Source: an optimization exercise on an open RTL-to-GDS flow (aim: small area). Production flows keep margins and buffers that such runs may drop.
Only simulation tests tie the RTL to the original design; equivalence was not proved.
Some runs may be left out. An edit can pass the tests and still lose a function that they never use.
In runs 5 to 8 the design's own scripts or RTL, not TritonCTS, make the clock network.
The flow treats the clock pin as an ideal source. Dropping or thinning the clock tree relies on that and would not hold on a real chip.
Power and IR drop assume default switching activity.

$ cat design/flow/run.sh
#!/bin/bash
# synth_recipe.tcl (not shown) runs the flow's synth.tcl, then flattens the netlist and writes it again
# the make line also repeats each setting of config.mk as NAME=value (left out here)
make -C /OpenROAD-flow-scripts/flow DESIGN_CONFIG=/design/flow/config.mk WORK_HOME=/design/flow/orfs CLKGATE_MAP_FILE= SYNTH_SCRIPT=/design/flow/synth_recipe.tcl finish
$ cat design/flow/config.mk
export PLATFORM = sky130hd
export DESIGN_NAME = topmodule
export DESIGN_NICKNAME = topmodule
export VERILOG_FILES = /design/flow/design.v
export SDC_FILE = /design/flow/constraint.sdc
export NUM_CORES = 4
export LEC_CHECK = 0
export CAP_MARGIN = 20
export CORE_MARGIN = 2
export CORE_UTILIZATION = 40
export SLEW_MARGIN = 20
$ cat design/flow/constraint.sdc
create_clock -name core_clock -period 10.0 [get_ports {CLK100MHZ}]
set_input_delay 2.0000 -clock core_clock [delete_from_list [all_inputs] [get_ports {CLK100MHZ}]]
set_output_delay 2.0000 -clock core_clock [all_outputs]
set_load 0.01 [all_outputs]
$ cat design/flow/design.v
`timescale 1ns / 1ps
module segment7(
    input [3:0] bcd,
    output [6:0] seg
    );
    logic [6:0] cathodes;
    assign seg[6:0] = cathodes[6:0]; 
    always_comb begin
        case (bcd[3:0])
            4'd0:
                cathodes = 7'b0000001;
            4'd1:        
                cathodes = 7'b1001111;
            4'd2:       
                cathodes = 7'b0010010;
            4'd3:        
                cathodes = 7'b0000110;
            4'd4:        
                cathodes = 7'b1001100;
            4'd5:        
                cathodes = 7'b0100100;
            4'd6:        
                cathodes = 7'b0100000;
            4'd7:        
                cathodes = 7'b0001111;
            4'd8:        
                cathodes = 7'b0000000;
            4'd9:        
                cathodes = 7'b0000100;
            default :
                cathodes = 7'b1111110;  
        endcase
    end
endmodule
`timescale 1ns / 1ps
module clock_divider #(parameter d = 2)(
    input clk_in,
    input reset,
    output clk_out,
    output clk_rise      
    );
    logic next_clk, clk;
    logic [27:0] next_counter, counter;
    assign clk_out = clk;
    assign clk_rise = ( counter == (d/2 - 1) ) && ( clk == 1'b0 );
    always_ff @ (posedge clk_in) begin
        if (reset == 1'b1) begin
            clk <= 1'b0;
            counter[27:0] <= 28'b0;
        end
        else begin
            clk <= next_clk;
            counter[27:0] <= next_counter[27:0];
        end
    end
    always_comb begin
        if ( counter == (d/2 - 1) ) begin
            next_clk = ~clk;
            next_counter[27:0] = 28'b0; 
        end
        else begin
            next_clk = clk;
            next_counter[27:0] = counter[27:0] + 1;
        end
    end
endmodule
`timescale 1ns / 1ps
`timescale 1ns / 1ps
module posedge_detector ( 
    input clk,
    input reset,
    input in_signal,
    output signal_edges
    );
    logic DFF1, DFF2;
    logic in_edge;
    assign in_edge = (DFF1 & ~DFF2) ;  
    assign signal_edges = in_edge; 
    always_ff @(posedge clk) begin
        if ( reset == 1'b1) begin
            DFF1 <= 1'b0;
            DFF2 <= 1'b0;
        end
        else begin
            DFF1 <= in_signal;
            DFF2 <= DFF1;
        end
    end
endmodule
`timescale 1ns / 1ps
module debouncer #(parameter N = 11)(
    input clk,
    input reset,
    input in_btn,
    output out_btn
    );
	reg [N-1 : 0] count, next_count;	                        
	reg DFF1, DFF2, DFF3;            						    
	reg out, next_out;                                          
	wire count_flag;										    
	wire in_edge;                                               
	assign in_edge = (DFF1  ^ DFF2);		 
	assign count_flag = count[N-1];			 
	assign out_btn = out;
	always_ff @ ( posedge clk ) begin
    	if(reset ==  1'b1) begin
        	DFF1 <= 1'b0;
        	DFF2 <= 1'b0;
        	DFF3 <= 1'b0;
        end
    	else begin
    		DFF1 <= in_btn;
    		DFF2 <= DFF1;
    		DFF3 <= DFF2;
    	end
    end
    always_comb begin                           
        case ( { in_edge , count_flag } )               
            2'b00:                                       
                next_count = count + 1;
            2'b01:                                       
                next_count = count;
            default:                                     
                next_count = { {(N - 1){1'b0}}, 1'b1 };
        endcase
    end
    always_ff @ ( posedge clk ) begin            
        if (reset == 1'b1)
		    count <= { N {1'b0} };
        else
            count <= next_count;
    end
    always_comb begin
        if ( count_flag == 1'b1 )                        
            next_out = DFF3;
        else                                             
            next_out = out;
    end
    always_ff @ ( posedge clk ) begin
        if ( reset == 1'b1 )
            out <= 1'b0;
        else
            out <= next_out;
    end
endmodule
`timescale 1ns / 1ps
module mode12_24(
    input reset,                     
    input mod12_24,                  
    input [19:0] in_disp_time,       
    output led0,                     
    output [19:0] out_disp_time      
);
    logic [5:0] hour12_24;
    logic pm;
    assign out_disp_time[19:0] = {hour12_24[5:0] , in_disp_time[13:0]};
    assign led0 = pm;
    always_comb begin
        if (mod12_24 == 1'b1) begin
            case (in_disp_time[19:14])
                {2'd2, 4'd3}: begin
                    hour12_24[5:0] = {2'd1, 4'd1};
                    pm = 1'd1;
                end
                {2'd2, 4'd2}: begin
                    hour12_24[5:0] = {2'd1, 4'd0};
                    pm = 1'd1;
                end
                {2'd2, 4'd1}: begin
                    hour12_24[5:0] = {2'd0, 4'd9};
                    pm = 1'd1;
                end
                {2'd2, 4'd0}: begin
                    hour12_24[5:0] = {2'd0, 4'd8};
                    pm = 1'd1;
                end
                {2'd1, 4'd9}: begin
                    hour12_24[5:0] = {2'd0, 4'd7};
                    pm = 1'd1;
                end
                {2'd1, 4'd8}: begin
                    hour12_24[5:0] = {2'd0, 4'd6};
                    pm = 1'd1;
                end
                {2'd1, 4'd7}: begin
                    hour12_24[5:0] = {2'd0, 4'd5};
                    pm = 1'd1;
                end
                {2'd1, 4'd6}: begin
                    hour12_24[5:0] = {2'd0, 4'd4};
                    pm = 1'd1;
                end
                {2'd1, 4'd5}: begin
                    hour12_24[5:0] = {2'd0, 4'd3};
                    pm = 1'd1;
                end
                {2'd1, 4'd4}: begin
                    hour12_24[5:0] = {2'd0, 4'd2};
                    pm = 1'd1;
                end
                {2'd1, 4'd3}: begin
                    hour12_24[5:0] = {2'd0, 4'd1};
                    pm = 1'd1;
                end
                default: begin
                    hour12_24[5:0] = in_disp_time[19:14];
                    pm = 1'b0;
                 end
            endcase
        end
        else begin
            hour12_24[5:0] = in_disp_time[19:14];
            pm = 1'b0;
        end
    end 
endmodule
`timescale 1ns / 1ps
module display_ctrl(
    input clk,                     
    input reset,                   
    input [19:0] disp_time,        
    output [15:0] seg7s            
);
    logic [1:0][3:0] hours, minutes, seconds;
    logic [5:0] anode, next_anode;
    logic [6:0] cathodes;            
    logic DP;
    logic [3:0] digit;
    logic sec_clk, sec_rise;
    assign seg7s[15:0] = { cathodes[6:0], DP , anode[5:0], 2'b11 };
    assign hours[1] = {2'b00, disp_time[19:18]};
    assign hours[0] = {disp_time[17:14]};
    assign minutes[1] = {1'b0, disp_time[13:11]};
    assign minutes[0] = disp_time[10:7];
    assign seconds[1] = {1'b0, disp_time[6:4]};
    assign seconds[0] = disp_time[3:0];
    always_ff @( posedge clk ) begin
        if ( reset == 1'b1 )   
            anode[5:0] <= 6'b111110;
        else if ( sec_rise == 1'b1 )
            anode[5:0] <= next_anode[5:0];
    end
    always_comb begin
        next_anode[5:0] = {anode[4:0], anode[5]};
        case ( anode[5:0] )            
            6'b111110: begin
                digit = seconds[0];
                DP = 1'b1;
            end
            6'b111101: begin
                digit = seconds[1];
                DP = 1'b1;
            end 
            6'b111011: begin
                digit = minutes[0];
                DP = 1'b0;
            end
            6'b110111: begin
                digit = minutes[1];
                DP = 1'b1;
            end
            6'b101111: begin
                digit = hours[0];
                DP = 1'b1;
            end
            6'b011111: begin
                digit = hours[1];
                DP = 1'b1;
            end
            default: begin
                digit = 4'b1111;
                DP = 1'b0;
            end
        endcase
    end    
    segment7 bcd_to_7seg(
        .bcd(digit[3:0]),
        .seg(cathodes[6:0])
    );
    clock_divider #(.d (10)) seg7freq ( 
        .clk_in(clk),
        .reset(reset),
        .clk_out(sec_clk),
        .clk_rise(sec_rise)
    );
endmodule
`timescale 1ns / 1ps
module led_alarm(
    input clk,                
    input reset,              
    input alarm,              
    output led0_mux,          
    output [7:0] leds         
    );
    logic state, next_state;
    logic[5:0] counter;
    logic[7:0] out, shift;
    logic div_clk, div_rise;
    assign leds[7:0] = out;
    assign led0_mux = state;
    always_ff @ (posedge clk) begin
        if (reset == 1'b1)
            state <= 1'b0;
        else
            state <= next_state;    
    end
    always_ff @ (posedge clk) begin
        if (reset == 1'b1 || (div_rise == 1'b1 && state == 1'b0)) begin
            shift[7:0] <= 8'b00000001;
            counter[5:0] <= 6'b0;
        end
        else if (div_rise == 1'b1) begin
            shift[7:0] <= {shift[6:0], shift[7]};
            counter[5:0] <= counter[5:0] + 6'd1;
        end
    end
    always_comb begin
        if (alarm == 1'b1)
            next_state = 1'b1;
        else begin
            if (counter == 6'd63)
                next_state = 1'b0;
            else
                next_state = state;
        end   
        if (state == 1'b1)
            out[7:0] = shift[7:0];
        else
            out[7:0] = 8'b0;
    end
    clock_divider #(.d (100)) instance_name(
        .clk_in(clk),
        .reset(reset),
        .clk_out(div_clk),
        .clk_rise(div_rise)
    );
endmodule
`timescale 1ns / 1ps
module display(
    input clk,               
    input reset,             
    input mod12_24,          
    input alarm,             
    input [19:0] disp_time,  
    output [15:0] seg7s,     
    output [7:0] leds        
);
    logic led0_mux;
    logic [19:0] out_disp_time;
    logic out_led0, led_AM_PM;
    logic [7:0] alarm_leds;
    assign leds[7:0] = { alarm_leds[7:1], out_led0 };
    always_comb begin
        if ( led0_mux == 1'b1 )
            out_led0 = alarm_leds[0];
        else
            out_led0 = led_AM_PM;  
    end
    mode12_24 mode12_24_instance (
        .reset(reset),                   
        .mod12_24(mod12_24),             
        .in_disp_time(disp_time[19:0]),        
        .led0(led_AM_PM),                
        .out_disp_time(out_disp_time[19:0])    
    );
     display_ctrl disp_ctrl_instance (
        .clk(clk),                       
        .reset(reset),                   
        .disp_time(out_disp_time[19:0]),       
        .seg7s(seg7s)                    
    );   
    led_alarm leds_instance (
        .clk(clk),                       
        .reset(reset),                   
        .alarm(alarm),                   
        .led0_mux(led0_mux),             
        .leds(alarm_leds)                
    );    
endmodule
`timescale 1ns / 1ps
module watch(
    input clk,                       
    input reset,                     
    input [1:0] edit_btns,           
    output [19:0] current_time       
    );
    logic [19:0] clock_time, next_time;
    logic [19:0] edit_time;
    logic secs_clk;
    logic secs;
    assign current_time = clock_time;
    always_ff @ (posedge clk) begin
        if ( reset == 1'b1)
            clock_time[19:0] <= 20'd0;
        else
            clock_time[19:0] <= next_time[19:0];   
    end
    always_comb begin
        if (secs == 1'b1) begin
            if ( edit_time[3:0] == 4'd9 ) begin                      
                if ( edit_time[6:4] == 3'd5 ) begin                  
                    if ( edit_time[10:7] == 4'd9 ) begin             
                        if ( edit_time[13:11] == 3'd5 ) begin        
                            if ( edit_time[19:14] == {2'd2, 4'd3} )  
                                next_time[19:0] = 20'd0;
                            else begin                             
                                if (edit_time[17:14] == 4'd9 )       
                                    next_time[19:0] = {edit_time[19:18] + 2'd1, 18'd0};
                                else
                                    next_time[19:0] = {edit_time[19:18], edit_time[17:14] + 4'd1, 14'd0};
                            end
                        end
                        else
                            next_time[19:0] = {edit_time[19:14], edit_time[13:11] + 3'd1, 11'd0};
                    end
                    else
                        next_time[19:0] = {edit_time[19:11], edit_time[10:7] + 4'd1, 7'd0};
                end
                else
                    next_time[19:0] = {edit_time[19:7], edit_time[6:4] + 3'd1, 4'd0};
            end
            else
                next_time[19:0] = {edit_time[19:4], edit_time[3:0] + 4'd1};
        end
        else
            next_time[19:0] = edit_time[19:0];
    end
    always_comb begin    
        if ( edit_btns[1] == 1'b1 ) begin
            if ( clock_time[19:14] == {2'd2, 4'd3} )                      
                edit_time[19:14] = 6'd0;
            else begin
                if ( clock_time[17:14] == 4'd9 )                          
                    edit_time[19:14] = {clock_time[19:18] + 2'd1, 4'd0};
                else
                    edit_time[19:14] = {clock_time[19:18], clock_time[17:14] + 4'd1};
            end
        end
        else
            edit_time[19:14] = clock_time[19:14];
        if ( edit_btns[0] == 1'b1 ) begin
            if ( clock_time[13:7] == {3'd5, 4'd9} )                   
                edit_time[13:7] = 7'b0;
            else begin
                if ( clock_time[10:7] == 4'd9 )                       
                    edit_time[13:7] = {clock_time[13:11] + 3'd1, 4'd0};
                else
                    edit_time[13:7] = {clock_time[13:11], clock_time[10:7] + 4'd1};
            end
        end
        else
            edit_time[13:7] = clock_time[13:7];
        edit_time[6:0] = clock_time[6:0];
    end
    clock_divider #(.d (1000)) seconds_clk(
        .clk_in(clk),
        .reset(reset),
        .clk_out(secs_clk),
        .clk_rise()
    );
    posedge_detector instance_name (
        .clk(clk),              
        .reset(reset),            
        .in_signal(secs_clk),        
        .signal_edges(secs)      
    );
endmodule
`timescale 1ns / 1ps
module alarm(
    input clk,                       
    input reset,                     
    input [1:0] edit_btns,           
    output [19:0] alarm_time         
);
    logic [12:0] a_time, next_time;                  
    assign alarm_time = { a_time , 7'b0 };           
    always_ff @( posedge clk ) begin
        if ( reset == 1'b1 ) begin
            a_time <= 13'd1 ;
        end
        else begin
            a_time <= next_time;
        end
    end
    always_comb begin
        if (edit_btns[1] == 1'b1) begin
            if ( a_time[12:7] == {2'd2, 4'd3} )                      
                next_time[12:7] = 6'd0;
            else begin
                if ( a_time[10:7] == 4'd9 )                          
                    next_time[12:7] = {a_time[12:11] + 2'd1, 4'd0};
                else
                    next_time[12:7] = {a_time[12:11], a_time[10:7] + 4'd1};
            end
        end
        else 
            next_time[12:7] = a_time[12:7];
        if (edit_btns[0] == 1'b1) begin
            if ( a_time[6:0] == {3'd5, 4'd9} )                   
                next_time[6:0] = 7'b0;
            else begin
                if ( a_time[3:0] == 4'd9 )                       
                    next_time[6:0] = {a_time[6:4] + 3'd1, 4'd0};
                else
                    next_time[6:0] = {a_time[6:4], a_time[3:0] + 4'd1};
            end
        end
        else
            next_time[6:0] = a_time[6:0];
    end
endmodule
`timescale 1ns / 1ps
module clock_mode(
    input clk,
    input reset,
    input mode,
    input [1:0] in_edit_btns,
    input [19:0] current_time,
    input [19:0] alarm_time,
    output [1:0] clock_edit_btns,
    output [1:0] alarm_edit_btns,
    output [19:0] display_time,     
    output alarm                           
    );
    logic [1:0] edit_btns_edges;
    logic [1:0] clock_btns, alarm_btns;
    logic [19:0] display;
    logic alarm_trigger, next_trigger;
    assign clock_edit_btns = clock_btns;
    assign alarm_edit_btns = alarm_btns;
    assign display_time = display; 
    assign alarm = alarm_trigger;
    always_ff @( posedge clk )begin
        if ( reset == 1'b1 )
            alarm_trigger <= 1'b0;
        else
            alarm_trigger <= next_trigger;
    end
    always_comb begin
        if ( mode == 1'b0 ) begin            
            clock_btns[1:0] = edit_btns_edges;
            alarm_btns[1:0] = 2'b0;
            display[19:0] = current_time[19:0];
        end
        else begin                               
            clock_btns[1:0] = 2'b0;
            alarm_btns[1:0] = edit_btns_edges[1:0];
            display[19:0] = alarm_time[19:0];
        end
        if ( alarm_time[19:0] == current_time[19:0] && mode == 1'b0 )        
            next_trigger = 1'b1;
        else
            next_trigger = 1'b0;       
    end
    posedge_detector posedge_detector_left ( 
        .clk(clk),              
        .reset(reset),            
        .in_signal(in_edit_btns[1]),        
        .signal_edges(edit_btns_edges[1])      
    );
    posedge_detector posedge_detector_right ( 
        .clk(clk),              
        .reset(reset),            
        .in_signal(in_edit_btns[0]),        
        .signal_edges(edit_btns_edges[0])      
    );
endmodule
`timescale 1ns / 1ps
module reloj(
    input clk,               
    input reset,             
    input mode,              
    input [1:0] edit_btns,   
    output alarm,            
    output [19:0] disp_time  
);
    logic [1:0] clock_btns_edges, alarm_btns_edges;
    logic [19:0] current_time, alarm_time;
    watch watch_instance (
        .clk(clk),              
        .reset(reset),            
        .edit_btns(clock_btns_edges),          
        .current_time(current_time)        
    );
    clock_mode mode_instance (
        .clk(clk),              
        .reset(reset),            
        .mode(mode),             
        .in_edit_btns(edit_btns),     
        .current_time(current_time),     
        .alarm_time(alarm_time),       
        .clock_edit_btns(clock_btns_edges),  
        .alarm_edit_btns(alarm_btns_edges),  
        .display_time(disp_time),
        .alarm(alarm)               
    );
    alarm alarm_instance (
        .clk(clk),              
        .reset(reset),            
        .edit_btns(alarm_btns_edges),        
        .alarm_time(alarm_time)       
    );
endmodule
`timescale 1ns / 1ps
module topmodule(
    input CLK100MHZ,
    input CPU_RESETN,
    input [1:0]SW,
    input BTNL, BTNR,
    output CA, CB, CC, CD, CE, CF, CG, DP,
    output [7:0]AN,
    output [7:0]LED
);
    logic debouced_left, debounced_right;
    logic [19:0] disp_time;
    logic alarm_trigger;
    logic [15:0] seg7output;
    assign { CA, CB, CC, CD, CE, CF, CG, DP } =  seg7output[15:8];
    assign AN[7:0] = seg7output[7:0];
    debouncer #(.N(6)) debounce_right ( 
        .clk(CLK100MHZ),                  
        .reset(~CPU_RESETN),             
        .in_btn(BTNR),                   
        .out_btn(debounced_right)        
    );
    debouncer #(.N(6)) debounce_left (  
        .clk(CLK100MHZ),                  
        .reset(~CPU_RESETN),             
        .in_btn(BTNL),                   
        .out_btn(debouced_left)          
    );
    reloj reloj_instance (
        .clk(CLK100MHZ),                  
        .reset(~CPU_RESETN),             
        .mode(SW[1]),                    
        .edit_btns({debouced_left, debounced_right}),        
        .alarm(alarm_trigger),           
        .disp_time(disp_time)            
    );
    display display_instance (
        .clk(CLK100MHZ),                  
        .reset(~CPU_RESETN),             
        .mod12_24(SW[0]),                
        .alarm(alarm_trigger),           
        .disp_time(disp_time),           
        .seg7s(seg7output[15:0]),        
        .leds(LED[7:0])                  
    );
endmodule
==> results.py, run 1 <==
metrics = {
    "pwr": {
        "combPwrFrac": 0.060,
        "ir_drop_uv": 104,
        "p_sw_mw": 0.342,
        "p_int_mw": 1.10,
        "switching_share": 0.237,
        "power_mw": 1.44,
        "power.density_nw_per_um2": 146,
        "clkPwrFrac": 0.464,
        "seqPwrFrac": 0.476,
        "p_leak_nw": 3.55,
    },
    "grt": {
        "grt.busiest_layer": "met2",
        "grt_pass1_wl_microns": 30600,
        "antenna_found_initial": 0,
        "grt_use_met3": 0.0313,
        "met1_usage": 0.221,
        "grt_start_max_net_pins": 78,
        "overflow": 0,
        "track_usage": 0.154,
        "use_met2": 0.235,
        "grt_pass1_vias": 6409,
    },
    "logic_synthesis": {
        "ys_ff_latch": 168,
        "syn_inst": 1047,
        "yosys-top-cells-area": "dfxtp_1 (38%), xor2_1 (6.2%), nor2_1 (5.4%), xnor2_1 (4.3%), ha_1 (4.1%)",
        "synth-edff-count": 0,
        "syn_avg_cell_area_sq_um": 8.42,
        "yosysTopAreaCell": "dfxtp_1",
        "synthMuxAreaShare": 0.0324,
        "synthXorXnorAreaFrac": 0.104,
        "synth.distinct_cells": 69,
        "synth_area_sq_um": 8820,
        "synth_seq_area_share": 0.381,
        "synth_compound_area_frac": 0.111,
        "synth_ff_type": "dfxtp_1",
        "yosys.area_share.simple": 0.293,
        "synth_top_family_by_area": "simple AND/OR/NAND/NOR gates",
        "synth_top_cell_area_share": 0.381,
        "async_flop_share": 0,
        "ys_warn_count": 13,
        "synthAdderAreaFrac": 0.0412,
    },
    "timing": {
        "layout_setup_ws_ns": 1.66,
        "rsz0062_at_grt": "false",
        "tightest_slew_ns": 1.04,
        "max_slew_margin": 0.307,
        "period_minus_slack_ns": 8.34,
        "clock-skew-final_ns": 0.0116,
        "finalHoldViolations": 0,
        "fin_crit_sh": 0.834,
        "fin_setup_tns_ns": 0,
        "final-max-slew-violation-count": 0,
        "setup_viol": 0,
        "fmax_ghz": 0.120,
        "hold_slack_ns": 0.443,
    },
    "flow_run": {
        "max_cap_viol_count": 0,
    },
    "floorplan": {
        "die_w_microns": 152,
        "start_util": 0.405,
        "fp.coreArea_sq_um": 21800,
        "dieArea_sq_um": 23200,
        "rows": 54,
        "die_y_microns": 152,
        "pin_count": 30,
    },
    "routing": {
        "avgViaCountPerCell": 5.20,
        "dr.pass1.iters": 4,
        "ant_nets": 0,
        "vias": 6968,
        "remaining_drc_errors": 0,
        "wl_microns": 17400,
        "routedWlPerCell_microns": 13.0,
        "drtIter0Drc": 265,
    },
    "place": {
        "place_inst": 1309,
        "dp_hpwl_microns": 12100,
        "dp_slack_ns": 1.67,
        "place_area_sq_um": 9260,
        "io_buffers": 27,
        "place.gp.congestion": 0.792,
    },
    "setup_path": {
        "arrival_ns": 6.34,
        "worst-path-max-fanout": 14,
        "critical_path.startpoint_type": "input port",
        "slowest_stage": "nor4_1",
        "path_buf_inv": 4,
        "crit_top_cell": "clkdlybuf4s50_1",
        "cp-end-kind": "primary output",
        "slowest_delay_ns": 0.83,
        "crit_type": "in -> out",
        "crit_family": "buffers and inverters",
        "cp_cell_sequence": "clkdlybuf4s50_1 -> buf_4 -> mux2_2 -> or4_1 -> a21oi_1 -> nor4b_1 -> nor4_1 -> inv_1 -> ha_1 -> and2_1 -> o21a_1 -> clkdlybuf4s50_1",
        "cp.required_ns": 8.00,
    },
    "clock_network": {
        "htree_levels": 4,
        "cts_buffers": 17,
        "path_clk_slew_ns": 0.06,
        "cts_hold_buf": 0,
        "post_cts_buffers": 0,
        "cts_tree": "yes",
        "cts_resized": 0,
        "clock_latency_ns": 0.43,
        "clk_path_buf_depth": 2,
        "clkSinkCount": 168,
        "cts_root_buf": "clkbuf_16",
    },
    "final_layout": {
        "fin_area_sq_um": 9870,
        "area_growth_pct": 12.0,
        "final_nets": 1083,
        "n_antenna_cell": 0,
        "nFillCells": 2180,
        "finish.utilization": 0.454,
        "fin_cells": 1341,
        "final_layout_size_suffix_gt1_frac": 0.0500,
    },
    "hold_path": {
        "holdCritPathClass": "reg -> reg",
    },
    "outcome": {
        "status": "finished clean",
    },
}
-- run 1: area by class of cell --
| cell class | instances | area (sq um) | area share |
|---|---|---|---|
| multi-input combinational | 801 | 5160 | 0.522 |
| sequential | 168 | 3360 | 0.341 |
| clock buffer | 18 | 439 | 0.0445 |
| tap | 280 | 350 | 0.0355 |
| timing repair buffer | 31 | 295 | 0.0299 |
| clock inverter | 14 | 160 | 0.0162 |
| inverter | 29 | 109 | 0.0110 |
-- run 1: power by group through the flow --
stage	Sequential (mW)	Clock (mW)	Combinational, mW
after detailed placement	0.700	0	0.0865
after floorplan	0.698	0	0.0604
after global routing	0.686	0.720	0.0970
after CTS	0.685	0.691	0.0870
final	0.685	0.668	0.0859
after global placement	0.700	0	0.0858
-- run 1: registers in the layout, summed over array words and instances, names as in the netlist, 6 cells and up --
signal	flops
display_instance.disp_ctrl_instance.seg7freq.counter	28
reloj_instance.watch_instance.seconds_clk.counter	28
reloj_instance.watch_instance.clock_time	20
display_instance.leds_instance.counter	6
debounce_right.count	6
debounce_left.count	6
display_instance.disp_ctrl_instance.anode	6
display_instance.leds_instance.shift	8
reloj_instance.alarm_instance.a_time	13
display_instance.leds_instance.instance_name.counter	28
-- run 1: layout by cell type (no fill, tap or decap), types with 24 or more instances in the layout --
cell	n
a21oi_1	34
nor3_1	31
nand3_1	42
o21ai_0	24
nand4_1	31
and2_1	39
xor2_1	62
nand2_1	86
clkdlybuf4s50_1	26
xnor2_1	43
nor2_1	127
ha_1	29
nor2b_1	24
dfxtp_1	168
mux2i_1	24
inv_1	29
-- run 1: synthesized netlist by cell type (all sizes together), types with 25 or more instances --
cell type,n
inv,29
nand2,86
xor2,62
o21ai,25
dfxtp,168
ha,29
nor2,127
nor3,32
xnor2,43
a21oi,35
nand3,43
and2,39
nand4,31
clkbuf,38
-- run 1: final timing paths --
path                                         startpoint                                      endpoint  slack [ns]  cells after the start
max reg2reg                                   flip-flop  reloj_instance.watch_instance.clock_time[17]        7.01                      7
min          reloj_instance.mode_instance.alarm_trigger          display_instance.leds_instance.state        0.44                      1
min reg2reg  reloj_instance.mode_instance.alarm_trigger          display_instance.leds_instance.state        0.44                      1
max                                               SW[1]                                            CG        1.66                     12
-- run 1: layer usage --
layer,share of wire,vias up
li1,-,3643
met1,0.52,3219
met2,0.43,85
met3,0.029,21
met4,0.014,0
met5,0,-
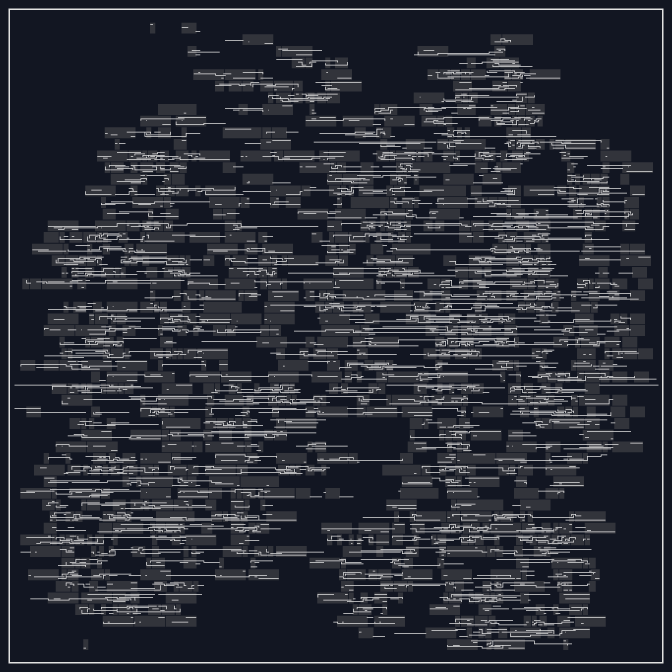
run_1/layer_met1.png
- wire length on this layer: 9130 microns
- main direction: horizontal
- share of all routed wire: 52%

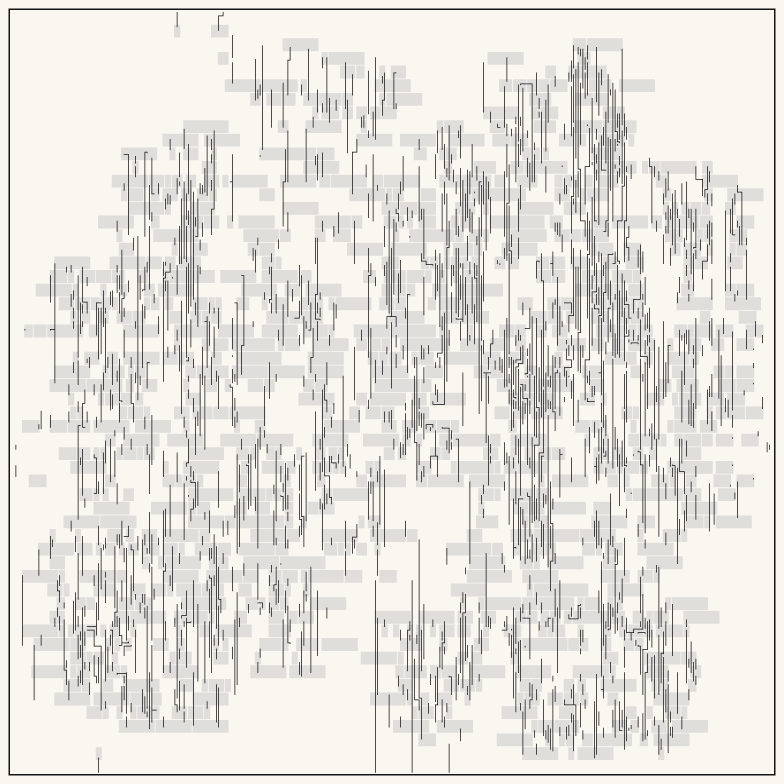
run_1/layer_met2.png
- main direction: vertical
- longest straight run: 39.1 microns
- wire length on this layer: 7560 microns
- share of all routed wire: 43%
- nets with wire on the layer: 846

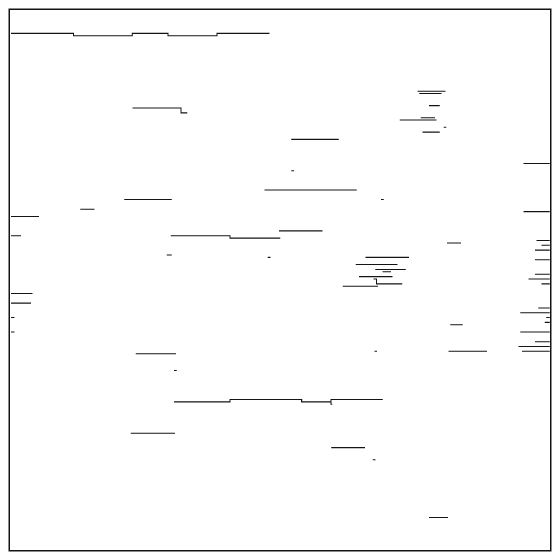
run_1/layer_met3.png
- share of all routed wire: 2.9%
- nets with wire on the layer: 45
- main direction: horizontal

--- run 2 (changed files replaced; the others as in run 1) ---
==> design/flow/design.v <==
`timescale 1ns / 1ps
module topmodule(
    input CLK100MHZ,
    input CPU_RESETN,
    input [1:0]SW,
    input BTNL, BTNR,
    output CA, CB, CC, CD, CE, CF, CG, DP,
    output [7:0]AN,
    output [7:0]LED
);
    wire clk = CLK100MHZ;
    wire rst = ~CPU_RESETN;
    function automatic [3:0] inc10(input [3:0] d);    
        inc10 = (d[3] & d[0]) ? 4'd0 : d + 4'd1;
    endfunction
    function automatic [6:0] inc60(input [6:0] m);    
        if (m[3] & m[0])
            inc60 = {((m[6] & m[4]) ? 3'd0 : m[6:4] + 3'd1), 4'd0};
        else
            inc60 = {m[6:4], m[3:0] + 4'd1};
    endfunction
    function automatic [5:0] inc24(input [5:0] h);    
        if (h[5] & h[1] & h[0])                       
            inc24 = 6'd0;
        else if (h[3] & h[0])                         
            inc24 = {h[5:4] + 2'd1, 4'd0};
        else
            inc24 = {h[5:4], h[3:0] + 4'd1};
    endfunction
    logic [3:0] c0, c1, c2;
    wire c0_9 = c0[3] & c0[0];
    wire c1_9 = c1[3] & c1[0];
    always_ff @(posedge clk) begin
        if (rst) begin
            c0 <= 4'd0; c1 <= 4'd0; c2 <= 4'd0;
        end else begin
            c0 <= inc10(c0);
            if (c0_9) c1 <= inc10(c1);
            if (c0_9 & c1_9) c2 <= inc10(c2);
        end
    end
    wire scan_en = c0[2] & ~c0[1] & ~c0[0];                        
    wire led_en  = c0_9 & c1[2] & ~c1[1] & ~c1[0];                 
    wire tick    = c2[2] & c2[0] & ~c2[1] & ~c1[3] & ~c1[2] & ~c1[1] & ~c1[0]
                   & ~c0[3] & ~c0[2] & ~c0[1] & c0[0];             
    logic [1:0] d1, d2, outb, p1, p2;
    logic [5:0] cntL, cntR;
    wire [1:0] in_b = {BTNL, BTNR};
    wire [1:0] flag = {cntL[5], cntR[5]};
    wire [1:0] edg  = d1 ^ d2;
    always_ff @(posedge clk) begin
        d2 <= d1;        
        p2 <= p1;        
        if (rst) begin
            d1 <= 2'b0;
            outb <= 2'b0;
            p1 <= 2'b0;
            cntL <= 6'd0;
            cntR <= 6'd0;
        end else begin
            d1 <= in_b;
            outb <= (flag & d2) | (~flag & outb);
            p1 <= outb;
            if (edg[1]) cntL <= 6'd1; else if (!flag[1]) cntL <= cntL + 6'd1;
            if (edg[0]) cntR <= 6'd1; else if (!flag[0]) cntR <= cntR + 6'd1;
        end
    end
    wire [1:0] pulse = p1 & ~p2;           
    logic [5:0] ch, ah;                    
    logic [6:0] cm, am;                    
    logic [6:0] cs;                        
    wire amode = SW[1];
    wire [5:0] dh = amode ? ah : ch;       
    wire [6:0] dm = amode ? am : cm;
    wire [6:0] ds = amode ? 7'd0 : cs;
    wire [5:0] dh_inc = inc24(dh);         
    wire [6:0] dm_inc = inc60(dm);
    wire [5:0] ch_e = (pulse[1] & ~amode) ? dh_inc : ch;
    wire [6:0] cm_e = (pulse[0] & ~amode) ? dm_inc : cm;
    wire s59  = cs[6] & cs[4] & cs[3] & cs[0];
    wire m59  = cm_e[6] & cm_e[4] & cm_e[3] & cm_e[0];
    always_ff @(posedge clk) begin
        if (rst) begin
            cs <= 7'd0; cm <= 7'd0; ch <= 6'd0;
            am <= 7'd1; ah <= 6'd0;
        end else begin
            cs <= tick ? inc60(cs) : cs;
            cm <= (tick & s59) ? inc60(cm_e) : cm_e;
            ch <= (tick & s59 & m59) ? inc24(ch_e) : ch_e;
            if (pulse[1] & amode) ah <= dh_inc;
            if (pulse[0] & amode) am <= dm_inc;
        end
    end
    logic alarm_q;
    always_ff @(posedge clk) begin
        if (rst) alarm_q <= 1'b0;
        else     alarm_q <= ~amode & (ch == ah) & (cm == am) & (cs == 7'd0);
    end
    wire h_ge13 = dh[5] | (dh[4] & (dh[3] | (dh[1] & dh[0]) | dh[2]));
    wire pm = SW[0] & h_ge13;
    logic [5:0] hd;
    always_comb begin
        if (pm) begin
            if (dh[5])       
                hd = {1'b0, dh[1], ~dh[1], 2'b0, dh[0]};
            else             
                hd = {2'b00, dh[3:0] - 4'd2};
        end else
            hd = dh;
    end
    logic [2:0] j;
    always_ff @(posedge clk) begin
        if (rst)          j <= 3'b000;
        else if (scan_en) j <= {j[1:0], ~j[2]};
    end
    wire [5:0] sel;
    assign sel[0] = ~j[2] & ~j[0];
    assign sel[1] = j[0] & ~j[1];
    assign sel[2] = j[1] & ~j[2];
    assign sel[3] = j[2] & j[0];
    assign sel[4] = j[1] & ~j[0];
    assign sel[5] = j[2] & ~j[1];
    wire [3:0] digit = ({4{sel[0]}} & ds[3:0])
                     | ({4{sel[1]}} & {1'b0, ds[6:4]})
                     | ({4{sel[2]}} & dm[3:0])
                     | ({4{sel[3]}} & {1'b0, dm[6:4]})
                     | ({4{sel[4]}} & hd[3:0])
                     | ({4{sel[5]}} & {2'b0, hd[5:4]});
    wire b3 = digit[3], b2 = digit[2], b1 = digit[1], b0 = digit[0];
    wire sa = b3 | b1 | ~(b2 ^ b0);
    wire sb = ~b2 | ~(b1 ^ b0);
    wire sc = b2 | ~b1 | b0;
    wire sd = b3 | (~b2 & ~b0) | (b1 & ~b0) | (~b2 & b1) | (b2 & ~b1 & b0);
    wire se = (~b2 & ~b0) | (b1 & ~b0);
    wire sf = b3 | (~b1 & ~b0) | (b2 & ~b1) | (b2 & ~b0);
    wire sg = b3 | (b2 ^ b1) | (b1 & ~b0);
    assign {CA, CB, CC, CD, CE, CF, CG} = ~{sa, sb, sc, sd, se, sf, sg};
    assign DP = ~sel[2];
    assign AN = {~sel, 2'b11};
    logic lstate;
    logic [5:0] lcnt;
    always_ff @(posedge clk) begin
        if (rst) lstate <= 1'b0;
        else     lstate <= alarm_q | (lstate & ~(&lcnt));
        if (rst | (led_en & ~lstate)) lcnt <= 6'd0;
        else if (led_en)              lcnt <= lcnt + 6'd1;
    end
    wire [7:0] shift = 8'd1 << lcnt[2:0];
    assign LED[7:1] = lstate ? shift[7:1] : 7'd0;
    assign LED[0]   = lstate ? shift[0] : pm;
endmodule
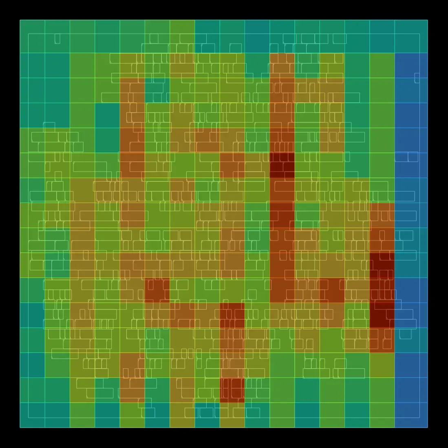
run_2/congestion.png
GR Layer Usage met3: 0.0400
met1 GRT Util: 0.246
Wirelength per Cell: 14.8 microns
met2 Usage GRT: 0.280
GRT Util Overall: 0.181

==> run 2 against run 1 <==
  * Wire length is 37% lower
  * Non-clock buffer count is 1 lower
  * Sequential power is 53% lower
  * Worst setup slack worse by 0.072 ns
  * Clock power is 53% lower
  * Hold slack worse by 0.075 ns
  * First-iteration DRC count is 17% lower
  * Power is 54% lower
  * Clock skew is 0.0082 ns lower
  * Design area is 46% lower
==> results.py, run 2 <==
metrics = {
    "clock_network": {
        "clk_path_buf_depth": 2,
        "path_clk_slew_ns": 0.06,
        "cts_root_buf": "clkbuf_16",
        "cts_tree": "yes",
        "cts_buffers": 9,
        "clkSinkCount": 78,
        "cts_resized": 0,
        "clock_latency_ns": 0.34,
        "post_cts_buffers": 0,
        "cts_hold_buf": 0,
        "htree_levels": 3,
    },
    "logic_synthesis": {
        "synth_top_cell_area_share": 0.331,
        "synth_seq_area_share": 0.331,
        "async_flop_share": 0,
        "synthXorXnorAreaFrac": 0.0761,
        "synthMuxAreaShare": 0.0589,
        "synth_compound_area_frac": 0.154,
        "synth.distinct_cells": 67,
        "synth.most_common_cell": "dfxtp_1",
        "synth_area_sq_um": 4720,
        "yosys.area_share.simple": 0.252,
        "syn_inst": 577,
        "synth_top_family_by_area": "simple AND/OR/NAND/NOR gates",
        "synth_ff_type": "dfxtp_1",
        "syn_avg_cell_area_sq_um": 8.18,
        "ys_top_cells_by_count": "dfxtp_1 (78), nor2_1 (66), nand2_1 (63)",
        "yosysTopAreaCell": "dfxtp_1",
        "ys_warn_count": 1,
        "ys_ff_latch": 78,
        "synthAdderAreaFrac": 0.0769,
        "synth-edff-count": 0,
        "yosys-top-cells-area": "dfxtp_1 (33%), ha_1 (7.7%), nor2_1 (5.3%), nand2_1 (5.0%), xnor2_1 (4.6%)",
    },
    "setup_path": {
        "cp.required_ns": 8.00,
        "crit_type": "in -> out",
        "worst-path-max-fanout": 22,
        "critical_path.startpoint_type": "input port",
        "cp-end-kind": "primary output",
        "arrival_ns": 6.41,
    },
    "final_layout": {
        "layout_commonest_cell": "dfxtp_1",
        "fin_cells": 740,
        "final_nets": 629,
        "final_layout_size_suffix_gt1_frac": 0.0553,
        "n_antenna_cell": 0,
        "reg_top3": "am (7), cm (7), cs (7)",
        "fin_area_sq_um": 5360,
        "area_growth_pct": 13.5,
        "nFillCells": 1107,
        "final_cell_mix": "dfxtp_1 (78), nor2_1 (66), nand2_1 (63), a21oi_1 (32), inv_1 (31)",
    },
    "pwr": {
        "p_leak_nw": 2.09,
        "power.density_nw_per_um2": 123,
        "power_mw": 0.658,
        "ir_drop_uv": 91.6,
    },
    "grt": {
        "overflow": 0,
        "antenna_found_initial": 0,
        "grt_pass1_wl_microns": 18500,
        "grt_pass1_vias": 3821,
        "grt_start_max_net_pins": 44,
    },
    "timing": {
        "period_minus_slack_ns": 8.41,
        "fin_setup_tns_ns": 0,
        "finalHoldViolations": 0,
        "final-max-slew-violation-count": 0,
        "setup_viol": 0,
        "clock-skew-final_ns": 0.00338,
        "rsz0062_at_grt": "false",
        "tightest_slew_ns": 0.905,
        "max_slew_margin": 0.395,
        "fin_crit_sh": 0.841,
        "fmax_ghz": 0.119,
    },
    "floorplan": {
        "die_w_microns": 113,
        "fp.coreArea_sq_um": 11500,
        "rows": 39,
        "die_y_microns": 113,
        "start_util": 0.411,
        "pin_count": 30,
        "dieArea_sq_um": 12700,
    },
    "routing": {
        "dr.pass1.iters": 4,
        "ant_nets": 0,
        "wl_microns": 11000,
        "avgViaCountPerCell": 5.45,
        "drtIter0Drc": 221,
        "remaining_drc_errors": 0,
        "vias": 4032,
    },
    "place": {
        "place_inst": 726,
        "dp_hpwl_microns": 8280,
        "place.gp.congestion": 0.904,
        "place_area_sq_um": 5080,
        "io_buffers": 27,
    },
    "flow_run": {
        "max_cap_viol_count": 0,
    },
    "outcome": {
        "status": "finished clean",
    },
    "hold_path": {
        "holdCritPathClass": "reg -> reg",
    },
}
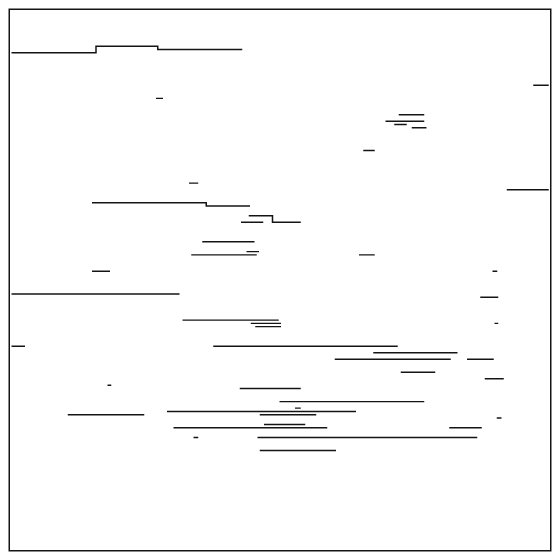
run_2/layer_met3.png
- longest straight run: 45.5 microns
- nets with wire on the layer: 33
- main direction: horizontal

==> run 2: cell types whose count changed after synthesis, moves of 23 or more <==
cell / previous run / this run
dfxtp_1: 168 / 78
nor2_1: 127 / 66
xor2_1: 62 / 16
nand3_1: 42 / 17
and2_1: 39 / 15
nand2_1: 86 / 63
nand4_1: 31 / 8
==> run 2: cell families after synthesis <==
| group | Yosys count |
|---|---|
| and+or+nand+nor | 239 |
| muxes | 27 |
| DFF | 78 |
| buffers and inverters | 57 |
| adders and majority gates | 29 |
| AOI/OAI and AO/OA | 105 |
| xor gates and xnor gates | 41 |
| other | 1 |
==> run 2: worst max-delay path: stages <==
cell             delay [ns]
clkdlybuf4s50_1        0.99
mux2i_1                0.46
inv_1                  0.12
ha_1                   0.23
o21bai_1               0.19
and2_1                 0.22
mux2i_1                0.13
a2111oi_1              0.73
inv_1                  0.15
ha_1                   0.25
nor2_1                 0.13
nand2_1                0.07
a211oi_1               0.17
clkdlybuf4s50_1        0.57
==> run 2: layout make-up <==
class | instances | area [sq um] | area share
Multi-Input combinational cell | 443 | 2930 | 0.546
Sequential cell | 78 | 1560 | 0.292
Timing Repair Buffer | 30 | 293 | 0.0547
Clock buffer | 9 | 225 | 0.0420
Tap cell | 143 | 179 | 0.0334
Inverter | 32 | 120 | 0.0224
Clock inverter | 5 | 52.6 | 0.00981
==> run 2: final timing paths <==
path         start  endpoint  slack (ns)  cells past startpoint
max          SW[1]        CD        1.59                     14
min          d1[1]     d2[1]        0.37                      0
max reg2reg  cm[0]     ch[4]        7.39                      6
min reg2reg  d1[1]     d2[1]        0.37                      0
==> run 2: metrics by stage <==
step	worst slack, ns	utilization	hold slack, ns
after detailed placement	1.42	0.443	0.363
after global placement	1.55	0.443	0.355
after global routing	1.13	0.467	0.376
final	1.59	0.467	0.368
after CTS	1.42	0.467	0.371
after floorplan	2.88	-	0.347
==> run 2: where the power goes <==
group	internal (mW)	switching [mW]	total [mW]
combinational	0.0110	0.0169	0.0279
clock	0.189	0.122	0.311
sequential	0.315	0.00405	0.319
==> run 2: per-layer routing <==
layer,global-route usage,share of wire,routed length (microns),up-vias
met2,0.280,0.45,4980,79
met3,0.0400,0.050,552,17
met5,0,0,0,-
li1,-,-,-,2043
met1,0.246,0.47,5210,1893
met4,0.0683,0.021,234,0
==> run 3: a larger rewrite; changed files in full <==
removed: design/flow/run.sh
==> design/flow/design.v <==
`timescale 1ns / 1ps
module ac_timebase(
    input clk, input rst,
    output scan_en, output led_en, output tick
);
    logic [3:0] c0, c1, c2;
    wire c0_9 = c0[3] & c0[0];
    wire c1_9 = c1[3] & c1[0];
    always_ff @(posedge clk) begin
        if (rst) begin
            c0 <= 4'd0; c1 <= 4'd0; c2 <= 4'd0;
        end else begin
            c0 <= c0_9 ? 4'd0 : c0 + 4'd1;
            if (c0_9) c1 <= c1_9 ? 4'd0 : c1 + 4'd1;
            if (c0_9 & c1_9) c2 <= (c2[3] & c2[0]) ? 4'd0 : c2 + 4'd1;
        end
    end
    assign scan_en = c0[2] & ~c0[1] & ~c0[0];                        
    assign led_en  = c0_9 & c1[2] & ~c1[1] & ~c1[0];                 
    assign tick    = c2[2] & c2[0] & ~c2[1] & ~c1[3] & ~c1[2] & ~c1[1] & ~c1[0]
                     & ~c0[3] & ~c0[2] & ~c0[1] & c0[0];             
endmodule
module ac_debounce(
    input clk, input rst, input in_btn, output pulse
);
    logic d1, d2, outb, p1, p2, flag;
    logic [4:0] cnt;
    wire edg = d1 ^ d2;
    always_ff @(posedge clk) begin
        d2 <= d1;        
        p2 <= p1;        
        if (rst) begin
            d1 <= 1'b0; outb <= 1'b0; p1 <= 1'b0; flag <= 1'b0; cnt <= 5'd0;
        end else begin
            d1 <= in_btn;
            outb <= flag ? d2 : outb;
            p1 <= outb;
            flag <= ~edg & (flag | (&cnt));
            cnt <= edg ? 5'd1 : cnt + 5'd1;
        end
    end
    assign pulse = p1 & ~p2;
endmodule
module ac_time(
    input clk, input rst, input amode, input [1:0] pulse, input tick,
    output [5:0] dh, output [6:0] dm, output [6:0] ds, output logic alarm_q
);
    function automatic [6:0] cinc60(input [6:0] m, input ci);    
        logic cu;
        cu = ci & m[3] & m[0];                                   
        cinc60[3:0] = cu ? 4'd0 : m[3:0] + {3'd0, ci};
        cinc60[6:4] = (cu & m[6] & m[4]) ? 3'd0 : m[6:4] + {2'd0, cu};
    endfunction
    function automatic [5:0] cinc24(input [5:0] h, input ci);    
        logic w, cu;
        w  = ci & h[5] & h[1] & h[0];                            
        cu = ci & h[3] & h[0];                                   
        cinc24[3:0] = (cu | w) ? 4'd0 : h[3:0] + {3'd0, ci};
        cinc24[5:4] = w ? 2'd0 : h[5:4] + {1'b0, cu};
    endfunction
    logic [5:0] ch, ah;
    logic [6:0] cm, am, cs;
    assign dh = amode ? ah : ch;
    assign dm = amode ? am : cm;
    assign ds = amode ? 7'd0 : cs;
    wire [5:0] ch_e = cinc24(ch, pulse[1] & ~amode);
    wire [6:0] cm_e = cinc60(cm, pulse[0] & ~amode);
    wire s59  = cs[6] & cs[4] & cs[3] & cs[0];
    wire m59  = cm_e[6] & cm_e[4] & cm_e[3] & cm_e[0];
    always_ff @(posedge clk) begin
        if (rst) begin
            cs <= 7'd0; cm <= 7'd0; ch <= 6'd0;
            am <= 7'd1; ah <= 6'd0;
            alarm_q <= 1'b0;
        end else begin
            cs <= cinc60(cs, tick);
            cm <= cinc60(cm_e, tick & s59);
            ch <= cinc24(ch_e, tick & s59 & m59);
            ah <= cinc24(ah, pulse[1] & amode);
            am <= cinc60(am, pulse[0] & amode);
            alarm_q <= ~amode & (ch == ah) & (cm == am) & (cs == 7'd0);
        end
    end
endmodule
module ac_display(
    input clk, input rst, input scan_en, input mode12,
    input [5:0] dh, input [6:0] dm, input [6:0] ds,
    output [6:0] seg, output dp, output [5:0] an, output pm
);
    wire h_ge13 = dh[5] | (dh[4] & (dh[3] | (dh[1] & dh[0]) | dh[2]));
    assign pm = mode12 & h_ge13;
    logic [5:0] hd;
    always_comb begin
        if (pm) begin
            if (dh[5])       
                hd = {1'b0, dh[1], ~dh[1], 2'b0, dh[0]};
            else             
                hd = {2'b00, dh[3:0] - 4'd2};
        end else
            hd = dh;
    end
    logic [2:0] j;
    always_ff @(posedge clk) begin
        if (rst)          j <= 3'b000;
        else if (scan_en) j <= {j[1:0], ~j[2]};
    end
    wire [5:0] sel;
    assign sel[0] = ~j[2] & ~j[0];
    assign sel[1] = j[0] & ~j[1];
    assign sel[2] = j[1] & ~j[2];
    assign sel[3] = j[2] & j[0];
    assign sel[4] = j[1] & ~j[0];
    assign sel[5] = j[2] & ~j[1];
    wire [3:0] digit = ({4{sel[0]}} & ds[3:0])
                     | ({4{sel[1]}} & {1'b0, ds[6:4]})
                     | ({4{sel[2]}} & dm[3:0])
                     | ({4{sel[3]}} & {1'b0, dm[6:4]})
                     | ({4{sel[4]}} & hd[3:0])
                     | ({4{sel[5]}} & {2'b0, hd[5:4]});
    wire b3 = digit[3], b2 = digit[2], b1 = digit[1], b0 = digit[0];
    wire sa = b3 | b1 | ~(b2 ^ b0);
    wire sb = ~b2 | ~(b1 ^ b0);
    wire sc = b2 | ~b1 | b0;
    wire sd = b3 | (~b2 & ~b0) | (b1 & ~b0) | (~b2 & b1) | (b2 & ~b1 & b0);
    wire se = (~b2 & ~b0) | (b1 & ~b0);
    wire sf = b3 | (~b1 & ~b0) | (b2 & ~b1) | (b2 & ~b0);
    wire sg = b3 | (b2 ^ b1) | (b1 & ~b0);
    assign seg = ~{sa, sb, sc, sd, se, sf, sg};
    assign dp = ~sel[2];
    assign an = ~sel;
endmodule
module ac_led(
    input clk, input rst, input alarm, input led_en, input pm, output [7:0] led
);
    logic lstate;
    logic [5:0] lcnt;
    always_ff @(posedge clk) begin
        if (rst) lstate <= 1'b0;
        else     lstate <= alarm | (lstate & ~(&lcnt));
        if (rst | (led_en & ~lstate)) lcnt <= 6'd0;
        else if (led_en)              lcnt <= lcnt + 6'd1;
    end
    wire [7:0] shift = 8'd1 << lcnt[2:0];
    assign led[7:1] = lstate ? shift[7:1] : 7'd0;
    assign led[0]   = lstate ? shift[0] : pm;
endmodule
module topmodule(
    input CLK100MHZ,
    input CPU_RESETN,
    input [1:0]SW,
    input BTNL, BTNR,
    output CA, CB, CC, CD, CE, CF, CG, DP,
    output [7:0]AN,
    output [7:0]LED
);
    wire clk = CLK100MHZ;
    wire rst = ~CPU_RESETN;
    wire scan_en, led_en, tick, alarm_q, pm;
    wire [1:0] pulse;
    wire [5:0] dh;
    wire [6:0] dm, ds;
    wire [5:0] an;
    ac_timebase u_tb(.clk(clk), .rst(rst), .scan_en(scan_en), .led_en(led_en), .tick(tick));
    ac_debounce u_dl(.clk(clk), .rst(rst), .in_btn(BTNL), .pulse(pulse[1]));
    ac_debounce u_dr(.clk(clk), .rst(rst), .in_btn(BTNR), .pulse(pulse[0]));
    ac_time u_time(.clk(clk), .rst(rst), .amode(SW[1]), .pulse(pulse), .tick(tick),
                   .dh(dh), .dm(dm), .ds(ds), .alarm_q(alarm_q));
    ac_display u_disp(.clk(clk), .rst(rst), .scan_en(scan_en), .mode12(SW[0]),
                      .dh(dh), .dm(dm), .ds(ds),
                      .seg({CA, CB, CC, CD, CE, CF, CG}), .dp(DP), .an(an), .pm(pm));
    assign AN = {an, 2'b11};
    ac_led u_led(.clk(clk), .rst(rst), .alarm(alarm_q), .led_en(led_en), .pm(pm), .led(LED));
endmodule
==> design/flow/flow/run.sh <==
#!/bin/bash
# Own layout flow: the standard flow, with three changes.
#  1. After the standard synthesis, the combinational logic between the
#     (untouched) flip-flops is re-mapped by ABC with an area-oriented script
#     (deepsyn + area mapping). Flip-flop instances, names and cell types stay
#     exactly as the standard synthesis made them.
#  2. Port buffers are the smallest buffer (buf_1) instead of clkdlybuf4s50_1.
#  3. CTS without dummy loads, with a small buffer list.
# Each tool's output goes to a log file of its own in the work folder.
set -euo pipefail
W=$(pwd)
R=$W/orfs/results/${FLOW_PLATFORM}/topmodule/base
LIB=$FLOW_HOME/platforms/sky130hd/lib/sky130_fd_sc_hd__tt_025C_1v80.lib

bash standard.sh synth > $W/log_1_synth.txt 2>&1

cp $R/1_2_yosys.v $W/synth_standard.v
DU=$(sed -n '/^export DONT_USE_CELLS/,/^$/p' $FLOW_HOME/platforms/sky130hd/config.mk \
     | grep -oE 'sky130_fd_sc_hd__[a-z0-9_]+' | sort -u | sed 's/^/-dont_use /' | tr '\n' ' ')
sed -e "s#@LIB@#$LIB#g" -e "s#@DU@#$DU#g" -e "s#@IN@#$W/synth_standard.v#g" \
    -e "s#@OUT@#$W/synth_reabc.v#g" -e "s#@SCRIPT@#$W/flow/abc_area.script#g" \
    $W/flow/reabc.ys > $W/reabc.ys
yosys -s $W/reabc.ys > $W/log_reabc.txt 2>&1
cp $W/synth_reabc.v $R/1_2_yosys.v
rm -f $R/1_synth.odb $R/1_synth.sdc

bash standard.sh \
    BUFFER_PORTS_ARGS="-buffer_cell sky130_fd_sc_hd__buf_1" \
    CTS_ARGS="${CTS_ARGS_OVERRIDE:--sink_clustering_enable -repair_clock_nets -dont_use_dummy_load -buf_list sky130_fd_sc_hd__clkbuf_8}" \
    finish > $W/log_2_layout.txt 2>&1
==> design/flow/flow/abc_area.script <==
strash
&get -n
&deepsyn -T 60 -S 1
&put
strash
&get -n
&dch -f
&nf -R 1000
&put
mfs2
strash
&get -n
&dch -f
&nf -R 1000
&put
topo
==> design/flow/flow/reabc.ys <==
# Re-map the combinational logic of the standard synthesis netlist.
read_liberty -ignore_miss_func @LIB@
read_verilog @IN@
hierarchy -top topmodule
# keep flip-flops and tie cells as they are
blackbox sky130_fd_sc_hd__dfxtp_* sky130_fd_sc_hd__dfrtp_* sky130_fd_sc_hd__dfstp_* sky130_fd_sc_hd__dfbbp_* sky130_fd_sc_hd__dfrbp_* sky130_fd_sc_hd__dfsbp_* sky130_fd_sc_hd__dfxbp_* sky130_fd_sc_hd__edfxtp_* sky130_fd_sc_hd__conb_1
# private names for the combinational cells, so that flattening keeps the
# standard netlist's net names
rename -hide t:sky130_fd_sc_hd__* t:sky130_fd_sc_hd__df* %d t:sky130_fd_sc_hd__conb_1 %d
flatten
opt_clean
tee -o @OUT@.stat_before.txt stat -liberty @LIB@
abc -liberty @LIB@ @DU@ -script @SCRIPT@
opt_clean -purge
splitnets
opt_clean -purge
hilomap -singleton -hicell sky130_fd_sc_hd__conb_1 HI -locell sky130_fd_sc_hd__conb_1 LO
insbuf -buf sky130_fd_sc_hd__buf_1 A X
write_verilog -noattr -nohex -nodec -selected @OUT@.tmp.v
design -reset
read_liberty -lib @LIB@
read_verilog @OUT@.tmp.v
hierarchy -check -top topmodule
tee -o @OUT@.stat_after.txt stat -liberty @LIB@
check -assert -mapped
write_verilog -noattr -nohex -nodec @OUT@
==> design/flow/standard.sh <==
#!/bin/bash
# synth_recipe.tcl (not shown) runs the flow's synth.tcl, then flattens the netlist and writes it again
# the make line also repeats each setting of config.mk as NAME=value (left out here)
make -C /OpenROAD-flow-scripts/flow DESIGN_CONFIG=/design/flow/config.mk WORK_HOME=/design/flow/orfs CLKGATE_MAP_FILE= SYNTH_SCRIPT=/design/flow/synth_recipe.tcl "${@:-finish}"
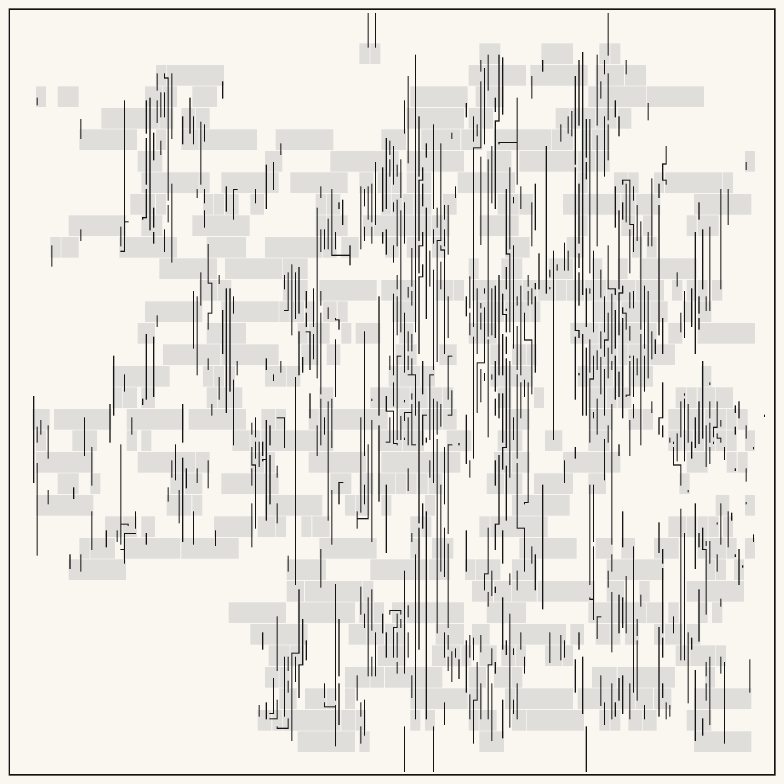
run_3/layer_met2.png
- main direction: vertical
- nets with wire on the layer: 379
- longest straight run: 35.0 microns
- wire length on this layer: 3210 microns

==> run 3 against run 2 <==
  * Combinational power is about 40% higher
  * Core utilization fell by 0.71 points
  * Register-to-register slack got worse by 0.50 ns
  * Fmax increased by 21%
  * Hold slack worse by 0.037 ns
  * First-iteration DRC count down 18%
  * Synthesized cell count down 28%
  * Wire length fell by 33%
  * Power fell by 18%
==> results.py, run 3 <==
metrics = {
    "clock_network": {
        "cts_root_buf": "clkbuf_8",
        "clkSinkCount": 78,
        "clk_path_buf_depth": 2,
        "path_clk_slew_ns": 0.09,
        "cts_tree": "yes",
        "post_cts_buffers": 0,
        "cts_buffers": 9,
        "cts_resized": 0,
        "htree_levels": 3,
        "cts_hold_buf": 0,
        "clock_latency_ns": 0.35,
    },
    "setup_path": {
        "crit_family": "simple AND/OR/NAND/NOR gates",
        "path_buf_inv": 3,
        "slowest_stage": "a221oi_1",
        "ff2ff_setup_slack_ns": 6.89,
        "critical_path.startpoint_type": "input port",
        "cp.required_ns": 8.00,
        "cp_cell_sequence": "buf_1 -> buf_4 -> mux2i_1 -> nand2_1 -> nor4_1 -> and2_0 -> xnor2_1 -> a221oi_1 -> a21oi_1 -> nor2b_1 -> nor3b_1 -> nor2b_1 -> buf_1",
        "worst-path-max-fanout": 21,
        "arrival_ns": 4.94,
        "cp-end-kind": "primary output",
        "crit_type": "in -> out",
        "slowest_delay_ns": 0.50,
    },
    "pwr": {
        "power.density_nw_per_um2": 143,
        "ir_drop_uv": 59.5,
        "p_leak_nw": 1.36,
        "power_mw": 0.543,
    },
    "routing": {
        "dr.pass1.iters": 5,
        "drtIter0Drc": 181,
        "ant_nets": 0,
        "remaining_drc_errors": 0,
        "vias": 2972,
        "wl_microns": 7360,
        "avgViaCountPerCell": 5.33,
        "routedWlPerCell_microns": 13.2,
    },
    "final_layout": {
        "reg_top3": "u_time.am (7), u_time.cm (7), u_time.cs (7)",
        "finish.utilization": 0.460,
        "layout_commonest_cell": "dfxtp_1",
        "final_layout_size_suffix_gt1_frac": 0.0243,
        "area_growth_pct": 10.6,
        "multiInputGateArea_sq_um": 1780,
        "regArea_sq_um": 1560,
        "n_antenna_cell": 0,
        "final_cell_mix": "dfxtp_1 (78), nor2_1 (61), nand2_1 (39), a21oi_1 (31), buf_1 (27)",
        "final_nets": 461,
        "nFillCells": 814,
    },
    "hold_path": {
        "holdCritPathClass": "reg -> reg",
    },
    "floorplan": {
        "start_util": 0.416,
        "die_w_microns": 96.7,
        "rows": 33,
        "pin_count": 30,
        "die_y_microns": 96.7,
        "dieArea_sq_um": 9340,
        "fp.coreArea_sq_um": 8260,
    },
    "timing": {
        "fin_setup_tns_ns": 0,
        "clock-skew-final_ns": 0.0282,
        "tightest_slew_ns": 0.643,
        "fin_crit_sh": 0.694,
        "fmax_ghz": 0.144,
        "rsz0062_at_grt": "false",
        "max_slew_margin": 0.567,
        "final-max-slew-violation-count": 0,
        "setup_viol": 0,
        "finalHoldViolations": 0,
        "period_minus_slack_ns": 6.94,
    },
    "place": {
        "dp_hpwl_microns": 5340,
        "place.gp.congestion": 0.876,
        "io_buffers": 27,
    },
    "logic_synthesis": {
        "syn_inst": 417,
        "synth_area_sq_um": 3430,
        "ys_warn_count": 5,
        "syn_avg_cell_area_sq_um": 8.24,
    },
    "outcome": {
        "status": "finished clean",
    },
    "grt": {
        "antenna_found_initial": 0,
        "track_usage": 0.160,
        "overflow": 0,
        "grt_start_max_net_pins": 44,
        "grt_pass1_wl_microns": 12400,
        "grt_pass1_vias": 2660,
    },
    "flow_run": {
        "max_cap_viol_count": 0,
    },
}
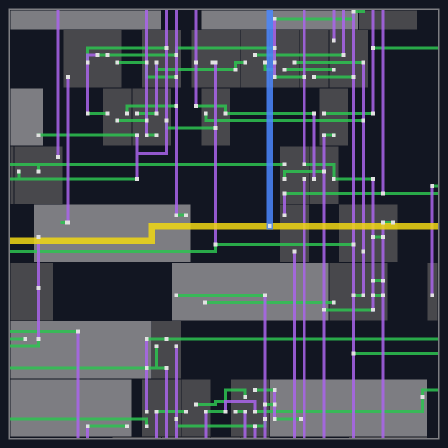
run_3/detail.png
Window x 38 to 58, y 19 to 39 microns. Cells in gray, sequential cells in the stronger gray; small squares are vias.
- yellow: metal 3
- blue: metal 4
- purple: metal 2
- green: metal 1
- most frequent: nor2_1 (5), dfxtp_1 (5)
- sequential cells in the window: 5
- netlist names of flops here include: u_tb.c0 (3), u_time.cs (2)
- cells with their middle in the window: 26

==> run 3: cell types whose count changed in the layout (fill, tap and decap cells not counted), moves of 13 or more <==
| cell | previous run | this run |
|---|---|---|
| and2_0 | 0 | 15 |
| and2_1 | 15 | 0 |
| inv_1 | 31 | 0 |
| mux2i_1 | 21 | 4 |
| xor2_1 | 16 | 3 |
| clkdlybuf4s50_1 | 27 | 0 |
| nand2_1 | 63 | 39 |
| buf_1 | 0 | 27 |
| clkinv_1 | 1 | 23 |
| ha_1 | 29 | 0 |
==> run 3: metal layers <==
layer | up-vias | GRT usage | part of all wire
li1 | 1534 | - | -
met1 | 1359 | 0.220 | 0.49
met2 | 74 | 0.241 | 0.44
met3 | 5 | 0.0470 | 0.061
met4 | 0 | 0.0563 | 0.011
met5 | - | 0 | 0
==> run 3: final cells by class <==
| class | count | area share |
|---|---|---|
| Multi-Input combinational cell | 314 | 0.468 |
| Sequential cell | 78 | 0.411 |
| Tap cell | 105 | 0.0346 |
| Clock buffer | 9 | 0.0326 |
| Timing Repair Buffer | 29 | 0.0306 |
| Inverter | 23 | 0.0227 |
==> run 3: path summary, 6_finish.rpt <==
| kind | startpoint | endpoint | cells past startpoint |
|---|---|---|---|
| max | SW[1] | CA | 13 |
| min reg2reg | u_dr.p1 | u_dr.p2 | 0 |
| max reg2reg | u_tb.c0[2] | u_time.ch[5] | 15 |
| min | u_dr.p1 | u_dr.p2 | 0 |
==> run 3: power by group <==
| part | internal (mW) | leakage (nW) | switching (mW) |
|---|---|---|---|
| clock network | 0.0804 | 0.0647 | 0.0987 |
| logic | 0.0156 | 0.659 | 0.0234 |
| registers | 0.318 | 0.632 | 0.00675 |
==> run 3: through the flow <==
| step | hold slack, ns | area (sq um) | std cells | worst slack, ns |
|---|---|---|---|---|
| after floorplan | 0.324 | 3440 | 418 | 3.65 |
| after global placement | 0.332 | 3670 | 549 | 3.30 |
| after detailed placement | 0.337 | 3670 | 549 | 3.11 |
| after CTS | 0.337 | 3800 | 558 | 3.10 |
| after global routing | 0.348 | 3800 | 558 | 2.73 |
| final | 0.332 | 3800 | 558 | 3.06 |
--- run 4 (changed files replaced; the others as in run 3) ---
==> design/flow/design.v <==
`timescale 1ns / 1ps
module ac_dig10(input [3:0] q, input ci, output [3:0] n, output co);
    assign n[0] = q[0] ^ ci;
    assign n[1] = q[1] ^ (ci & q[0] & ~q[3]);
    assign n[2] = q[2] ^ (ci & q[0] & q[1]);
    assign n[3] = q[3] ^ (ci & q[0] & (q[3] | (q[2] & q[1])));
    assign co   = ci & q[3] & q[0];
endmodule
module ac_dig6(input [2:0] q, input ci, output [2:0] n, output co);
    assign n[0] = q[0] ^ ci;
    assign n[1] = q[1] ^ (ci & q[0] & ~q[2]);
    assign n[2] = q[2] ^ (ci & q[0] & (q[1] | q[2]));
    assign co   = ci & q[2] & q[0];
endmodule
module ac_inc60(input [6:0] q, input ci, output [6:0] n, output co);
    wire cu;
    ac_dig10 u_u(.q(q[3:0]), .ci(ci), .n(n[3:0]), .co(cu));
    ac_dig6  u_t(.q(q[6:4]), .ci(cu), .n(n[6:4]), .co(co));
endmodule
module ac_inc24(input [5:0] q, input ci, output [5:0] n);
    wire w  = ci & q[5] & q[1] & q[0];               
    wire cu = ci & q[3] & q[0];                      
    assign n[0] = q[0] ^ ci;
    assign n[1] = q[1] ^ (ci & q[0] & ~q[3]);
    assign n[2] = q[2] ^ (ci & q[0] & q[1] & ~q[5]);
    assign n[3] = q[3] ^ (ci & q[0] & (q[3] | (q[2] & q[1])));
    assign n[4] = q[4] ^ cu;
    assign n[5] = (q[5] & ~w) | (cu & q[4]);
endmodule
module ac_timebase(
    input clk, input rst,
    output scan_en, output led_en, output tick
);
    logic [3:0] c0, c1, c2;
    wire [3:0] n0, n1, n2;
    wire k0, k1, k2;
    ac_dig10 u_d0(.q(c0), .ci(1'b1), .n(n0), .co(k0));
    ac_dig10 u_d1(.q(c1), .ci(k0),   .n(n1), .co(k1));
    ac_dig10 u_d2(.q(c2), .ci(k1),   .n(n2), .co(k2));
    always_ff @(posedge clk) begin
        if (rst) begin
            c0 <= 4'd0; c1 <= 4'd0; c2 <= 4'd0;
        end else begin
            c0 <= n0; c1 <= n1; c2 <= n2;
        end
    end
    assign scan_en = c0[2] & ~c0[1] & ~c0[0];                          
    assign led_en  = c0[3] & c0[0] & c1[2] & ~c1[1] & ~c1[0];          
    assign tick    = c2[2] & c2[0] & ~c2[1] & ~c1[3] & ~c1[2] & ~c1[1] & ~c1[0]
                     & ~c0[3] & ~c0[2] & ~c0[1] & c0[0];               
endmodule
module ac_debounce(
    input clk, input rst, input in_btn, output pulse
);
    logic d1, d2, outb, p1, p2, flag;
    logic [4:0] lf;
    wire edg = d1 ^ d2;
    wire last = ~lf[4] & lf[3] & lf[2] & lf[1] & lf[0];
    always_ff @(posedge clk) begin
        p2 <= p1;        
        lf <= edg ? 5'b11111 : {lf[3:0], lf[4] ^ lf[2]};
        if (rst) begin
            d1 <= 1'b0; d2 <= 1'b1; outb <= 1'b0; p1 <= 1'b0; flag <= 1'b0;
        end else begin
            d1 <= in_btn;
            d2 <= d1;
            outb <= flag ? d2 : outb;
            p1 <= outb;
            flag <= ~edg & (flag | last);
        end
    end
    assign pulse = p1 & ~p2;
endmodule
module ac_time(
    input clk, input rst, input amode, input [1:0] pulse, input tick,
    output [5:0] dh, output logic [6:0] cm, output logic [6:0] am, output logic [6:0] cs,
    output logic alarm_q
);
    logic [5:0] ch, ah;
    assign dh = amode ? ah : ch;
    wire [6:0] cs_n, cm_e, cm_n, am_n;
    wire [5:0] ch_e, ch_n, ah_n;
    wire cs_c, cm_c, x1, x2;
    ac_inc60 u_cs (.q(cs),   .ci(tick),               .n(cs_n), .co(cs_c));
    ac_inc60 u_cme(.q(cm),   .ci(pulse[0] & ~amode),  .n(cm_e), .co(x1));
    ac_inc60 u_cmn(.q(cm_e), .ci(cs_c),               .n(cm_n), .co(cm_c));
    ac_inc24 u_che(.q(ch),   .ci(pulse[1] & ~amode),  .n(ch_e));
    ac_inc24 u_chn(.q(ch_e), .ci(cm_c),               .n(ch_n));
    ac_inc60 u_am (.q(am),   .ci(pulse[0] & amode),   .n(am_n), .co(x2));
    ac_inc24 u_ah (.q(ah),   .ci(pulse[1] & amode),   .n(ah_n));
    always_ff @(posedge clk) begin
        if (rst) begin
            cs <= 7'd0; cm <= 7'd0; ch <= 6'd0;
            am <= 7'd1; ah <= 6'd0;
            alarm_q <= 1'b0;
        end else begin
            cs <= cs_n;
            cm <= cm_n;
            ch <= ch_n;
            am <= am_n;
            ah <= ah_n;
            alarm_q <= ~amode & (ch == ah) & (cm == am) & (cs == 7'd0);
        end
    end
endmodule
module ac_display(
    input clk, input rst, input scan_en, input mode12, input amode,
    input [5:0] dh, input [6:0] cm, input [6:0] am, input [6:0] cs,
    output [6:0] seg, output dp, output [5:0] an, output pm
);
    wire h_ge13 = dh[5] | (dh[4] & (dh[3] | dh[2] | (dh[1] & dh[0])));
    assign pm = mode12 & h_ge13;
    wire [5:0] hd = ~pm   ? dh :
                    dh[5] ? {1'b0, dh[1], ~dh[1], 2'b00, dh[0]} :
                            {2'b00, 1'b0, dh[3] | (dh[2] & dh[1]), ~dh[1], dh[0]};
    logic [2:0] j;
    always_ff @(posedge clk) begin
        if (rst)          j <= 3'b000;
        else if (scan_en) j <= {j[1:0], ~j[2]};
    end
    wire [5:0] sel;
    assign sel[0] = ~j[2] & ~j[0];
    assign sel[1] = j[0] & ~j[1];
    assign sel[2] = j[1] & ~j[2];
    assign sel[3] = j[2] & j[0];
    assign sel[4] = j[1] & ~j[0];
    assign sel[5] = j[2] & ~j[1];
    wire [3:0] digit = ({4{sel[0] & ~amode}} & cs[3:0])
                     | ({4{sel[1] & ~amode}} & {1'b0, cs[6:4]})
                     | ({4{sel[2] & ~amode}} & cm[3:0])
                     | ({4{sel[2] &  amode}} & am[3:0])
                     | ({4{sel[3] & ~amode}} & {1'b0, cm[6:4]})
                     | ({4{sel[3] &  amode}} & {1'b0, am[6:4]})
                     | ({4{sel[4]}} & hd[3:0])
                     | ({4{sel[5]}} & {2'b0, hd[5:4]});
    wire b3 = digit[3], b2 = digit[2], b1 = digit[1], b0 = digit[0];
    wire sa = b3 | b1 | ~(b2 ^ b0);
    wire sb = ~b2 | ~(b1 ^ b0);
    wire sc = b2 | ~b1 | b0;
    wire sd = b3 | (~b2 & ~b0) | (b1 & ~b0) | (~b2 & b1) | (b2 & ~b1 & b0);
    wire se = (~b2 & ~b0) | (b1 & ~b0);
    wire sf = b3 | (~b1 & ~b0) | (b2 & ~b1) | (b2 & ~b0);
    wire sg = b3 | (b2 ^ b1) | (b1 & ~b0);
    assign seg = ~{sa, sb, sc, sd, se, sf, sg};
    assign dp = ~sel[2];
    assign an = ~sel;
endmodule
module ac_led(
    input clk, input rst, input alarm, input led_en, input pm, output [7:0] led
);
    logic lstate;
    logic [5:0] lcnt;
    always_ff @(posedge clk) begin
        if (rst) lstate <= 1'b0;
        else     lstate <= alarm | (lstate & ~(&lcnt));
        if (rst | (led_en & ~lstate)) lcnt <= 6'd0;
        else if (led_en)              lcnt <= lcnt + 6'd1;
    end
    wire [7:0] shift = 8'd1 << lcnt[2:0];
    assign led[7:1] = lstate ? shift[7:1] : 7'd0;
    assign led[0]   = lstate ? shift[0] : pm;
endmodule
module topmodule(
    input CLK100MHZ,
    input CPU_RESETN,
    input [1:0]SW,
    input BTNL, BTNR,
    output CA, CB, CC, CD, CE, CF, CG, DP,
    output [7:0]AN,
    output [7:0]LED
);
    wire clk = CLK100MHZ;
    wire rst = ~CPU_RESETN;
    wire scan_en, led_en, tick, alarm_q, pm;
    wire [1:0] pulse;
    wire [5:0] dh;
    wire [6:0] cm, am, cs;
    wire [5:0] an;
    ac_timebase u_tb(.clk(clk), .rst(rst), .scan_en(scan_en), .led_en(led_en), .tick(tick));
    ac_debounce u_dl(.clk(clk), .rst(rst), .in_btn(BTNL), .pulse(pulse[1]));
    ac_debounce u_dr(.clk(clk), .rst(rst), .in_btn(BTNR), .pulse(pulse[0]));
    ac_time u_time(.clk(clk), .rst(rst), .amode(SW[1]), .pulse(pulse), .tick(tick),
                   .dh(dh), .cm(cm), .am(am), .cs(cs), .alarm_q(alarm_q));
    ac_display u_disp(.clk(clk), .rst(rst), .scan_en(scan_en), .mode12(SW[0]), .amode(SW[1]),
                      .dh(dh), .cm(cm), .am(am), .cs(cs),
                      .seg({CA, CB, CC, CD, CE, CF, CG}), .dp(DP), .an(an), .pm(pm));
    assign AN = {an, 2'b11};
    ac_led u_led(.clk(clk), .rst(rst), .alarm(alarm_q), .led_en(led_en), .pm(pm), .led(LED));
endmodule
==> design/flow/flow/run.sh <==
#!/bin/bash
# Own layout flow: the standard flow, with these changes.
#  1. After the standard synthesis (bash standard.sh synth, unchanged), the
#     combinational logic between the flip-flops is re-mapped by ABC with an
#     area-oriented script (deepsyn + area mapping), four seeds in parallel,
#     keeping the smallest result. Flip-flop instances, their names and cell
#     types stay exactly as the standard synthesis made them.
#  2. Port buffers are the smallest buffer (buf_1) instead of clkdlybuf4s50_1.
#  3. CTS without dummy loads, clkbuf_8 only.
# Each tool's output goes to a log file of its own in the work folder.
set -euo pipefail
W=$(pwd)
R=$W/orfs/results/${FLOW_PLATFORM}/topmodule/base
LIB=$FLOW_HOME/platforms/sky130hd/lib/sky130_fd_sc_hd__tt_025C_1v80.lib

bash standard.sh synth > $W/log_1_synth.txt 2>&1

cp $R/1_2_yosys.v $W/synth_standard.v
DU=$(sed -n '/^export DONT_USE_CELLS/,/^$/p' $FLOW_HOME/platforms/sky130hd/config.mk \
     | grep -oE 'sky130_fd_sc_hd__[a-z0-9_]+' | sort -u | sed 's/^/-dont_use /' | tr '\n' ' ')
for s in 1 2 3 4; do
  sed -e "s#SEED#$s#" $W/flow/abc_area.script > $W/abc_area_$s.script
  sed -e "s#@LIB@#$LIB#g" -e "s#@DU@#$DU#g" -e "s#@IN@#$W/synth_standard.v#g" \
      -e "s#@OUT@#$W/synth_reabc_$s.v#g" -e "s#@SCRIPT@#$W/abc_area_$s.script#g" \
      $W/flow/reabc.ys > $W/reabc_$s.ys
  yosys -s $W/reabc_$s.ys > $W/log_reabc_$s.txt 2>&1 &
done
wait
best=""; besta=""
for s in 1 2 3 4; do
  a=$(grep 'Chip area for module' $W/synth_reabc_$s.v.stat_after.txt | awk '{print $NF}')
  echo "seed $s: $a" >> $W/log_reabc_pick.txt
  if [[ -z "$best" ]] || awk -v a="$a" -v b="$besta" 'BEGIN{exit !(a < b)}'; then best=$s; besta=$a; fi
done
echo "picked seed $best ($besta)" >> $W/log_reabc_pick.txt
cp $W/synth_reabc_$best.v $R/1_2_yosys.v
rm -f $R/1_synth.odb $R/1_synth.sdc

bash standard.sh \
    BUFFER_PORTS_ARGS="-buffer_cell sky130_fd_sc_hd__buf_1" \
    CTS_ARGS="-sink_clustering_enable -repair_clock_nets -dont_use_dummy_load -buf_list sky130_fd_sc_hd__clkbuf_8" \
    finish > $W/log_2_layout.txt 2>&1
==> design/flow/flow/abc_area.script <==
strash
&get -n
&deepsyn -T 60 -S SEED
&put
strash
&get -n
&dch -f
&nf -R 1000
&put
mfs2
strash
&get -n
&dch -f
&nf -R 1000
&put
topo
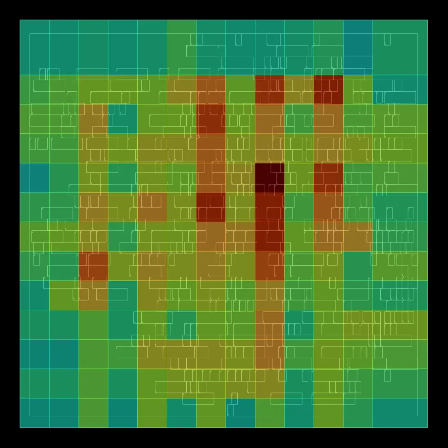
run_4/congestion.png
post-layout util: 0.455
Wirelength per Cell: 13.0 microns

==> run 4 against run 3 <==
  * Combinational power shrank 39%
  * Highest routed layer unchanged
  * First-iteration DRC count shrank 27%
  * Still clean on timing, DRC and antenna
  * Core utilization shrank 0.50 points
  * Sequential cell count is the same
  * Fmax grew 3.6%
  * Largest cell class unchanged
==> results.py, run 4 <==
metrics = {
    "pwr": {
        "clkPwrFrac": 0.333,
        "combPwrFrac": 0.046,
        "switching_share": 0.214,
        "seqPwrFrac": 0.621,
        "p_leak_nw": 1.35,
        "power.density_nw_per_um2": 139,
        "p_int_mw": 0.405,
        "ir_drop_uv": 91.6,
        "p_sw_mw": 0.110,
    },
    "routing": {
        "remaining_drc_errors": 0,
        "wl_microns": 7180,
        "ant_nets": 0,
        "dr.pass1.iters": 4,
        "avgViaCountPerCell": 5.32,
        "drtIter0Drc": 132,
    },
    "floorplan": {
        "dieArea_sq_um": 9160,
        "rows": 33,
        "start_util": 0.411,
        "fp.coreArea_sq_um": 8180,
        "pin_count": 30,
        "die_y_microns": 95.7,
        "die_w_microns": 95.7,
    },
    "setup_path": {
        "path_buf_inv": 2,
        "path_depth": 11,
        "cp.required_ns": 8.00,
        "arrival_ns": 4.70,
        "critical_path.startpoint_type": "input port",
        "slowest_delay_ns": 0.71,
        "crit_type": "in -> out",
        "crit_family": "compound AO/OA/AOI/OAI gates",
        "cp-end-kind": "primary output",
        "worstRegToRegCells": 13,
        "worst-path-max-fanout": 20,
        "ff2ff_setup_slack_ns": 6.39,
        "cp_cell_sequence": "buf_1 -> nand2_1 -> o22ai_1 -> nand2_1 -> xor2_1 -> a221oi_1 -> o31ai_1 -> a21oi_1 -> nor2b_1 -> nor4_1 -> buf_1",
        "slowest_stage": "buf_1",
    },
    "clock_network": {
        "cts_buffers": 9,
        "cts_tree": "yes",
        "post_cts_buffers": 0,
        "cts_resized": 0,
        "cts_hold_buf": 0,
        "clk_path_buf_depth": 2,
        "clkSinkCount": 78,
        "path_clk_slew_ns": 0.09,
        "htree_levels": 3,
        "cts_root_buf": "clkbuf_8",
        "clock_latency_ns": 0.35,
    },
    "place": {
        "dp_slack_ns": 3.34,
        "place_area_sq_um": 3600,
        "place.gp.congestion": 0.875,
        "dp_hpwl_microns": 5270,
        "io_buffers": 27,
    },
    "grt": {
        "grt_pass1_wl_microns": 12200,
        "grt_start_max_net_pins": 42,
        "grt_pass1_vias": 2660,
        "track_usage": 0.170,
        "overflow": 0,
        "antenna_found_initial": 0,
    },
    "timing": {
        "layout_setup_ws_ns": 3.30,
        "rsz0062_at_grt": "false",
        "fmax_ghz": 0.149,
        "finalHoldViolations": 0,
        "fin_crit_sh": 0.670,
        "clock-skew-final_ns": 0.0315,
        "max_slew_margin": 0.350,
        "tightest_slew_ns": 0.975,
        "period_minus_slack_ns": 6.70,
        "setup_viol": 0,
        "fin_setup_tns_ns": 0,
        "final-max-slew-violation-count": 0,
    },
    "logic_synthesis": {
        "syn_inst": 413,
        "syn_avg_cell_area_sq_um": 8.14,
        "ys_warn_count": 5,
        "synth_area_sq_um": 3360,
    },
    "final_layout": {
        "area_growth_pct": 10.6,
        "reg_top3": "u_time.am (7), u_time.cm (7), u_time.cs (7)",
        "final_layout_size_suffix_gt1_frac": 0.0223,
        "final_nets": 456,
        "nFillCells": 847,
        "layout_commonest_cell": "dfxtp_1",
        "fin_area_sq_um": 3720,
        "final_cell_mix": "dfxtp_1 (78), nor2_1 (55), a21oi_1 (40), nand2_1 (37), buf_1 (27)",
        "n_antenna_cell": 0,
    },
    "hold_path": {
        "worstHoldPathCells": 0,
        "holdCritPathClass": "reg -> reg",
    },
    "outcome": {
        "status": "finished clean",
    },
    "flow_run": {
        "max_cap_viol_count": 0,
    },
}
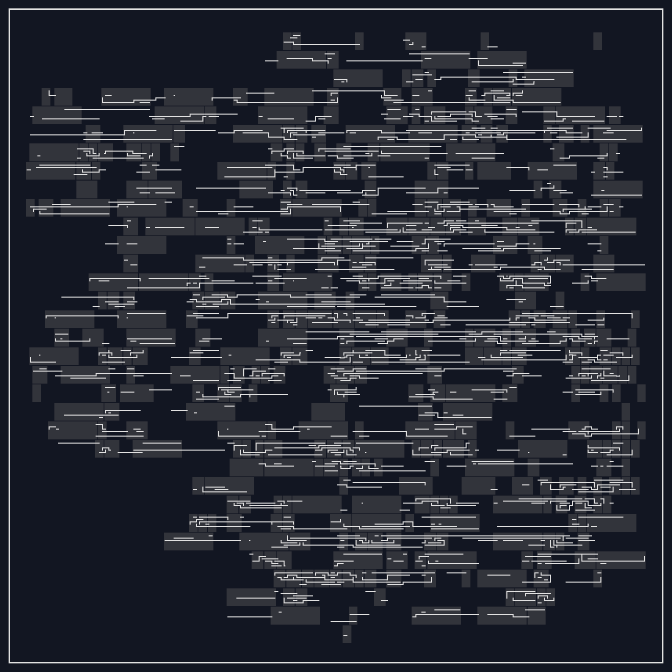
run_4/layer_met1.png
met1 GRT Util: 0.225
vias: 2940

-- run 4: worst reg2reg max path: cells and delay by family, from the launching register on --
family                     cells  cell delay, ns
AOI/OAI and AO/OA              4            0.86
adders and majority gates      1            0.24
DFF                            1            0.35
and+or+nand+nor                8            2.08
-- run 4: routing by layer --
| layer | track usage | up-vias | part of all wire |
|---|---|---|---|
| li1 | - | 1520 | - |
| met1 | 0.225 | 1351 | 0.48 |
| met2 | 0.266 | 59 | 0.45 |
| met3 | 0.0493 | 10 | 0.052 |
| met4 | 0.0595 | 0 | 0.017 |
| met5 | 0 | - | 0 |
-- run 4: path summary, 6_finish.rpt --
check,endpoint,from
max,CA,SW[1]
min,u_dr.p2,u_dr.p1
max reg2reg,u_time.ch[4],u_tb.c0[2]
min reg2reg,u_dr.p2,u_dr.p1
-- run 4: final cells by class --
cell class / instances / area (sq um) / area share
flip-flops and latches: 78 / 1560 / 0.420
repair buffers: 28 / 109 / 0.0293
clock buffers: 9 / 124 / 0.0333
well taps: 105 / 131 / 0.0353
multi-input cells: 307 / 1700 / 0.456
inverters: 26 / 97.6 / 0.0262
-- run 4: power groups by stage --
stage,Clock (mW),Combinational [mW],Sequential [mW]
after detailed placement,0,0.0239,0.327
after floorplan,0,0.0153,0.326
after global placement,0,0.0235,0.327
after CTS,0.182,0.0239,0.320
after global routing,0.194,0.0270,0.321
final,0.172,0.0237,0.320
-- run 4: per-stage QoR --
step	hold slack [ns]	cells	power, mW
6_report	0.352	553	0.516
5_1_grt	0.365	553	0.542
4_1_cts	0.356	553	0.527
3_5_place_dp	0.338	544	0.351
3_3_place_gp	0.334	544	0.351
2_1_floorplan	0.324	414	0.342
## Run 5: what changed since run 4
--- a/design/flow/flow/run.sh
+++ b/design/flow/flow/run.sh
@@ -6,7 +6,8 @@
 #     keeping the smallest result. Flip-flop instances, their names and cell
 #     types stay exactly as the standard synthesis made them.
 #  2. Port buffers are the smallest buffer (buf_1) instead of clkdlybuf4s50_1.
-#  3. CTS without dummy loads, clkbuf_8 only.
+#  3. Clock buffering by hand (flow/mycts.tcl): the clock port drives four
+#     clkbuf_16, each driving a k-means cluster of flip-flops.
 # Each tool's output goes to a log file of its own in the work folder.
 set -euo pipefail
 W=$(pwd)
@@ -38,5 +39,5 @@
 
 bash standard.sh \
     BUFFER_PORTS_ARGS="-buffer_cell sky130_fd_sc_hd__buf_1" \
-    CTS_ARGS="-sink_clustering_enable -repair_clock_nets -dont_use_dummy_load -buf_list sky130_fd_sc_hd__clkbuf_8" \
+    PRE_CTS_TCL="$W/flow/mycts_hook.tcl" \
     finish > $W/log_2_layout.txt 2>&1
==> design/flow/flow/mycts.tcl (new file) <==
# Clock buffering for a small design: the clock port drives K clock buffers
# directly, each buffer drives one cluster of flip-flops (k-means on the
# placed flip-flop locations). Used in place of TritonCTS's tree.
proc mycts_build {K master_name} {
  set db [ord::get_db]
  set block [ord::get_db_block]
  set master [$db findMaster $master_name]
  set clk_port_net ""
  foreach bt [$block getBTerms] {
    if {[$bt getName] == "CLK100MHZ"} { set clk_port_net [$bt getNet] }
  }
  set sinks {}
  foreach it [$clk_port_net getITerms] { lappend sinks $it }
  set n [llength $sinks]
  set xs {}; set ys {}
  foreach it $sinks {
    set box [[$it getInst] getBBox]
    lappend xs [expr {([$box xMin] + [$box xMax]) / 2.0}]
    lappend ys [expr {([$box yMin] + [$box yMax]) / 2.0}]
  }
  # k-means, seeded with sinks spread along the sorted x order
  set order [lsort -real -indices $xs]
  set cx {}; set cy {}
  for {set k 0} {$k < $K} {incr k} {
    set i [lindex $order [expr {int(($k + 0.5) * $n / $K)}]]
    lappend cx [lindex $xs $i]; lappend cy [lindex $ys $i]
  }
  set asg [lrepeat $n 0]
  for {set iter 0} {$iter < 50} {incr iter} {
    for {set i 0} {$i < $n} {incr i} {
      set best 0; set bd 1e30
      for {set k 0} {$k < $K} {incr k} {
        set d [expr {abs([lindex $xs $i] - [lindex $cx $k]) + abs([lindex $ys $i] - [lindex $cy $k])}]
        if {$d < $bd} { set bd $d; set best $k }
      }
      lset asg $i $best
    }
    for {set k 0} {$k < $K} {incr k} {
      set sx 0; set sy 0; set c 0
      for {set i 0} {$i < $n} {incr i} {
        if {[lindex $asg $i] == $k} { set sx [expr {$sx + [lindex $xs $i]}]; set sy [expr {$sy + [lindex $ys $i]}]; incr c }
      }
      if {$c > 0} { lset cx $k [expr {$sx / $c}]; lset cy $k [expr {$sy / $c}] }
    }
  }
  for {set k 0} {$k < $K} {incr k} {
    set inst [odb::dbInst_create $block $master "clkbuf_my_$k"]
    set net [odb::dbNet_create $block "clknet_my_$k"]
    $net setSigType CLOCK
    [$inst findITerm A] connect $clk_port_net
    [$inst findITerm X] connect $net
    for {set i 0} {$i < $n} {incr i} {
      if {[lindex $asg $i] == $k} {
        set it [lindex $sinks $i]
        $it disconnect
        $it connect $net
      }
    }
    $inst setLocation [expr {int([lindex $cx $k])}] [expr {int([lindex $cy $k])}]
    $inst setPlacementStatus PLACED
    puts "mycts: buffer $k at [lindex $cx $k] [lindex $cy $k]"
  }
}
==> design/flow/flow/mycts_hook.tcl (new file) <==
# PRE_CTS hook: the clock port drives four clkbuf_16 directly, each driving one
# k-means cluster of flip-flops; TritonCTS is then skipped.
source [file join [file dirname [info script]] mycts.tcl]
mycts_build 4 sky130_fd_sc_hd__clkbuf_16
set_propagated_clock [all_clocks]
proc clock_tree_synthesis {args} { puts "clock_tree_synthesis skipped: clock buffered by mycts" }
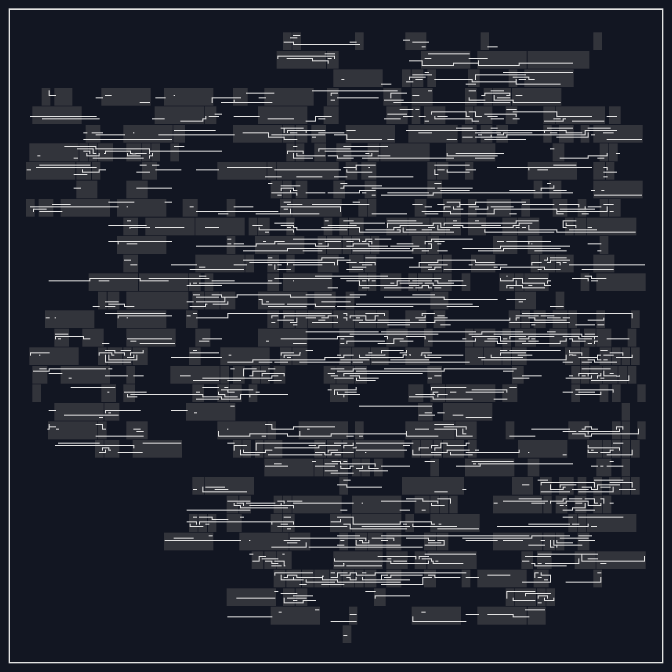
run_5/layer_met1.png
vias: 2928
DRT Wirelength: 7280 microns
met1 GRT Util: 0.228

==> run 5 against run 4 <==
  * Still clean on timing, DRC and antenna
  * Core utilization decreased by 0.29 points
  * Clock skew increased by 0.0045 ns
  * Combinational power about the same
  * Via count decreased by 0.41%
  * Global-route usage decreased by 1.0 points
  * Register-to-register slack got worse by 0.05 ns
  * Clock power decreased by 13%
  * Largest power group unchanged
==> results.py, run 5 <==
metrics = {
    "setup_path": {
        "crit_type": "in -> out",
        "cp.required_ns": 8.00,
        "worst-path-max-fanout": 20,
        "cp_cell_sequence": "buf_1 -> nand2_1 -> o22ai_1 -> nand2_1 -> xor2_1 -> a221oi_1 -> o31ai_1 -> a21oi_1 -> nor2b_1 -> nor4_1 -> buf_1",
        "cp-end-kind": "primary output",
        "slowest_delay_ns": 0.70,
        "critical_path.startpoint_type": "input port",
        "slowest_stage": "buf_1",
        "arrival_ns": 4.69,
    },
    "timing": {
        "clock-skew-final_ns": 0.0360,
        "period_minus_slack_ns": 6.69,
        "fmax_ghz": 0.150,
        "max_slew_margin": 0.352,
        "finalHoldViolations": 0,
        "final-max-slew-violation-count": 0,
        "rsz0062_at_grt": "false",
        "fin_crit_sh": 0.669,
        "setup_viol": 0,
        "tightest_slew_ns": 0.971,
        "fin_setup_tns_ns": 0,
    },
    "pwr": {
        "p_leak_nw": 1.33,
        "power.density_nw_per_um2": 134,
        "p_int_mw": 0.397,
        "seqPwrFrac": 0.648,
        "power_mw": 0.494,
        "ir_drop_uv": 94.9,
        "p_sw_mw": 0.0965,
        "clkPwrFrac": 0.303,
        "switching_share": 0.196,
        "combPwrFrac": 0.048,
    },
    "final_layout": {
        "area_growth_pct": 9.90,
        "final_nets": 451,
        "final_cell_mix": "dfxtp_1 (78), nor2_1 (55), a21oi_1 (40), nand2_1 (37), buf_1 (27)",
        "final_layout_size_suffix_gt1_frac": 0.0113,
        "fin_area_sq_um": 3700,
        "finish.utilization": 0.452,
        "layout_commonest_cell": "dfxtp_1",
        "n_antenna_cell": 0,
        "reg_top3": "u_time.am (7), u_time.cm (7), u_time.cs (7)",
    },
    "routing": {
        "dr.pass1.iters": 4,
        "drtIter0Drc": 150,
        "ant_nets": 0,
        "avgViaCountPerCell": 5.34,
        "routedWlPerCell_microns": 13.3,
        "remaining_drc_errors": 0,
    },
    "place": {
        "place_area_sq_um": 3600,
        "dp_hpwl_microns": 5270,
        "place.gp.congestion": 0.875,
        "io_buffers": 27,
    },
    "floorplan": {
        "rows": 33,
        "start_util": 0.411,
        "pin_count": 30,
        "die_w_microns": 95.7,
        "dieArea_sq_um": 9160,
        "die_y_microns": 95.7,
        "fp.coreArea_sq_um": 8180,
    },
    "logic_synthesis": {
        "synth_area_sq_um": 3360,
        "syn_inst": 413,
        "ys_warn_count": 5,
        "syn_avg_cell_area_sq_um": 8.14,
    },
    "grt": {
        "grt_start_max_net_pins": 42,
        "grt_pass1_wl_microns": 12200,
        "overflow": 0,
        "antenna_found_initial": 0,
        "track_usage": 0.160,
        "grt_pass1_vias": 2666,
    },
    "flow_run": {
        "max_cap_viol_count": 0,
    },
    "clock_network": {
        "path_clk_slew_ns": 0.08,
        "cts_hold_buf": 0,
        "post_cts_buffers": 0,
        "cts_resized": 0,
        "clock_latency_ns": 0.16,
    },
    "hold_path": {
        "holdCritPathClass": "reg -> reg",
    },
    "outcome": {
        "status": "finished clean",
    },
}
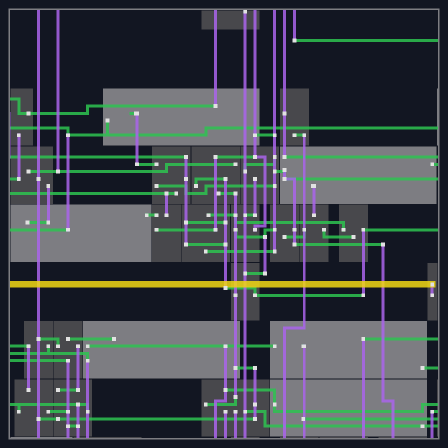
run_5/detail.png
Window x 38 to 58, y 19 to 39 microns. Cells in gray, sequential cells in the stronger gray; small squares are vias.
- purple: metal 2
- green: metal 1
- yellow: metal 3
- most frequent: dfxtp_1 (6), nand2_1 (4), nor2_1 (4)
- sequential cells in the window: 6
- cells with their middle in the window: 24
- netlist names of flops here include: u_time.cs (3)

==> run 5: cell count changes in the layout (fill, tap and decap cells not counted) <==
cell	change
clkbuf_16	+4
clkbuf_8	-9
==> run 5: power by group through the flow <==
stage | clock (mW) | combinational [mW] | sequential, mW
6_report | 0.150 | 0.0238 | 0.320
5_1_grt | 0.165 | 0.0271 | 0.321
4_1_cts | 0.154 | 0.0240 | 0.320
3_5_place_dp | 0 | 0.0239 | 0.327
3_3_place_gp | 0 | 0.0235 | 0.327
2_1_floorplan | 0 | 0.0153 | 0.326
==> run 5: final cells by class <==
cell class / count / area (sq um)
Inverter: 26 / 97.6
Buffer: 4 / 100
Tap cell: 105 / 131
Multi-Input combinational cell: 307 / 1700
Timing Repair Buffer: 28 / 109
Sequential cell: 78 / 1560
Fill cell: 850 / 4480
==> run 5: critical path, delay by kind of cell <==
kind | cells | cell delay [ns]
compound gates | 4 | 1.01
buf+inv | 2 | 0.85
simple gates | 4 | 0.63
xor+xnor | 1 | 0.18
==> run 5: worst paths after layout <==
check        depth (start not counted)           end        from  slack, ns
max reg2reg                         13  u_time.ch[4]  u_tb.c0[0]       6.34
min reg2reg                          0       u_dr.p2     u_dr.p1       0.35
min                                  0       u_dr.p2     u_dr.p1       0.35
max                                 11            CA       SW[1]       3.31
==> run 5: metal layers <==
layer | share of wire | wire length, microns | vias to the layer above | GRT usage
met5 | 0 | 0 | - | 0
met4 | 0.013 | 93 | 0 | 0.0250
met3 | 0.046 | 337 | 9 | 0.0172
met2 | 0.45 | 3270 | 51 | 0.267
met1 | 0.49 | 3580 | 1359 | 0.228
li1 | - | - | 1509 | -
==> run 5: through the flow <==
stage                     worst slack, ns  instances  hold slack, ns
after floorplan                      4.23        414           0.324
after detailed placement             3.34        544           0.338
after global routing                 2.94        548           0.362
after CTS                            3.32        548           0.356
final                                3.31        548           0.351
after global placement               3.49        544           0.334
## Run 6: what changed since run 5
--- a/design/flow/design.v
+++ b/design/flow/design.v
@@ -39,15 +39,14 @@
     ac_dig10 u_d2(.q(c2), .ci(k1),   .n(n2), .co(k2));
     always_ff @(posedge clk) begin
         if (rst) begin
-            c0 <= 4'd0; c1 <= 4'd0; c2 <= 4'd0;
+            c0 <= 4'd8; c1 <= 4'd9; c2 <= 4'd4;
         end else begin
             c0 <= n0; c1 <= n1; c2 <= n2;
         end
     end
-    assign scan_en = c0[2] & ~c0[1] & ~c0[0];                          
-    assign led_en  = c0[3] & c0[0] & c1[2] & ~c1[1] & ~c1[0];          
-    assign tick    = c2[2] & c2[0] & ~c2[1] & ~c1[3] & ~c1[2] & ~c1[1] & ~c1[0]
-                     & ~c0[3] & ~c0[2] & ~c0[1] & c0[0];               
+    assign scan_en = ~c0[2] & c0[1] & ~c0[0];                          
+    assign led_en  = c1[2] & ~c1[1] & ~c1[0] & c0[2] & c0[1] & c0[0];   
+    assign tick    = k2;                                               
 endmodule
 module ac_debounce(
     input clk, input rst, input in_btn, output pulse
@@ -55,10 +54,10 @@
     logic d1, d2, outb, p1, p2, flag;
     logic [4:0] lf;
     wire edg = d1 ^ d2;
-    wire last = ~lf[4] & lf[3] & lf[2] & lf[1] & lf[0];
+    wire last = ~lf[3] & ~lf[2] & ~lf[1] & ~lf[0];
     always_ff @(posedge clk) begin
         p2 <= p1;        
-        lf <= edg ? 5'b11111 : {lf[3:0], lf[4] ^ lf[2]};
+        lf <= edg ? 5'b00001 : {lf[3:0], lf[4] ^ lf[2]};
         if (rst) begin
             d1 <= 1'b0; d2 <= 1'b1; outb <= 1'b0; p1 <= 1'b0; flag <= 1'b0;
         end else begin
==> design/flow/flow/mycts_hook.tcl (replaced) <==
# PRE_CTS hook: the clock port drives four clkbuf_16 directly, each driving one
# k-means cluster of flip-flops; TritonCTS is then skipped.
source [file join [file dirname [info script]] mycts.tcl]
mycts_build 3 sky130_fd_sc_hd__clkbuf_16
set_propagated_clock [all_clocks]
proc clock_tree_synthesis {args} { puts "clock_tree_synthesis skipped: clock buffered by mycts" }
--- a/design/flow/config.mk
+++ b/design/flow/config.mk
@@ -7,5 +7,5 @@
 export LEC_CHECK = 0
 export CAP_MARGIN = 20
 export CORE_MARGIN = 2
-export CORE_UTILIZATION = 40
+export CORE_UTILIZATION = 60
 export SLEW_MARGIN = 20
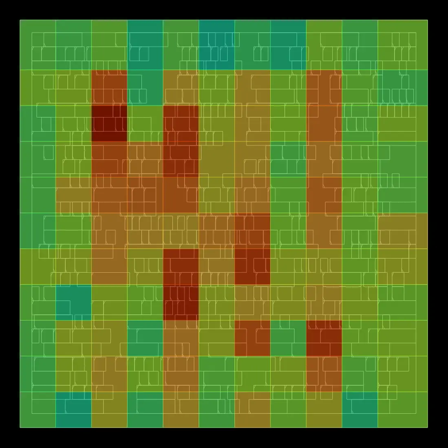
run_6/congestion.png
post-layout util: 0.663
most used routing layer: met2
GR Layer Usage met3: 0.0138

==> run 6 against run 5 <==
  * Critical path depth up 1
  * Wire length down 2.4%
  * First-iteration DRC count up 27%
  * Critical endpoint is now CG
  * Still clean on timing, DRC and antenna
==> results.py, run 6 <==
metrics = {
    "routing": {
        "drtIter0Drc": 191,
        "routedWlPerCell_microns": 14.1,
        "remaining_drc_errors": 0,
        "wl_microns": 7100,
        "avgViaCountPerCell": 5.76,
        "ant_nets": 0,
        "dr.pass1.iters": 5,
    },
    "final_layout": {
        "fin_cells": 504,
        "n_antenna_cell": 0,
        "reg_top3": "u_time.am (7), u_time.cm (7), u_time.cs (7)",
        "final_layout_size_suffix_gt1_frac": 0.0116,
        "final_cell_mix": "dfxtp_1 (78), a21oi_1 (42), nor2_1 (41), o21ai_0 (32), nand2_1 (28)",
        "area_growth_pct": 8.02,
        "layout_commonest_cell": "dfxtp_1",
        "nFillCells": 481,
        "final_nets": 440,
    },
    "logic_synthesis": {
        "ys_warn_count": 5,
        "syn_avg_cell_area_sq_um": 8.29,
        "syn_inst": 403,
        "synth_area_sq_um": 3340,
    },
    "hold_path": {
        "holdCritPathClass": "reg -> reg",
    },
    "floorplan": {
        "dieArea_sq_um": 6180,
        "die_y_microns": 78.6,
        "rows": 27,
        "die_w_microns": 78.6,
        "pin_count": 30,
        "start_util": 0.614,
        "fp.coreArea_sq_um": 5440,
    },
    "setup_path": {
        "cp-end-kind": "primary output",
        "crit_type": "in -> out",
        "cp_cell_sequence": "buf_1 -> clkinv_1 -> a2111oi_0 -> nor3_1 -> xnor2_1 -> a31oi_1 -> o31ai_1 -> nand2b_1 -> xnor2_1 -> and2_0 -> nor3b_1 -> buf_1",
        "cp.required_ns": 8.00,
        "slowest_delay_ns": 0.61,
        "critical_path.startpoint_type": "input port",
        "slowest_stage": "buf_1",
        "worst-path-max-fanout": 19,
        "arrival_ns": 5.19,
    },
    "timing": {
        "finalHoldViolations": 0,
        "fmax_ghz": 0.139,
        "rsz0062_at_grt": "false",
        "setup_viol": 0,
        "fin_crit_sh": 0.719,
        "tightest_slew_ns": 0.829,
        "max_slew_margin": 0.447,
        "final-max-slew-violation-count": 0,
        "fin_setup_tns_ns": 0,
        "clock-skew-final_ns": 0.0444,
        "period_minus_slack_ns": 7.19,
    },
    "clock_network": {
        "post_cts_buffers": 0,
        "clock_latency_ns": 0.18,
        "cts_hold_buf": 0,
        "path_clk_slew_ns": 0.12,
        "cts_resized": 0,
    },
    "pwr": {
        "p_int_mw": 0.388,
        "power_mw": 0.487,
        "power.density_nw_per_um2": 135,
        "seqPwrFrac": 0.673,
        "clkPwrFrac": 0.264,
        "p_sw_mw": 0.0993,
        "combPwrFrac": 0.063,
        "switching_share": 0.204,
        "p_leak_nw": 1.29,
        "ir_drop_uv": 123,
    },
    "grt": {
        "overflow": 0,
        "antenna_found_initial": 0,
        "track_usage": 0.233,
        "grt_start_max_net_pins": 55,
        "grt_pass1_wl_microns": 12200,
        "grt_pass1_vias": 2672,
    },
    "flow_run": {
        "max_cap_viol_count": 0,
    },
    "place": {
        "place_inst": 501,
        "io_buffers": 27,
        "dp_hpwl_microns": 5190,
        "place.gp.congestion": 0.919,
    },
    "outcome": {
        "status": "finished clean",
    },
}
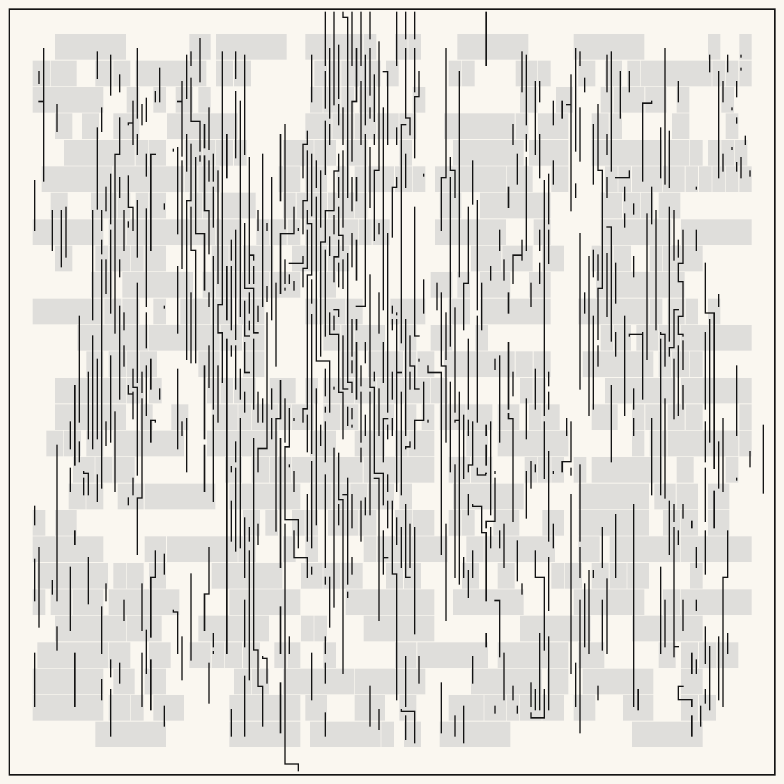
run_6/layer_met2.png
vias: 2904
met2 Usage GRT: 0.409

## run 6: path summary, 6_finish.rpt
kind	to	from	slack, ns	depth (start not counted)
max	CG	SW[1]	2.81	12
min	u_dr.p2	u_dr.p1	0.37	0
max reg2reg	u_time.ch[2]	u_tb.c0[0]	7.11	11
min reg2reg	u_dr.p2	u_dr.p1	0.37	0
## run 6: power by group through the flow
stage	logic [mW]	registers, mW	clock network (mW)
2_1_floorplan	0.0206	0.333	0
3_3_place_gp	0.0296	0.335	0
3_5_place_dp	0.0302	0.335	0
4_1_cts	0.0304	0.328	0.133
5_1_grt	0.0351	0.330	0.144
6_report	0.0305	0.328	0.129
## run 6: worst max-delay path, delay by kind of cell
kind / cells / cell delay, ns
AOI/OAI and AO/OA: 3 / 0.86
buffers and inverters: 3 / 1.12
xor gates and xnor gates: 2 / 0.36
and+or+nand+nor: 4 / 0.84
## run 6: layout make-up
| cell class | count | area (sq um) | share of cell area |
|---|---|---|---|
| Buffer | 3 | 75.1 | 0.0208 |
| Timing Repair Buffer | 28 | 110 | 0.0305 |
| Multi-Input combinational cell | 296 | 1670 | 0.463 |
| Inverter | 27 | 101 | 0.0281 |
| Sequential cell | 78 | 1560 | 0.433 |
| Tap cell | 72 | 90.1 | 0.0250 |
## run 6: routing by layer
| layer | global-route usage | routed length (microns) |
|---|---|---|
| met2 | 0.409 | 3330 |
| met4 | 0.0316 | 85 |
| met1 | 0.325 | 3370 |
| met3 | 0.0138 | 323 |
| met5 | 0 | 0 |
## run 6: stage by stage
step | setup slack [ns] | cell area, sq um | hold WS, ns
after global routing | 2.52 | 3610 | 0.390
after global placement | 3.12 | 3530 | 0.326
after detailed placement | 2.96 | 3530 | 0.332
after floorplan | 4.01 | 3340 | 0.324
after CTS | 2.91 | 3610 | 0.375
final | 2.81 | 3610 | 0.368
## Run 7: what changed since run 6
==> design/flow/flow/mycts_hook.tcl (replaced) <==
# PRE_CTS hook: the clock port drives four clkbuf_16 directly, each driving one
# k-means cluster of flip-flops; TritonCTS is then skipped.
source [file join [file dirname [info script]] mycts.tcl]
mycts_build 4 sky130_fd_sc_hd__clkbuf_8
set_propagated_clock [all_clocks]
proc clock_tree_synthesis {args} { puts "clock_tree_synthesis skipped: clock buffered by mycts" }
--- a/design/flow/config.mk
+++ b/design/flow/config.mk
@@ -8,4 +8,5 @@
 export CAP_MARGIN = 20
 export CORE_MARGIN = 2
 export CORE_UTILIZATION = 60
+export PLACE_DENSITY = 0.85
 export SLEW_MARGIN = 20
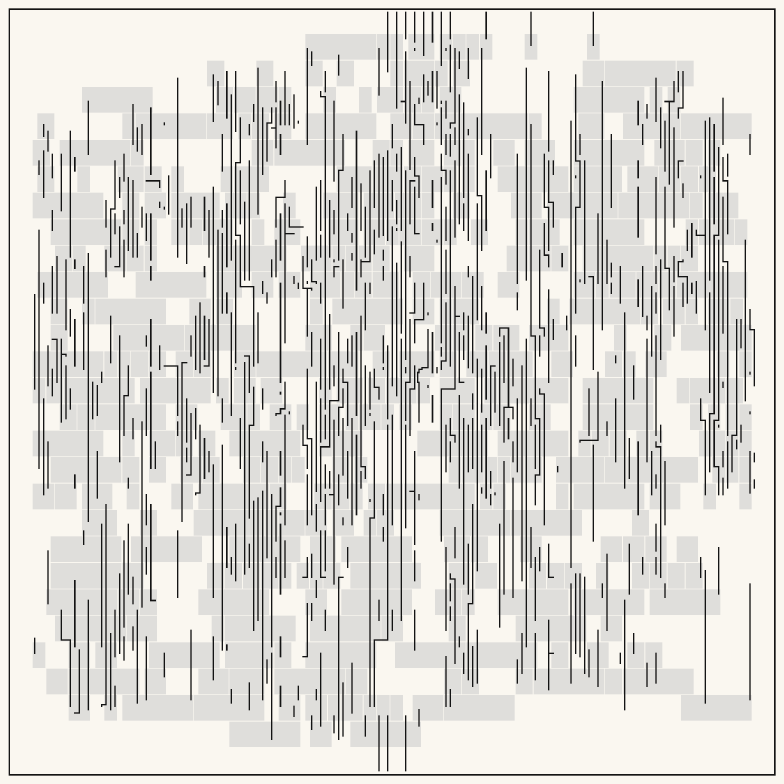
run_7/layer_met2.png
- nets with wire on the layer: 366
- longest straight run: 45.9 microns
- main direction: vertical
- wire length on this layer: 3520 microns
- share of all routed wire: 48%

==> run 7 against run 6 <==
  * First-iteration DRC count increased by 25%
  * Largest cell class unchanged
  * Clock power decreased by 14%
  * Sequential share of layout area increased by 0.33 points
  * Critical path type unchanged
  * Register-to-register slack got worse by 0.06 ns
==> results.py, run 7 <==
metrics = {
    "timing": {
        "tightest_slew_ns": 0.905,
        "hold_slack_ns": 0.355,
        "max_slew_margin": 0.397,
        "fmax_ghz": 0.138,
        "setup_viol": 0,
        "rsz0062_at_grt": "false",
        "fin_setup_tns_ns": 0,
        "layout_setup_ws_ns": 2.73,
        "finalHoldViolations": 0,
        "clock-skew-final_ns": 0.0173,
        "final-max-slew-violation-count": 0,
        "fin_crit_sh": 0.727,
        "period_minus_slack_ns": 7.27,
    },
    "grt": {
        "grt_pass1_vias": 2649,
        "grt_start_max_net_pins": 55,
        "antenna_found_initial": 0,
        "grt_pass1_wl_microns": 12300,
        "overflow": 0,
    },
    "logic_synthesis": {
        "ys_warn_count": 5,
        "syn_inst": 403,
        "synth_area_sq_um": 3340,
        "syn_avg_cell_area_sq_um": 8.29,
    },
    "place": {
        "dp_hpwl_microns": 5410,
        "place_inst": 500,
        "io_buffers": 27,
        "dp_slack_ns": 2.87,
        "place_area_sq_um": 3520,
        "place.gp.congestion": 0.951,
    },
    "floorplan": {
        "die_y_microns": 78.6,
        "rows": 27,
        "fp.coreArea_sq_um": 5440,
        "dieArea_sq_um": 6180,
        "pin_count": 30,
        "start_util": 0.614,
        "die_w_microns": 78.6,
    },
    "final_layout": {
        "reg_top3": "u_time.am (7), u_time.cm (7), u_time.cs (7)",
        "final_cell_mix": "dfxtp_1 (78), a21oi_1 (42), nor2_1 (41), o21ai_0 (32), nand2_1 (28)",
        "nFillCells": 485,
        "n_antenna_cell": 0,
        "final_nets": 440,
        "layout_commonest_cell": "dfxtp_1",
        "final_layout_size_suffix_gt1_frac": 0.0116,
        "fin_cells": 504,
        "fin_area_sq_um": 3580,
        "area_growth_pct": 7.19,
    },
    "clock_network": {
        "path_clk_slew_ns": 0.12,
        "cts_resized": 0,
        "clock_latency_ns": 0.17,
        "cts_hold_buf": 0,
        "post_cts_buffers": 0,
    },
    "setup_path": {
        "r2r-end": "u_time.ch[2]",
        "crit_end": "CG",
        "cp-end-kind": "primary output",
        "crit_family": "buffers and inverters",
        "worstRegToRegCells": 11,
        "worst-path-max-fanout": 19,
        "ff2ff_setup_slack_ns": 7.05,
        "cp.required_ns": 8.00,
        "crit_start": "SW[1]",
        "reg2reg_from": "u_tb.c0[0]",
        "critical_path.startpoint_type": "input port",
        "cp_cell_sequence": "buf_1 -> clkinv_1 -> a2111oi_0 -> nor3_1 -> xnor2_1 -> a31oi_1 -> o31ai_1 -> nand2b_1 -> xnor2_1 -> and2_0 -> nor3b_1 -> buf_1",
        "arrival_ns": 5.27,
        "crit_type": "in -> out",
        "slowest_delay_ns": 0.64,
        "path_depth": 12,
        "slowest_stage": "buf_1",
        "path_buf_inv": 3,
    },
    "pwr": {
        "power.density_nw_per_um2": 131,
        "ir_drop_uv": 116,
        "p_leak_nw": 1.28,
    },
    "hold_path": {
        "worstHoldPathCells": 0,
        "holdCritPathClass": "reg -> reg",
    },
    "routing": {
        "drtIter0Drc": 239,
        "avgViaCountPerCell": 5.83,
        "dr.pass1.iters": 7,
        "vias": 2940,
        "ant_nets": 0,
        "wl_microns": 7290,
        "remaining_drc_errors": 0,
    },
    "flow_run": {
        "max_cap_viol_count": 0,
    },
    "outcome": {
        "status": "finished clean",
    },
}
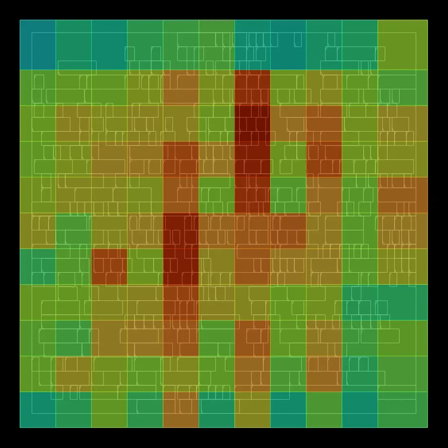
run_7/congestion.png
GRT Util Overall: 0.240
Wirelength per Cell: 14.5 microns

[run 7: changes by cell type in the layout (fill, tap and decap cells not counted)]
cell / before / now
clkbuf_16: 3 / 0
clkbuf_8: 0 / 4
buf_4: 1 / 0
[run 7: where the power goes]
| group | internal (mW) | leakage (nW) | total (mW) | switching, mW |
|---|---|---|---|---|
| Clock | 0.0374 | 0.0288 | 0.111 | 0.0741 |
| Sequential | 0.321 | 0.633 | 0.328 | 0.00749 |
| Combinational | 0.0118 | 0.618 | 0.0304 | 0.0185 |
[run 7: worst reg2reg max path: stages (launching register included)]
cell	delay [ns]
dfxtp_1	0.47
and3_1	0.31
and3_1	0.30
and3_1	0.24
and2_0	0.28
nand4_1	0.24
nor3_1	0.30
a31oi_1	0.14
nand2b_1	0.23
nor2_1	0.11
o21ai_0	0.08
a31oi_1	0.19
[run 7: per-layer routing]
layer,vias up,wire length [microns],global-route usage
met3,16,313,0.00920
met5,-,0,0
met1,1337,3280,0.331
met4,0,174,0.0456
met2,85,3520,0.421
li1,1502,-,-
[run 7: metrics by stage]
stage / util / power, mW
5_1_grt: 0.658 / 0.491
3_3_place_gp: 0.648 / 0.363
3_5_place_dp: 0.648 / 0.366
2_1_floorplan: - / 0.354
6_report: 0.658 / 0.470
4_1_cts: 0.658 / 0.473
[run 7: area by class of cell]
cell class | instances | area [sq um] | share of cell area
sequential | 78 | 1560 | 0.436
buffer | 4 | 55.1 | 0.0154
tap | 72 | 90.1 | 0.0252
multi-input combinational | 296 | 1670 | 0.466
timing repair buffer | 27 | 103 | 0.0287
inverter | 27 | 101 | 0.0283
[run 7: worst min-delay path by stage]
stage / slack [ns] / endpoint / start
after floorplan: 0.32 / u_dr.p2 / u_dr.p1
after global placement: 0.33 / u_dr.p2 / u_dr.p1
after detailed placement: 0.33 / u_dr.p2 / u_dr.p1
after CTS: 0.36 / u_dr.p2 / u_dr.p1
after global routing: 0.36 / u_dr.p2 / u_dr.p1
final: 0.36 / u_dr.p2 / u_dr.p1
## Run 8: what changed since run 7
==> design/flow/flow/run.sh (replaced) <==
#!/bin/bash
# Own layout flow: the standard flow, with these changes.
#  1. After the standard synthesis (bash standard.sh synth, unchanged), the
#     combinational logic between the flip-flops is re-mapped by ABC with an
#     area-oriented script (deepsyn + area mapping), eight seeds, keeping the
#     smallest result. Flip-flop instances, their names and cell types stay
#     exactly as the standard synthesis made them (flow/reabc.ys).
#  2. Port buffers are the smallest buffer (buf_1) instead of clkdlybuf4s50_1.
#  3. Clock buffering by hand instead of TritonCTS (flow/mycts_hook.tcl, run
#     as the CTS step's PRE_CTS_TCL hook): the clock port drives a few clock
#     buffers directly, each driving one k-means cluster of flip-flops.
# Each tool's output goes to a log file of its own in the work folder.
set -euo pipefail
W=$(pwd)
R=$W/orfs/results/${FLOW_PLATFORM}/topmodule/base
LIB=$FLOW_HOME/platforms/sky130hd/lib/sky130_fd_sc_hd__tt_025C_1v80.lib

bash standard.sh synth > $W/log_1_synth.txt 2>&1

cp $R/1_2_yosys.v $W/synth_standard.v
DU=$(sed -n '/^export DONT_USE_CELLS/,/^$/p' $FLOW_HOME/platforms/sky130hd/config.mk \
     | grep -oE 'sky130_fd_sc_hd__[a-z0-9_]+' | sort -u | sed 's/^/-dont_use /' | tr '\n' ' ')
run_seed() {
  local s=$1
  sed -e "s#SEED#$s#" $W/flow/abc_area.script > $W/abc_area_$s.script
  sed -e "s#@LIB@#$LIB#g" -e "s#@DU@#$DU#g" -e "s#@IN@#$W/synth_standard.v#g" \
      -e "s#@OUT@#$W/synth_reabc_$s.v#g" -e "s#@SCRIPT@#$W/abc_area_$s.script#g" \
      $W/flow/reabc.ys > $W/reabc_$s.ys
  yosys -s $W/reabc_$s.ys > $W/log_reabc_$s.txt 2>&1 || true
}
for s in 1 2 3 4; do run_seed $s & done; wait
for s in 5 6 7 8; do run_seed $s & done; wait
best=""; besta=""
for s in 1 2 3 4 5 6 7 8; do
  f=$W/synth_reabc_$s.v.stat_after.txt
  [[ -s $W/synth_reabc_$s.v && -s $f ]] || { echo "seed $s: failed" >> $W/log_reabc_pick.txt; continue; }
  a=$(grep 'Chip area for module' $f | awk '{print $NF}')
  echo "seed $s: $a" >> $W/log_reabc_pick.txt
  if [[ -z "$best" ]] || awk -v a="$a" -v b="$besta" 'BEGIN{exit !(a < b)}'; then best=$s; besta=$a; fi
done
if [[ -n "$best" ]]; then
  echo "picked seed $best ($besta)" >> $W/log_reabc_pick.txt
  cp $W/synth_reabc_$best.v $R/1_2_yosys.v
  rm -f $R/1_synth.odb $R/1_synth.sdc
else
  echo "no re-mapped netlist; keeping the standard one" >> $W/log_reabc_pick.txt
fi

bash standard.sh \
    BUFFER_PORTS_ARGS="-buffer_cell sky130_fd_sc_hd__buf_1" \
    PRE_CTS_TCL="$W/flow/mycts_hook.tcl" \
    finish > $W/log_2_layout.txt 2>&1
--- a/design/flow/flow/mycts.tcl
+++ b/design/flow/flow/mycts.tcl
@@ -61,3 +61,25 @@
     puts "mycts: buffer $k at [lindex $cx $k] [lindex $cy $k]"
   }
 }
+
+# Size each clock buffer made by mycts_build: the smallest of the given cells
+# whose flip-flop clock pins all have an estimated slew below limit_ns.
+proc mycts_size {K cells limit_ns} {
+  set db [ord::get_db]
+  set block [ord::get_db_block]
+  for {set k 0} {$k < $K} {incr k} {
+    set inst [$block findInst "clkbuf_my_$k"]
+    foreach c $cells {
+      $inst swapMaster [$db findMaster $c]
+      estimate_parasitics -placement
+      set worst 0
+      foreach pin [get_pins -of_objects [get_nets "clknet_my_$k"]] {
+        if {[get_property $pin direction] != "input"} { continue }
+        set s [get_property $pin slew_max]
+        if {$s > $worst} { set worst $s }
+      }
+      puts "mycts: clkbuf_my_$k $c worst sink slew $worst"
+      if {$worst < $limit_ns} { break }
+    }
+  }
+}
==> design/flow/flow/mycts_hook.tcl (replaced) <==
source [file join [file dirname [info script]] mycts.tcl]
mycts_build 4 sky130_fd_sc_hd__clkbuf_8
set_propagated_clock [all_clocks]
mycts_size 4 {sky130_fd_sc_hd__clkbuf_4 sky130_fd_sc_hd__clkbuf_8 sky130_fd_sc_hd__clkbuf_16} 0.124
proc clock_tree_synthesis {args} { puts "clock_tree_synthesis skipped: clock buffered by mycts" }
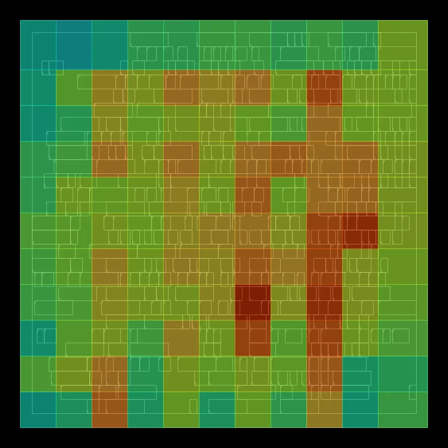
run_8/congestion.png
met2 Usage GRT: 0.387
post-layout util: 0.661
GR Layer Usage met3: 0.0195
GRT Util Overall: 0.219
Wirelength per Cell: 13.4 microns

==> run 8 against run 7 <==
  * Synthesized cell count increased by 0.50%
  * Critical path depth increased by 2
  * Via count decreased by 2.0%
  * Design area increased by 0.49%
  * Clock power increased by 8%
  * Combinational power increased by 5%
  * Die area decreased by 0.22%
  * Sequential share of layout area decreased by 0.21 points
  * Critical path type unchanged
==> results.py, run 8 <==
metrics = {
    "outcome": {
        "status": "finished clean",
    },
    "final_layout": {
        "final_layout_size_suffix_gt1_frac": 0.0138,
        "final_nets": 444,
        "final_cell_mix": "dfxtp_1 (78), nor2_1 (51), a21oi_1 (39), nand2_1 (30)",
        "area_growth_pct": 7.96,
        "n_antenna_cell": 0,
        "reg_top3": "u_time.am (7), u_time.cm (7), u_time.cs (7)",
        "layout_commonest_cell": "dfxtp_1",
        "fin_cells": 508,
    },
    "timing": {
        "final-max-slew-violation-count": 0,
        "finalHoldViolations": 0,
        "setup_viol": 0,
        "max_slew_margin": 0.526,
        "rsz0062_at_grt": "false",
        "fin_setup_tns_ns": 0,
        "fin_crit_sh": 0.626,
        "clock-skew-final_ns": 0.0220,
        "layout_setup_ws_ns": 3.74,
        "period_minus_slack_ns": 6.26,
        "hold_slack_ns": 0.352,
        "tightest_slew_ns": 0.706,
        "fmax_ghz": 0.160,
    },
    "place": {
        "dp_hpwl_microns": 4870,
        "dp_slack_ns": 3.81,
        "place_inst": 504,
        "place.gp.congestion": 0.909,
        "io_buffers": 27,
    },
    "floorplan": {
        "dieArea_sq_um": 6170,
        "pin_count": 30,
        "die_y_microns": 78.5,
        "rows": 27,
        "start_util": 0.613,
        "fp.coreArea_sq_um": 5440,
        "die_w_microns": 78.5,
    },
    "logic_synthesis": {
        "ys_warn_count": 5,
        "syn_inst": 405,
        "syn_avg_cell_area_sq_um": 8.23,
        "synth_area_sq_um": 3330,
    },
    "clock_network": {
        "cts_hold_buf": 0,
        "clock_latency_ns": 0.17,
        "cts_resized": 0,
        "post_cts_buffers": 0,
        "path_clk_slew_ns": 0.09,
    },
    "grt": {
        "grt_pass1_vias": 2559,
        "antenna_found_initial": 0,
        "grt_start_max_net_pins": 41,
        "overflow": 0,
        "grt_pass1_wl_microns": 11400,
    },
    "pwr": {
        "ir_drop_uv": 145,
        "power.density_nw_per_um2": 134,
        "power_mw": 0.481,
        "p_leak_nw": 1.29,
    },
    "flow_run": {
        "max_cap_viol_count": 0,
    },
    "routing": {
        "drtIter0Drc": 183,
        "avgViaCountPerCell": 5.67,
        "dr.pass1.iters": 4,
        "remaining_drc_errors": 0,
        "vias": 2880,
        "wl_microns": 6810,
        "ant_nets": 0,
    },
    "setup_path": {
        "critical_path.startpoint_type": "input port",
        "cp-end-kind": "primary output",
        "crit_type": "in -> out",
        "cp.required_ns": 8.00,
        "arrival_ns": 4.26,
        "worst-path-max-fanout": 25,
    },
    "hold_path": {
        "holdCritPathClass": "reg -> reg",
    },
}
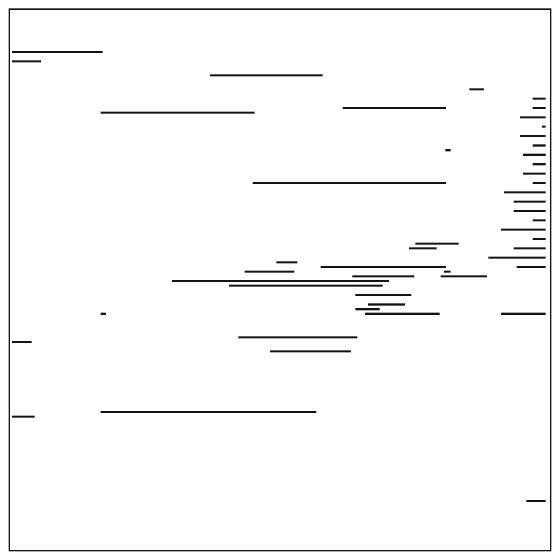
run_8/layer_met3.png
- wire length on this layer: 368 microns
- main direction: horizontal

-- run 8: cell types whose count changed in the layout (fill, tap and decap cells not counted), moves of 3 or more --
cell       delta
nor2_1       +10
o21ai_0       -5
nand2b_1      -4
nor3b_1       -5
xnor2_1       +3
nor2b_1       +4
o2bb2ai_1     +3
a211oi_1      +4
clkinv_1      -4
a21oi_1       -3
-- run 8: metal layers --
layer | global-route usage | wire (microns) | vias up
met5 | 0 | 0 | -
met4 | 0.0281 | 80 | 0
met3 | 0.0195 | 368 | 8
met2 | 0.387 | 3150 | 69
met1 | 0.298 | 3210 | 1302
li1 | - | - | 1501
-- run 8: critical path, cell delays in order --
cell	delay [ns]
buf_1	0.07
buf_4	0.20
nand2b_1	0.18
o22ai_1	0.21
nand2_1	0.14
o22ai_1	0.15
o22ai_1	0.08
nand3_1	0.11
nand2_1	0.06
a31oi_1	0.27
a21oi_1	0.12
nor2b_1	0.19
nor4_1	0.27
buf_1	0.18
-- run 8: worst paths after layout --
| check | startpoint | end | slack, ns | cells after the start |
|---|---|---|---|---|
| worst max-delay path | SW[1] | CA | 3.74 | 14 |
| worst min-delay path | u_dr.p1 | u_dr.p2 | 0.35 | 0 |
| worst max register to register | u_tb.c0[0] | u_time.ch[4] | 6.62 | 12 |
| worst min register to register | u_dr.p1 | u_dr.p2 | 0.35 | 0 |
-- run 8: area by class of cell --
class,instances,area [sq um]
fillers,470,1840
multi-input cells,302,1680
flip-flops and latches,78,1560
repair buffers,29,116
well taps,72,90.1
inverters,23,86.3
plain buffers,4,66.3
-- run 8: metrics by stage --
step                instance area, sq um   util
finish                              3600  0.661
global route                        3600  0.661
CTS                                 3600  0.661
detailed placement                  3530  0.649
global placement                    3530  0.649
floorplan                           3340      -
-- run 8: power breakdown --
group / total [mW] / internal (mW) / switching, mW / leakage, nW
Sequential: 0.328 / 0.321 / 0.00759 / 0.633
Combinational: 0.0320 / 0.0127 / 0.0193 / 0.618
Clock: 0.120 / 0.0462 / 0.0740 / 0.0339
Total: 0.481 / 0.380 / 0.101 / 1.29

==> gallery <==
Signal wires on met3.
image #1
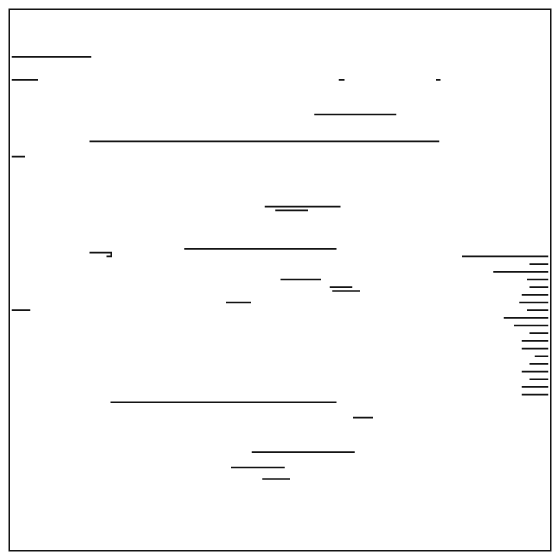
image #2
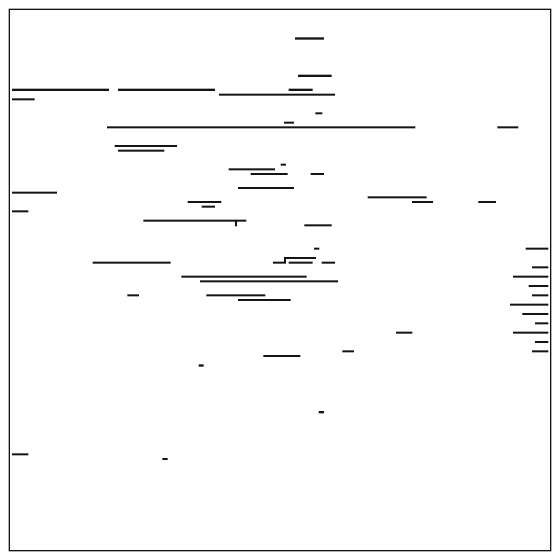
image #3
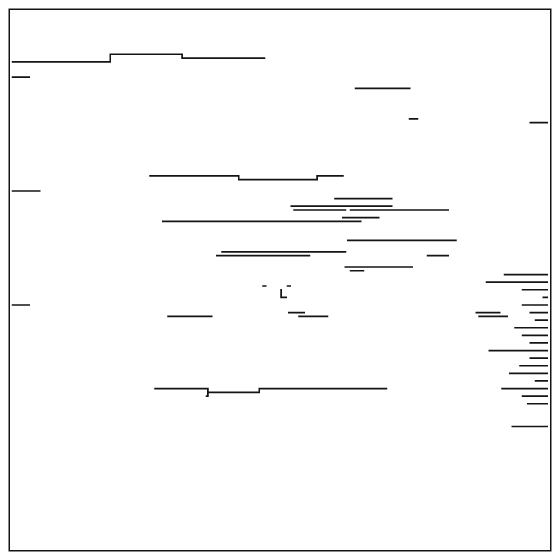
run 3: image #3
run 7: image #2
run 5: image #1


==> layout pictures side by side <==
Metal 2.
shot_01.png
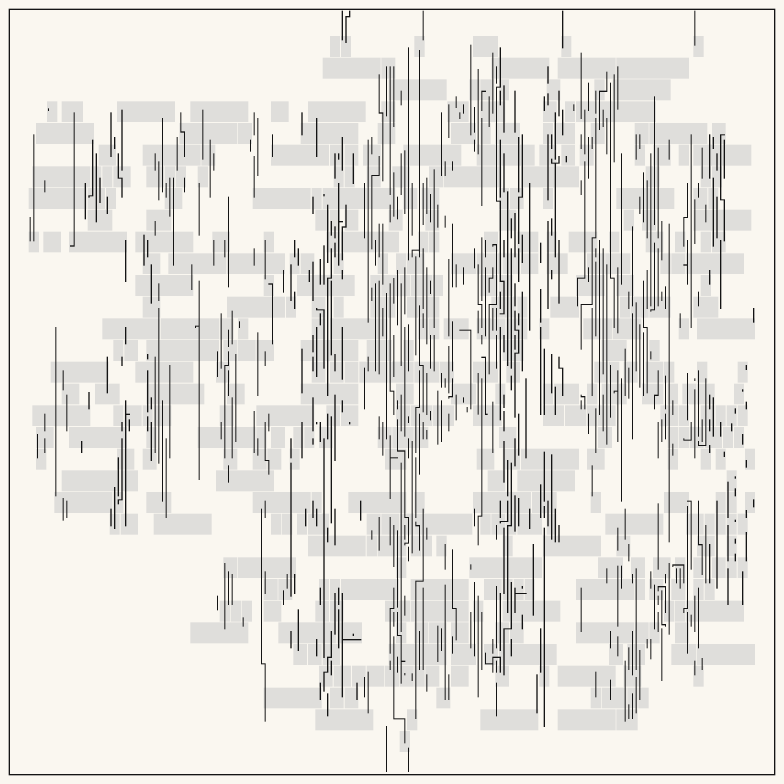
shot_02.png
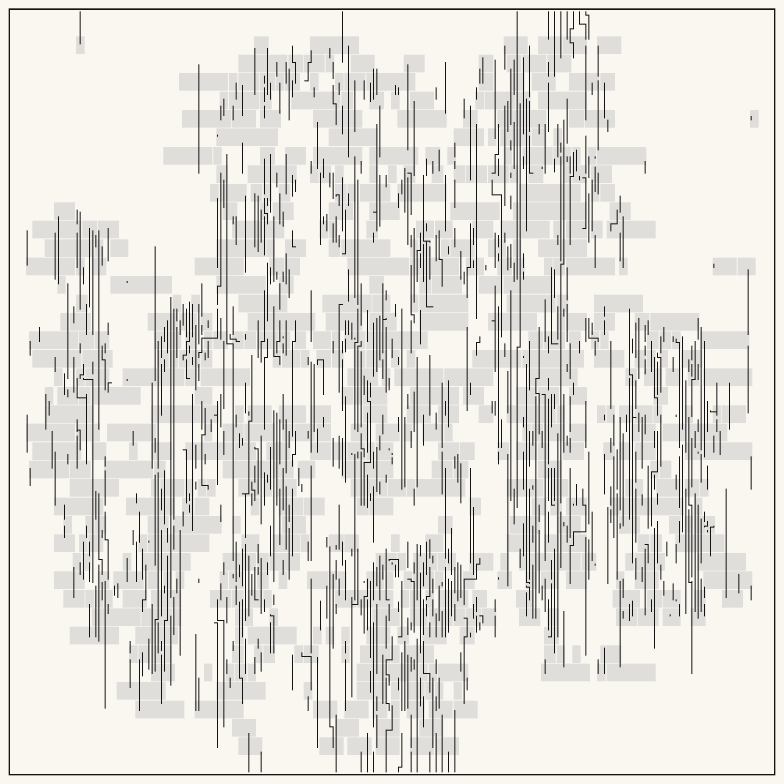
shot_03.png
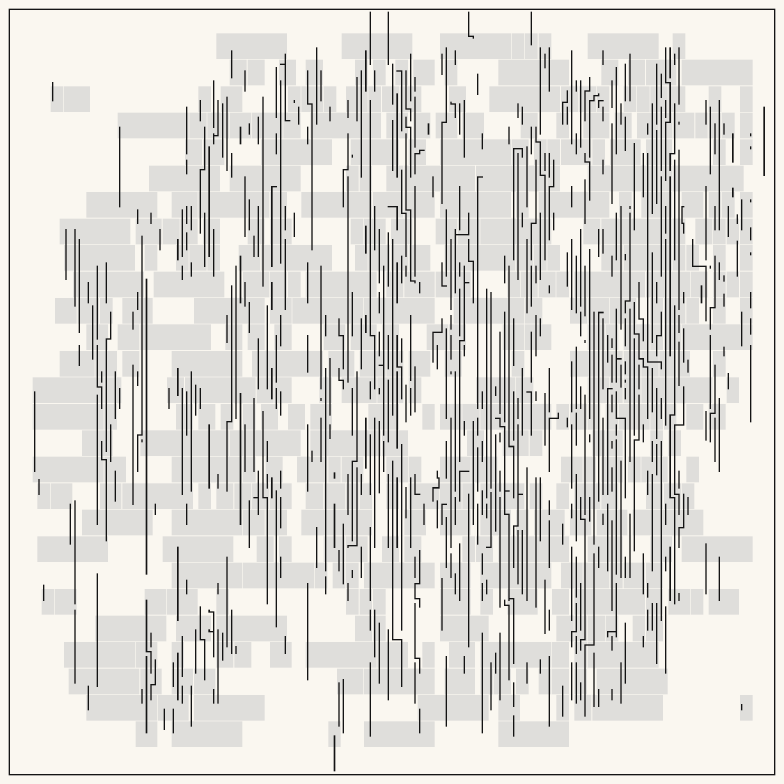
shot_01.png: run 5
shot_03.png: run 8
shot_02.png: run 2

==> what the ideal ports hide <==
The results above use ideal ports. As a check the final layouts listed here were re-extracted and re-timed, cells and wires unchanged.
Step 1: set_driving_cell puts a clkbuf_16 on CLK100MHZ and a buf_2 on each other input, an assumption about the parent block.
Step 2 moves the port delays by t, midway between the first and last clock arrival at a register: inputs arrive t later, outputs are due t later. That takes back most of the time a late clock gives input paths.
Slacks: no drivers / after step 1 / after step 2; pairs: no drivers / after step 1.
run	shift t [ns]	setup WS [ns]	worst setup path at the end	cell pins on the clock port's net
run 1	0.468	1.659 / 1.634 / 1.634	input to output	1
run 2	0.371	1.587 / 1.544 / 1.544	input to output	1
run 3	0.365	3.060 / 3.037 / 3.037	input to output	1
run 4	0.366	3.301 / 3.275 / 3.275	input to output	1
run 5	0.227	3.312 / 3.285 / 3.285	input to output	4
run 6	0.218	2.806 / 2.762 / 2.762	input to output	3
run 7	0.225	2.728 / 2.699 / 2.699	input to output	4
run 8	0.221	3.740 / 3.721 / 3.721	input to output	4
After both steps setup and hold are still met in every run listed. The setup slack of run 6, which loses most, moves by -0.044 ns with the drivers and by -0.044 ns with both steps.
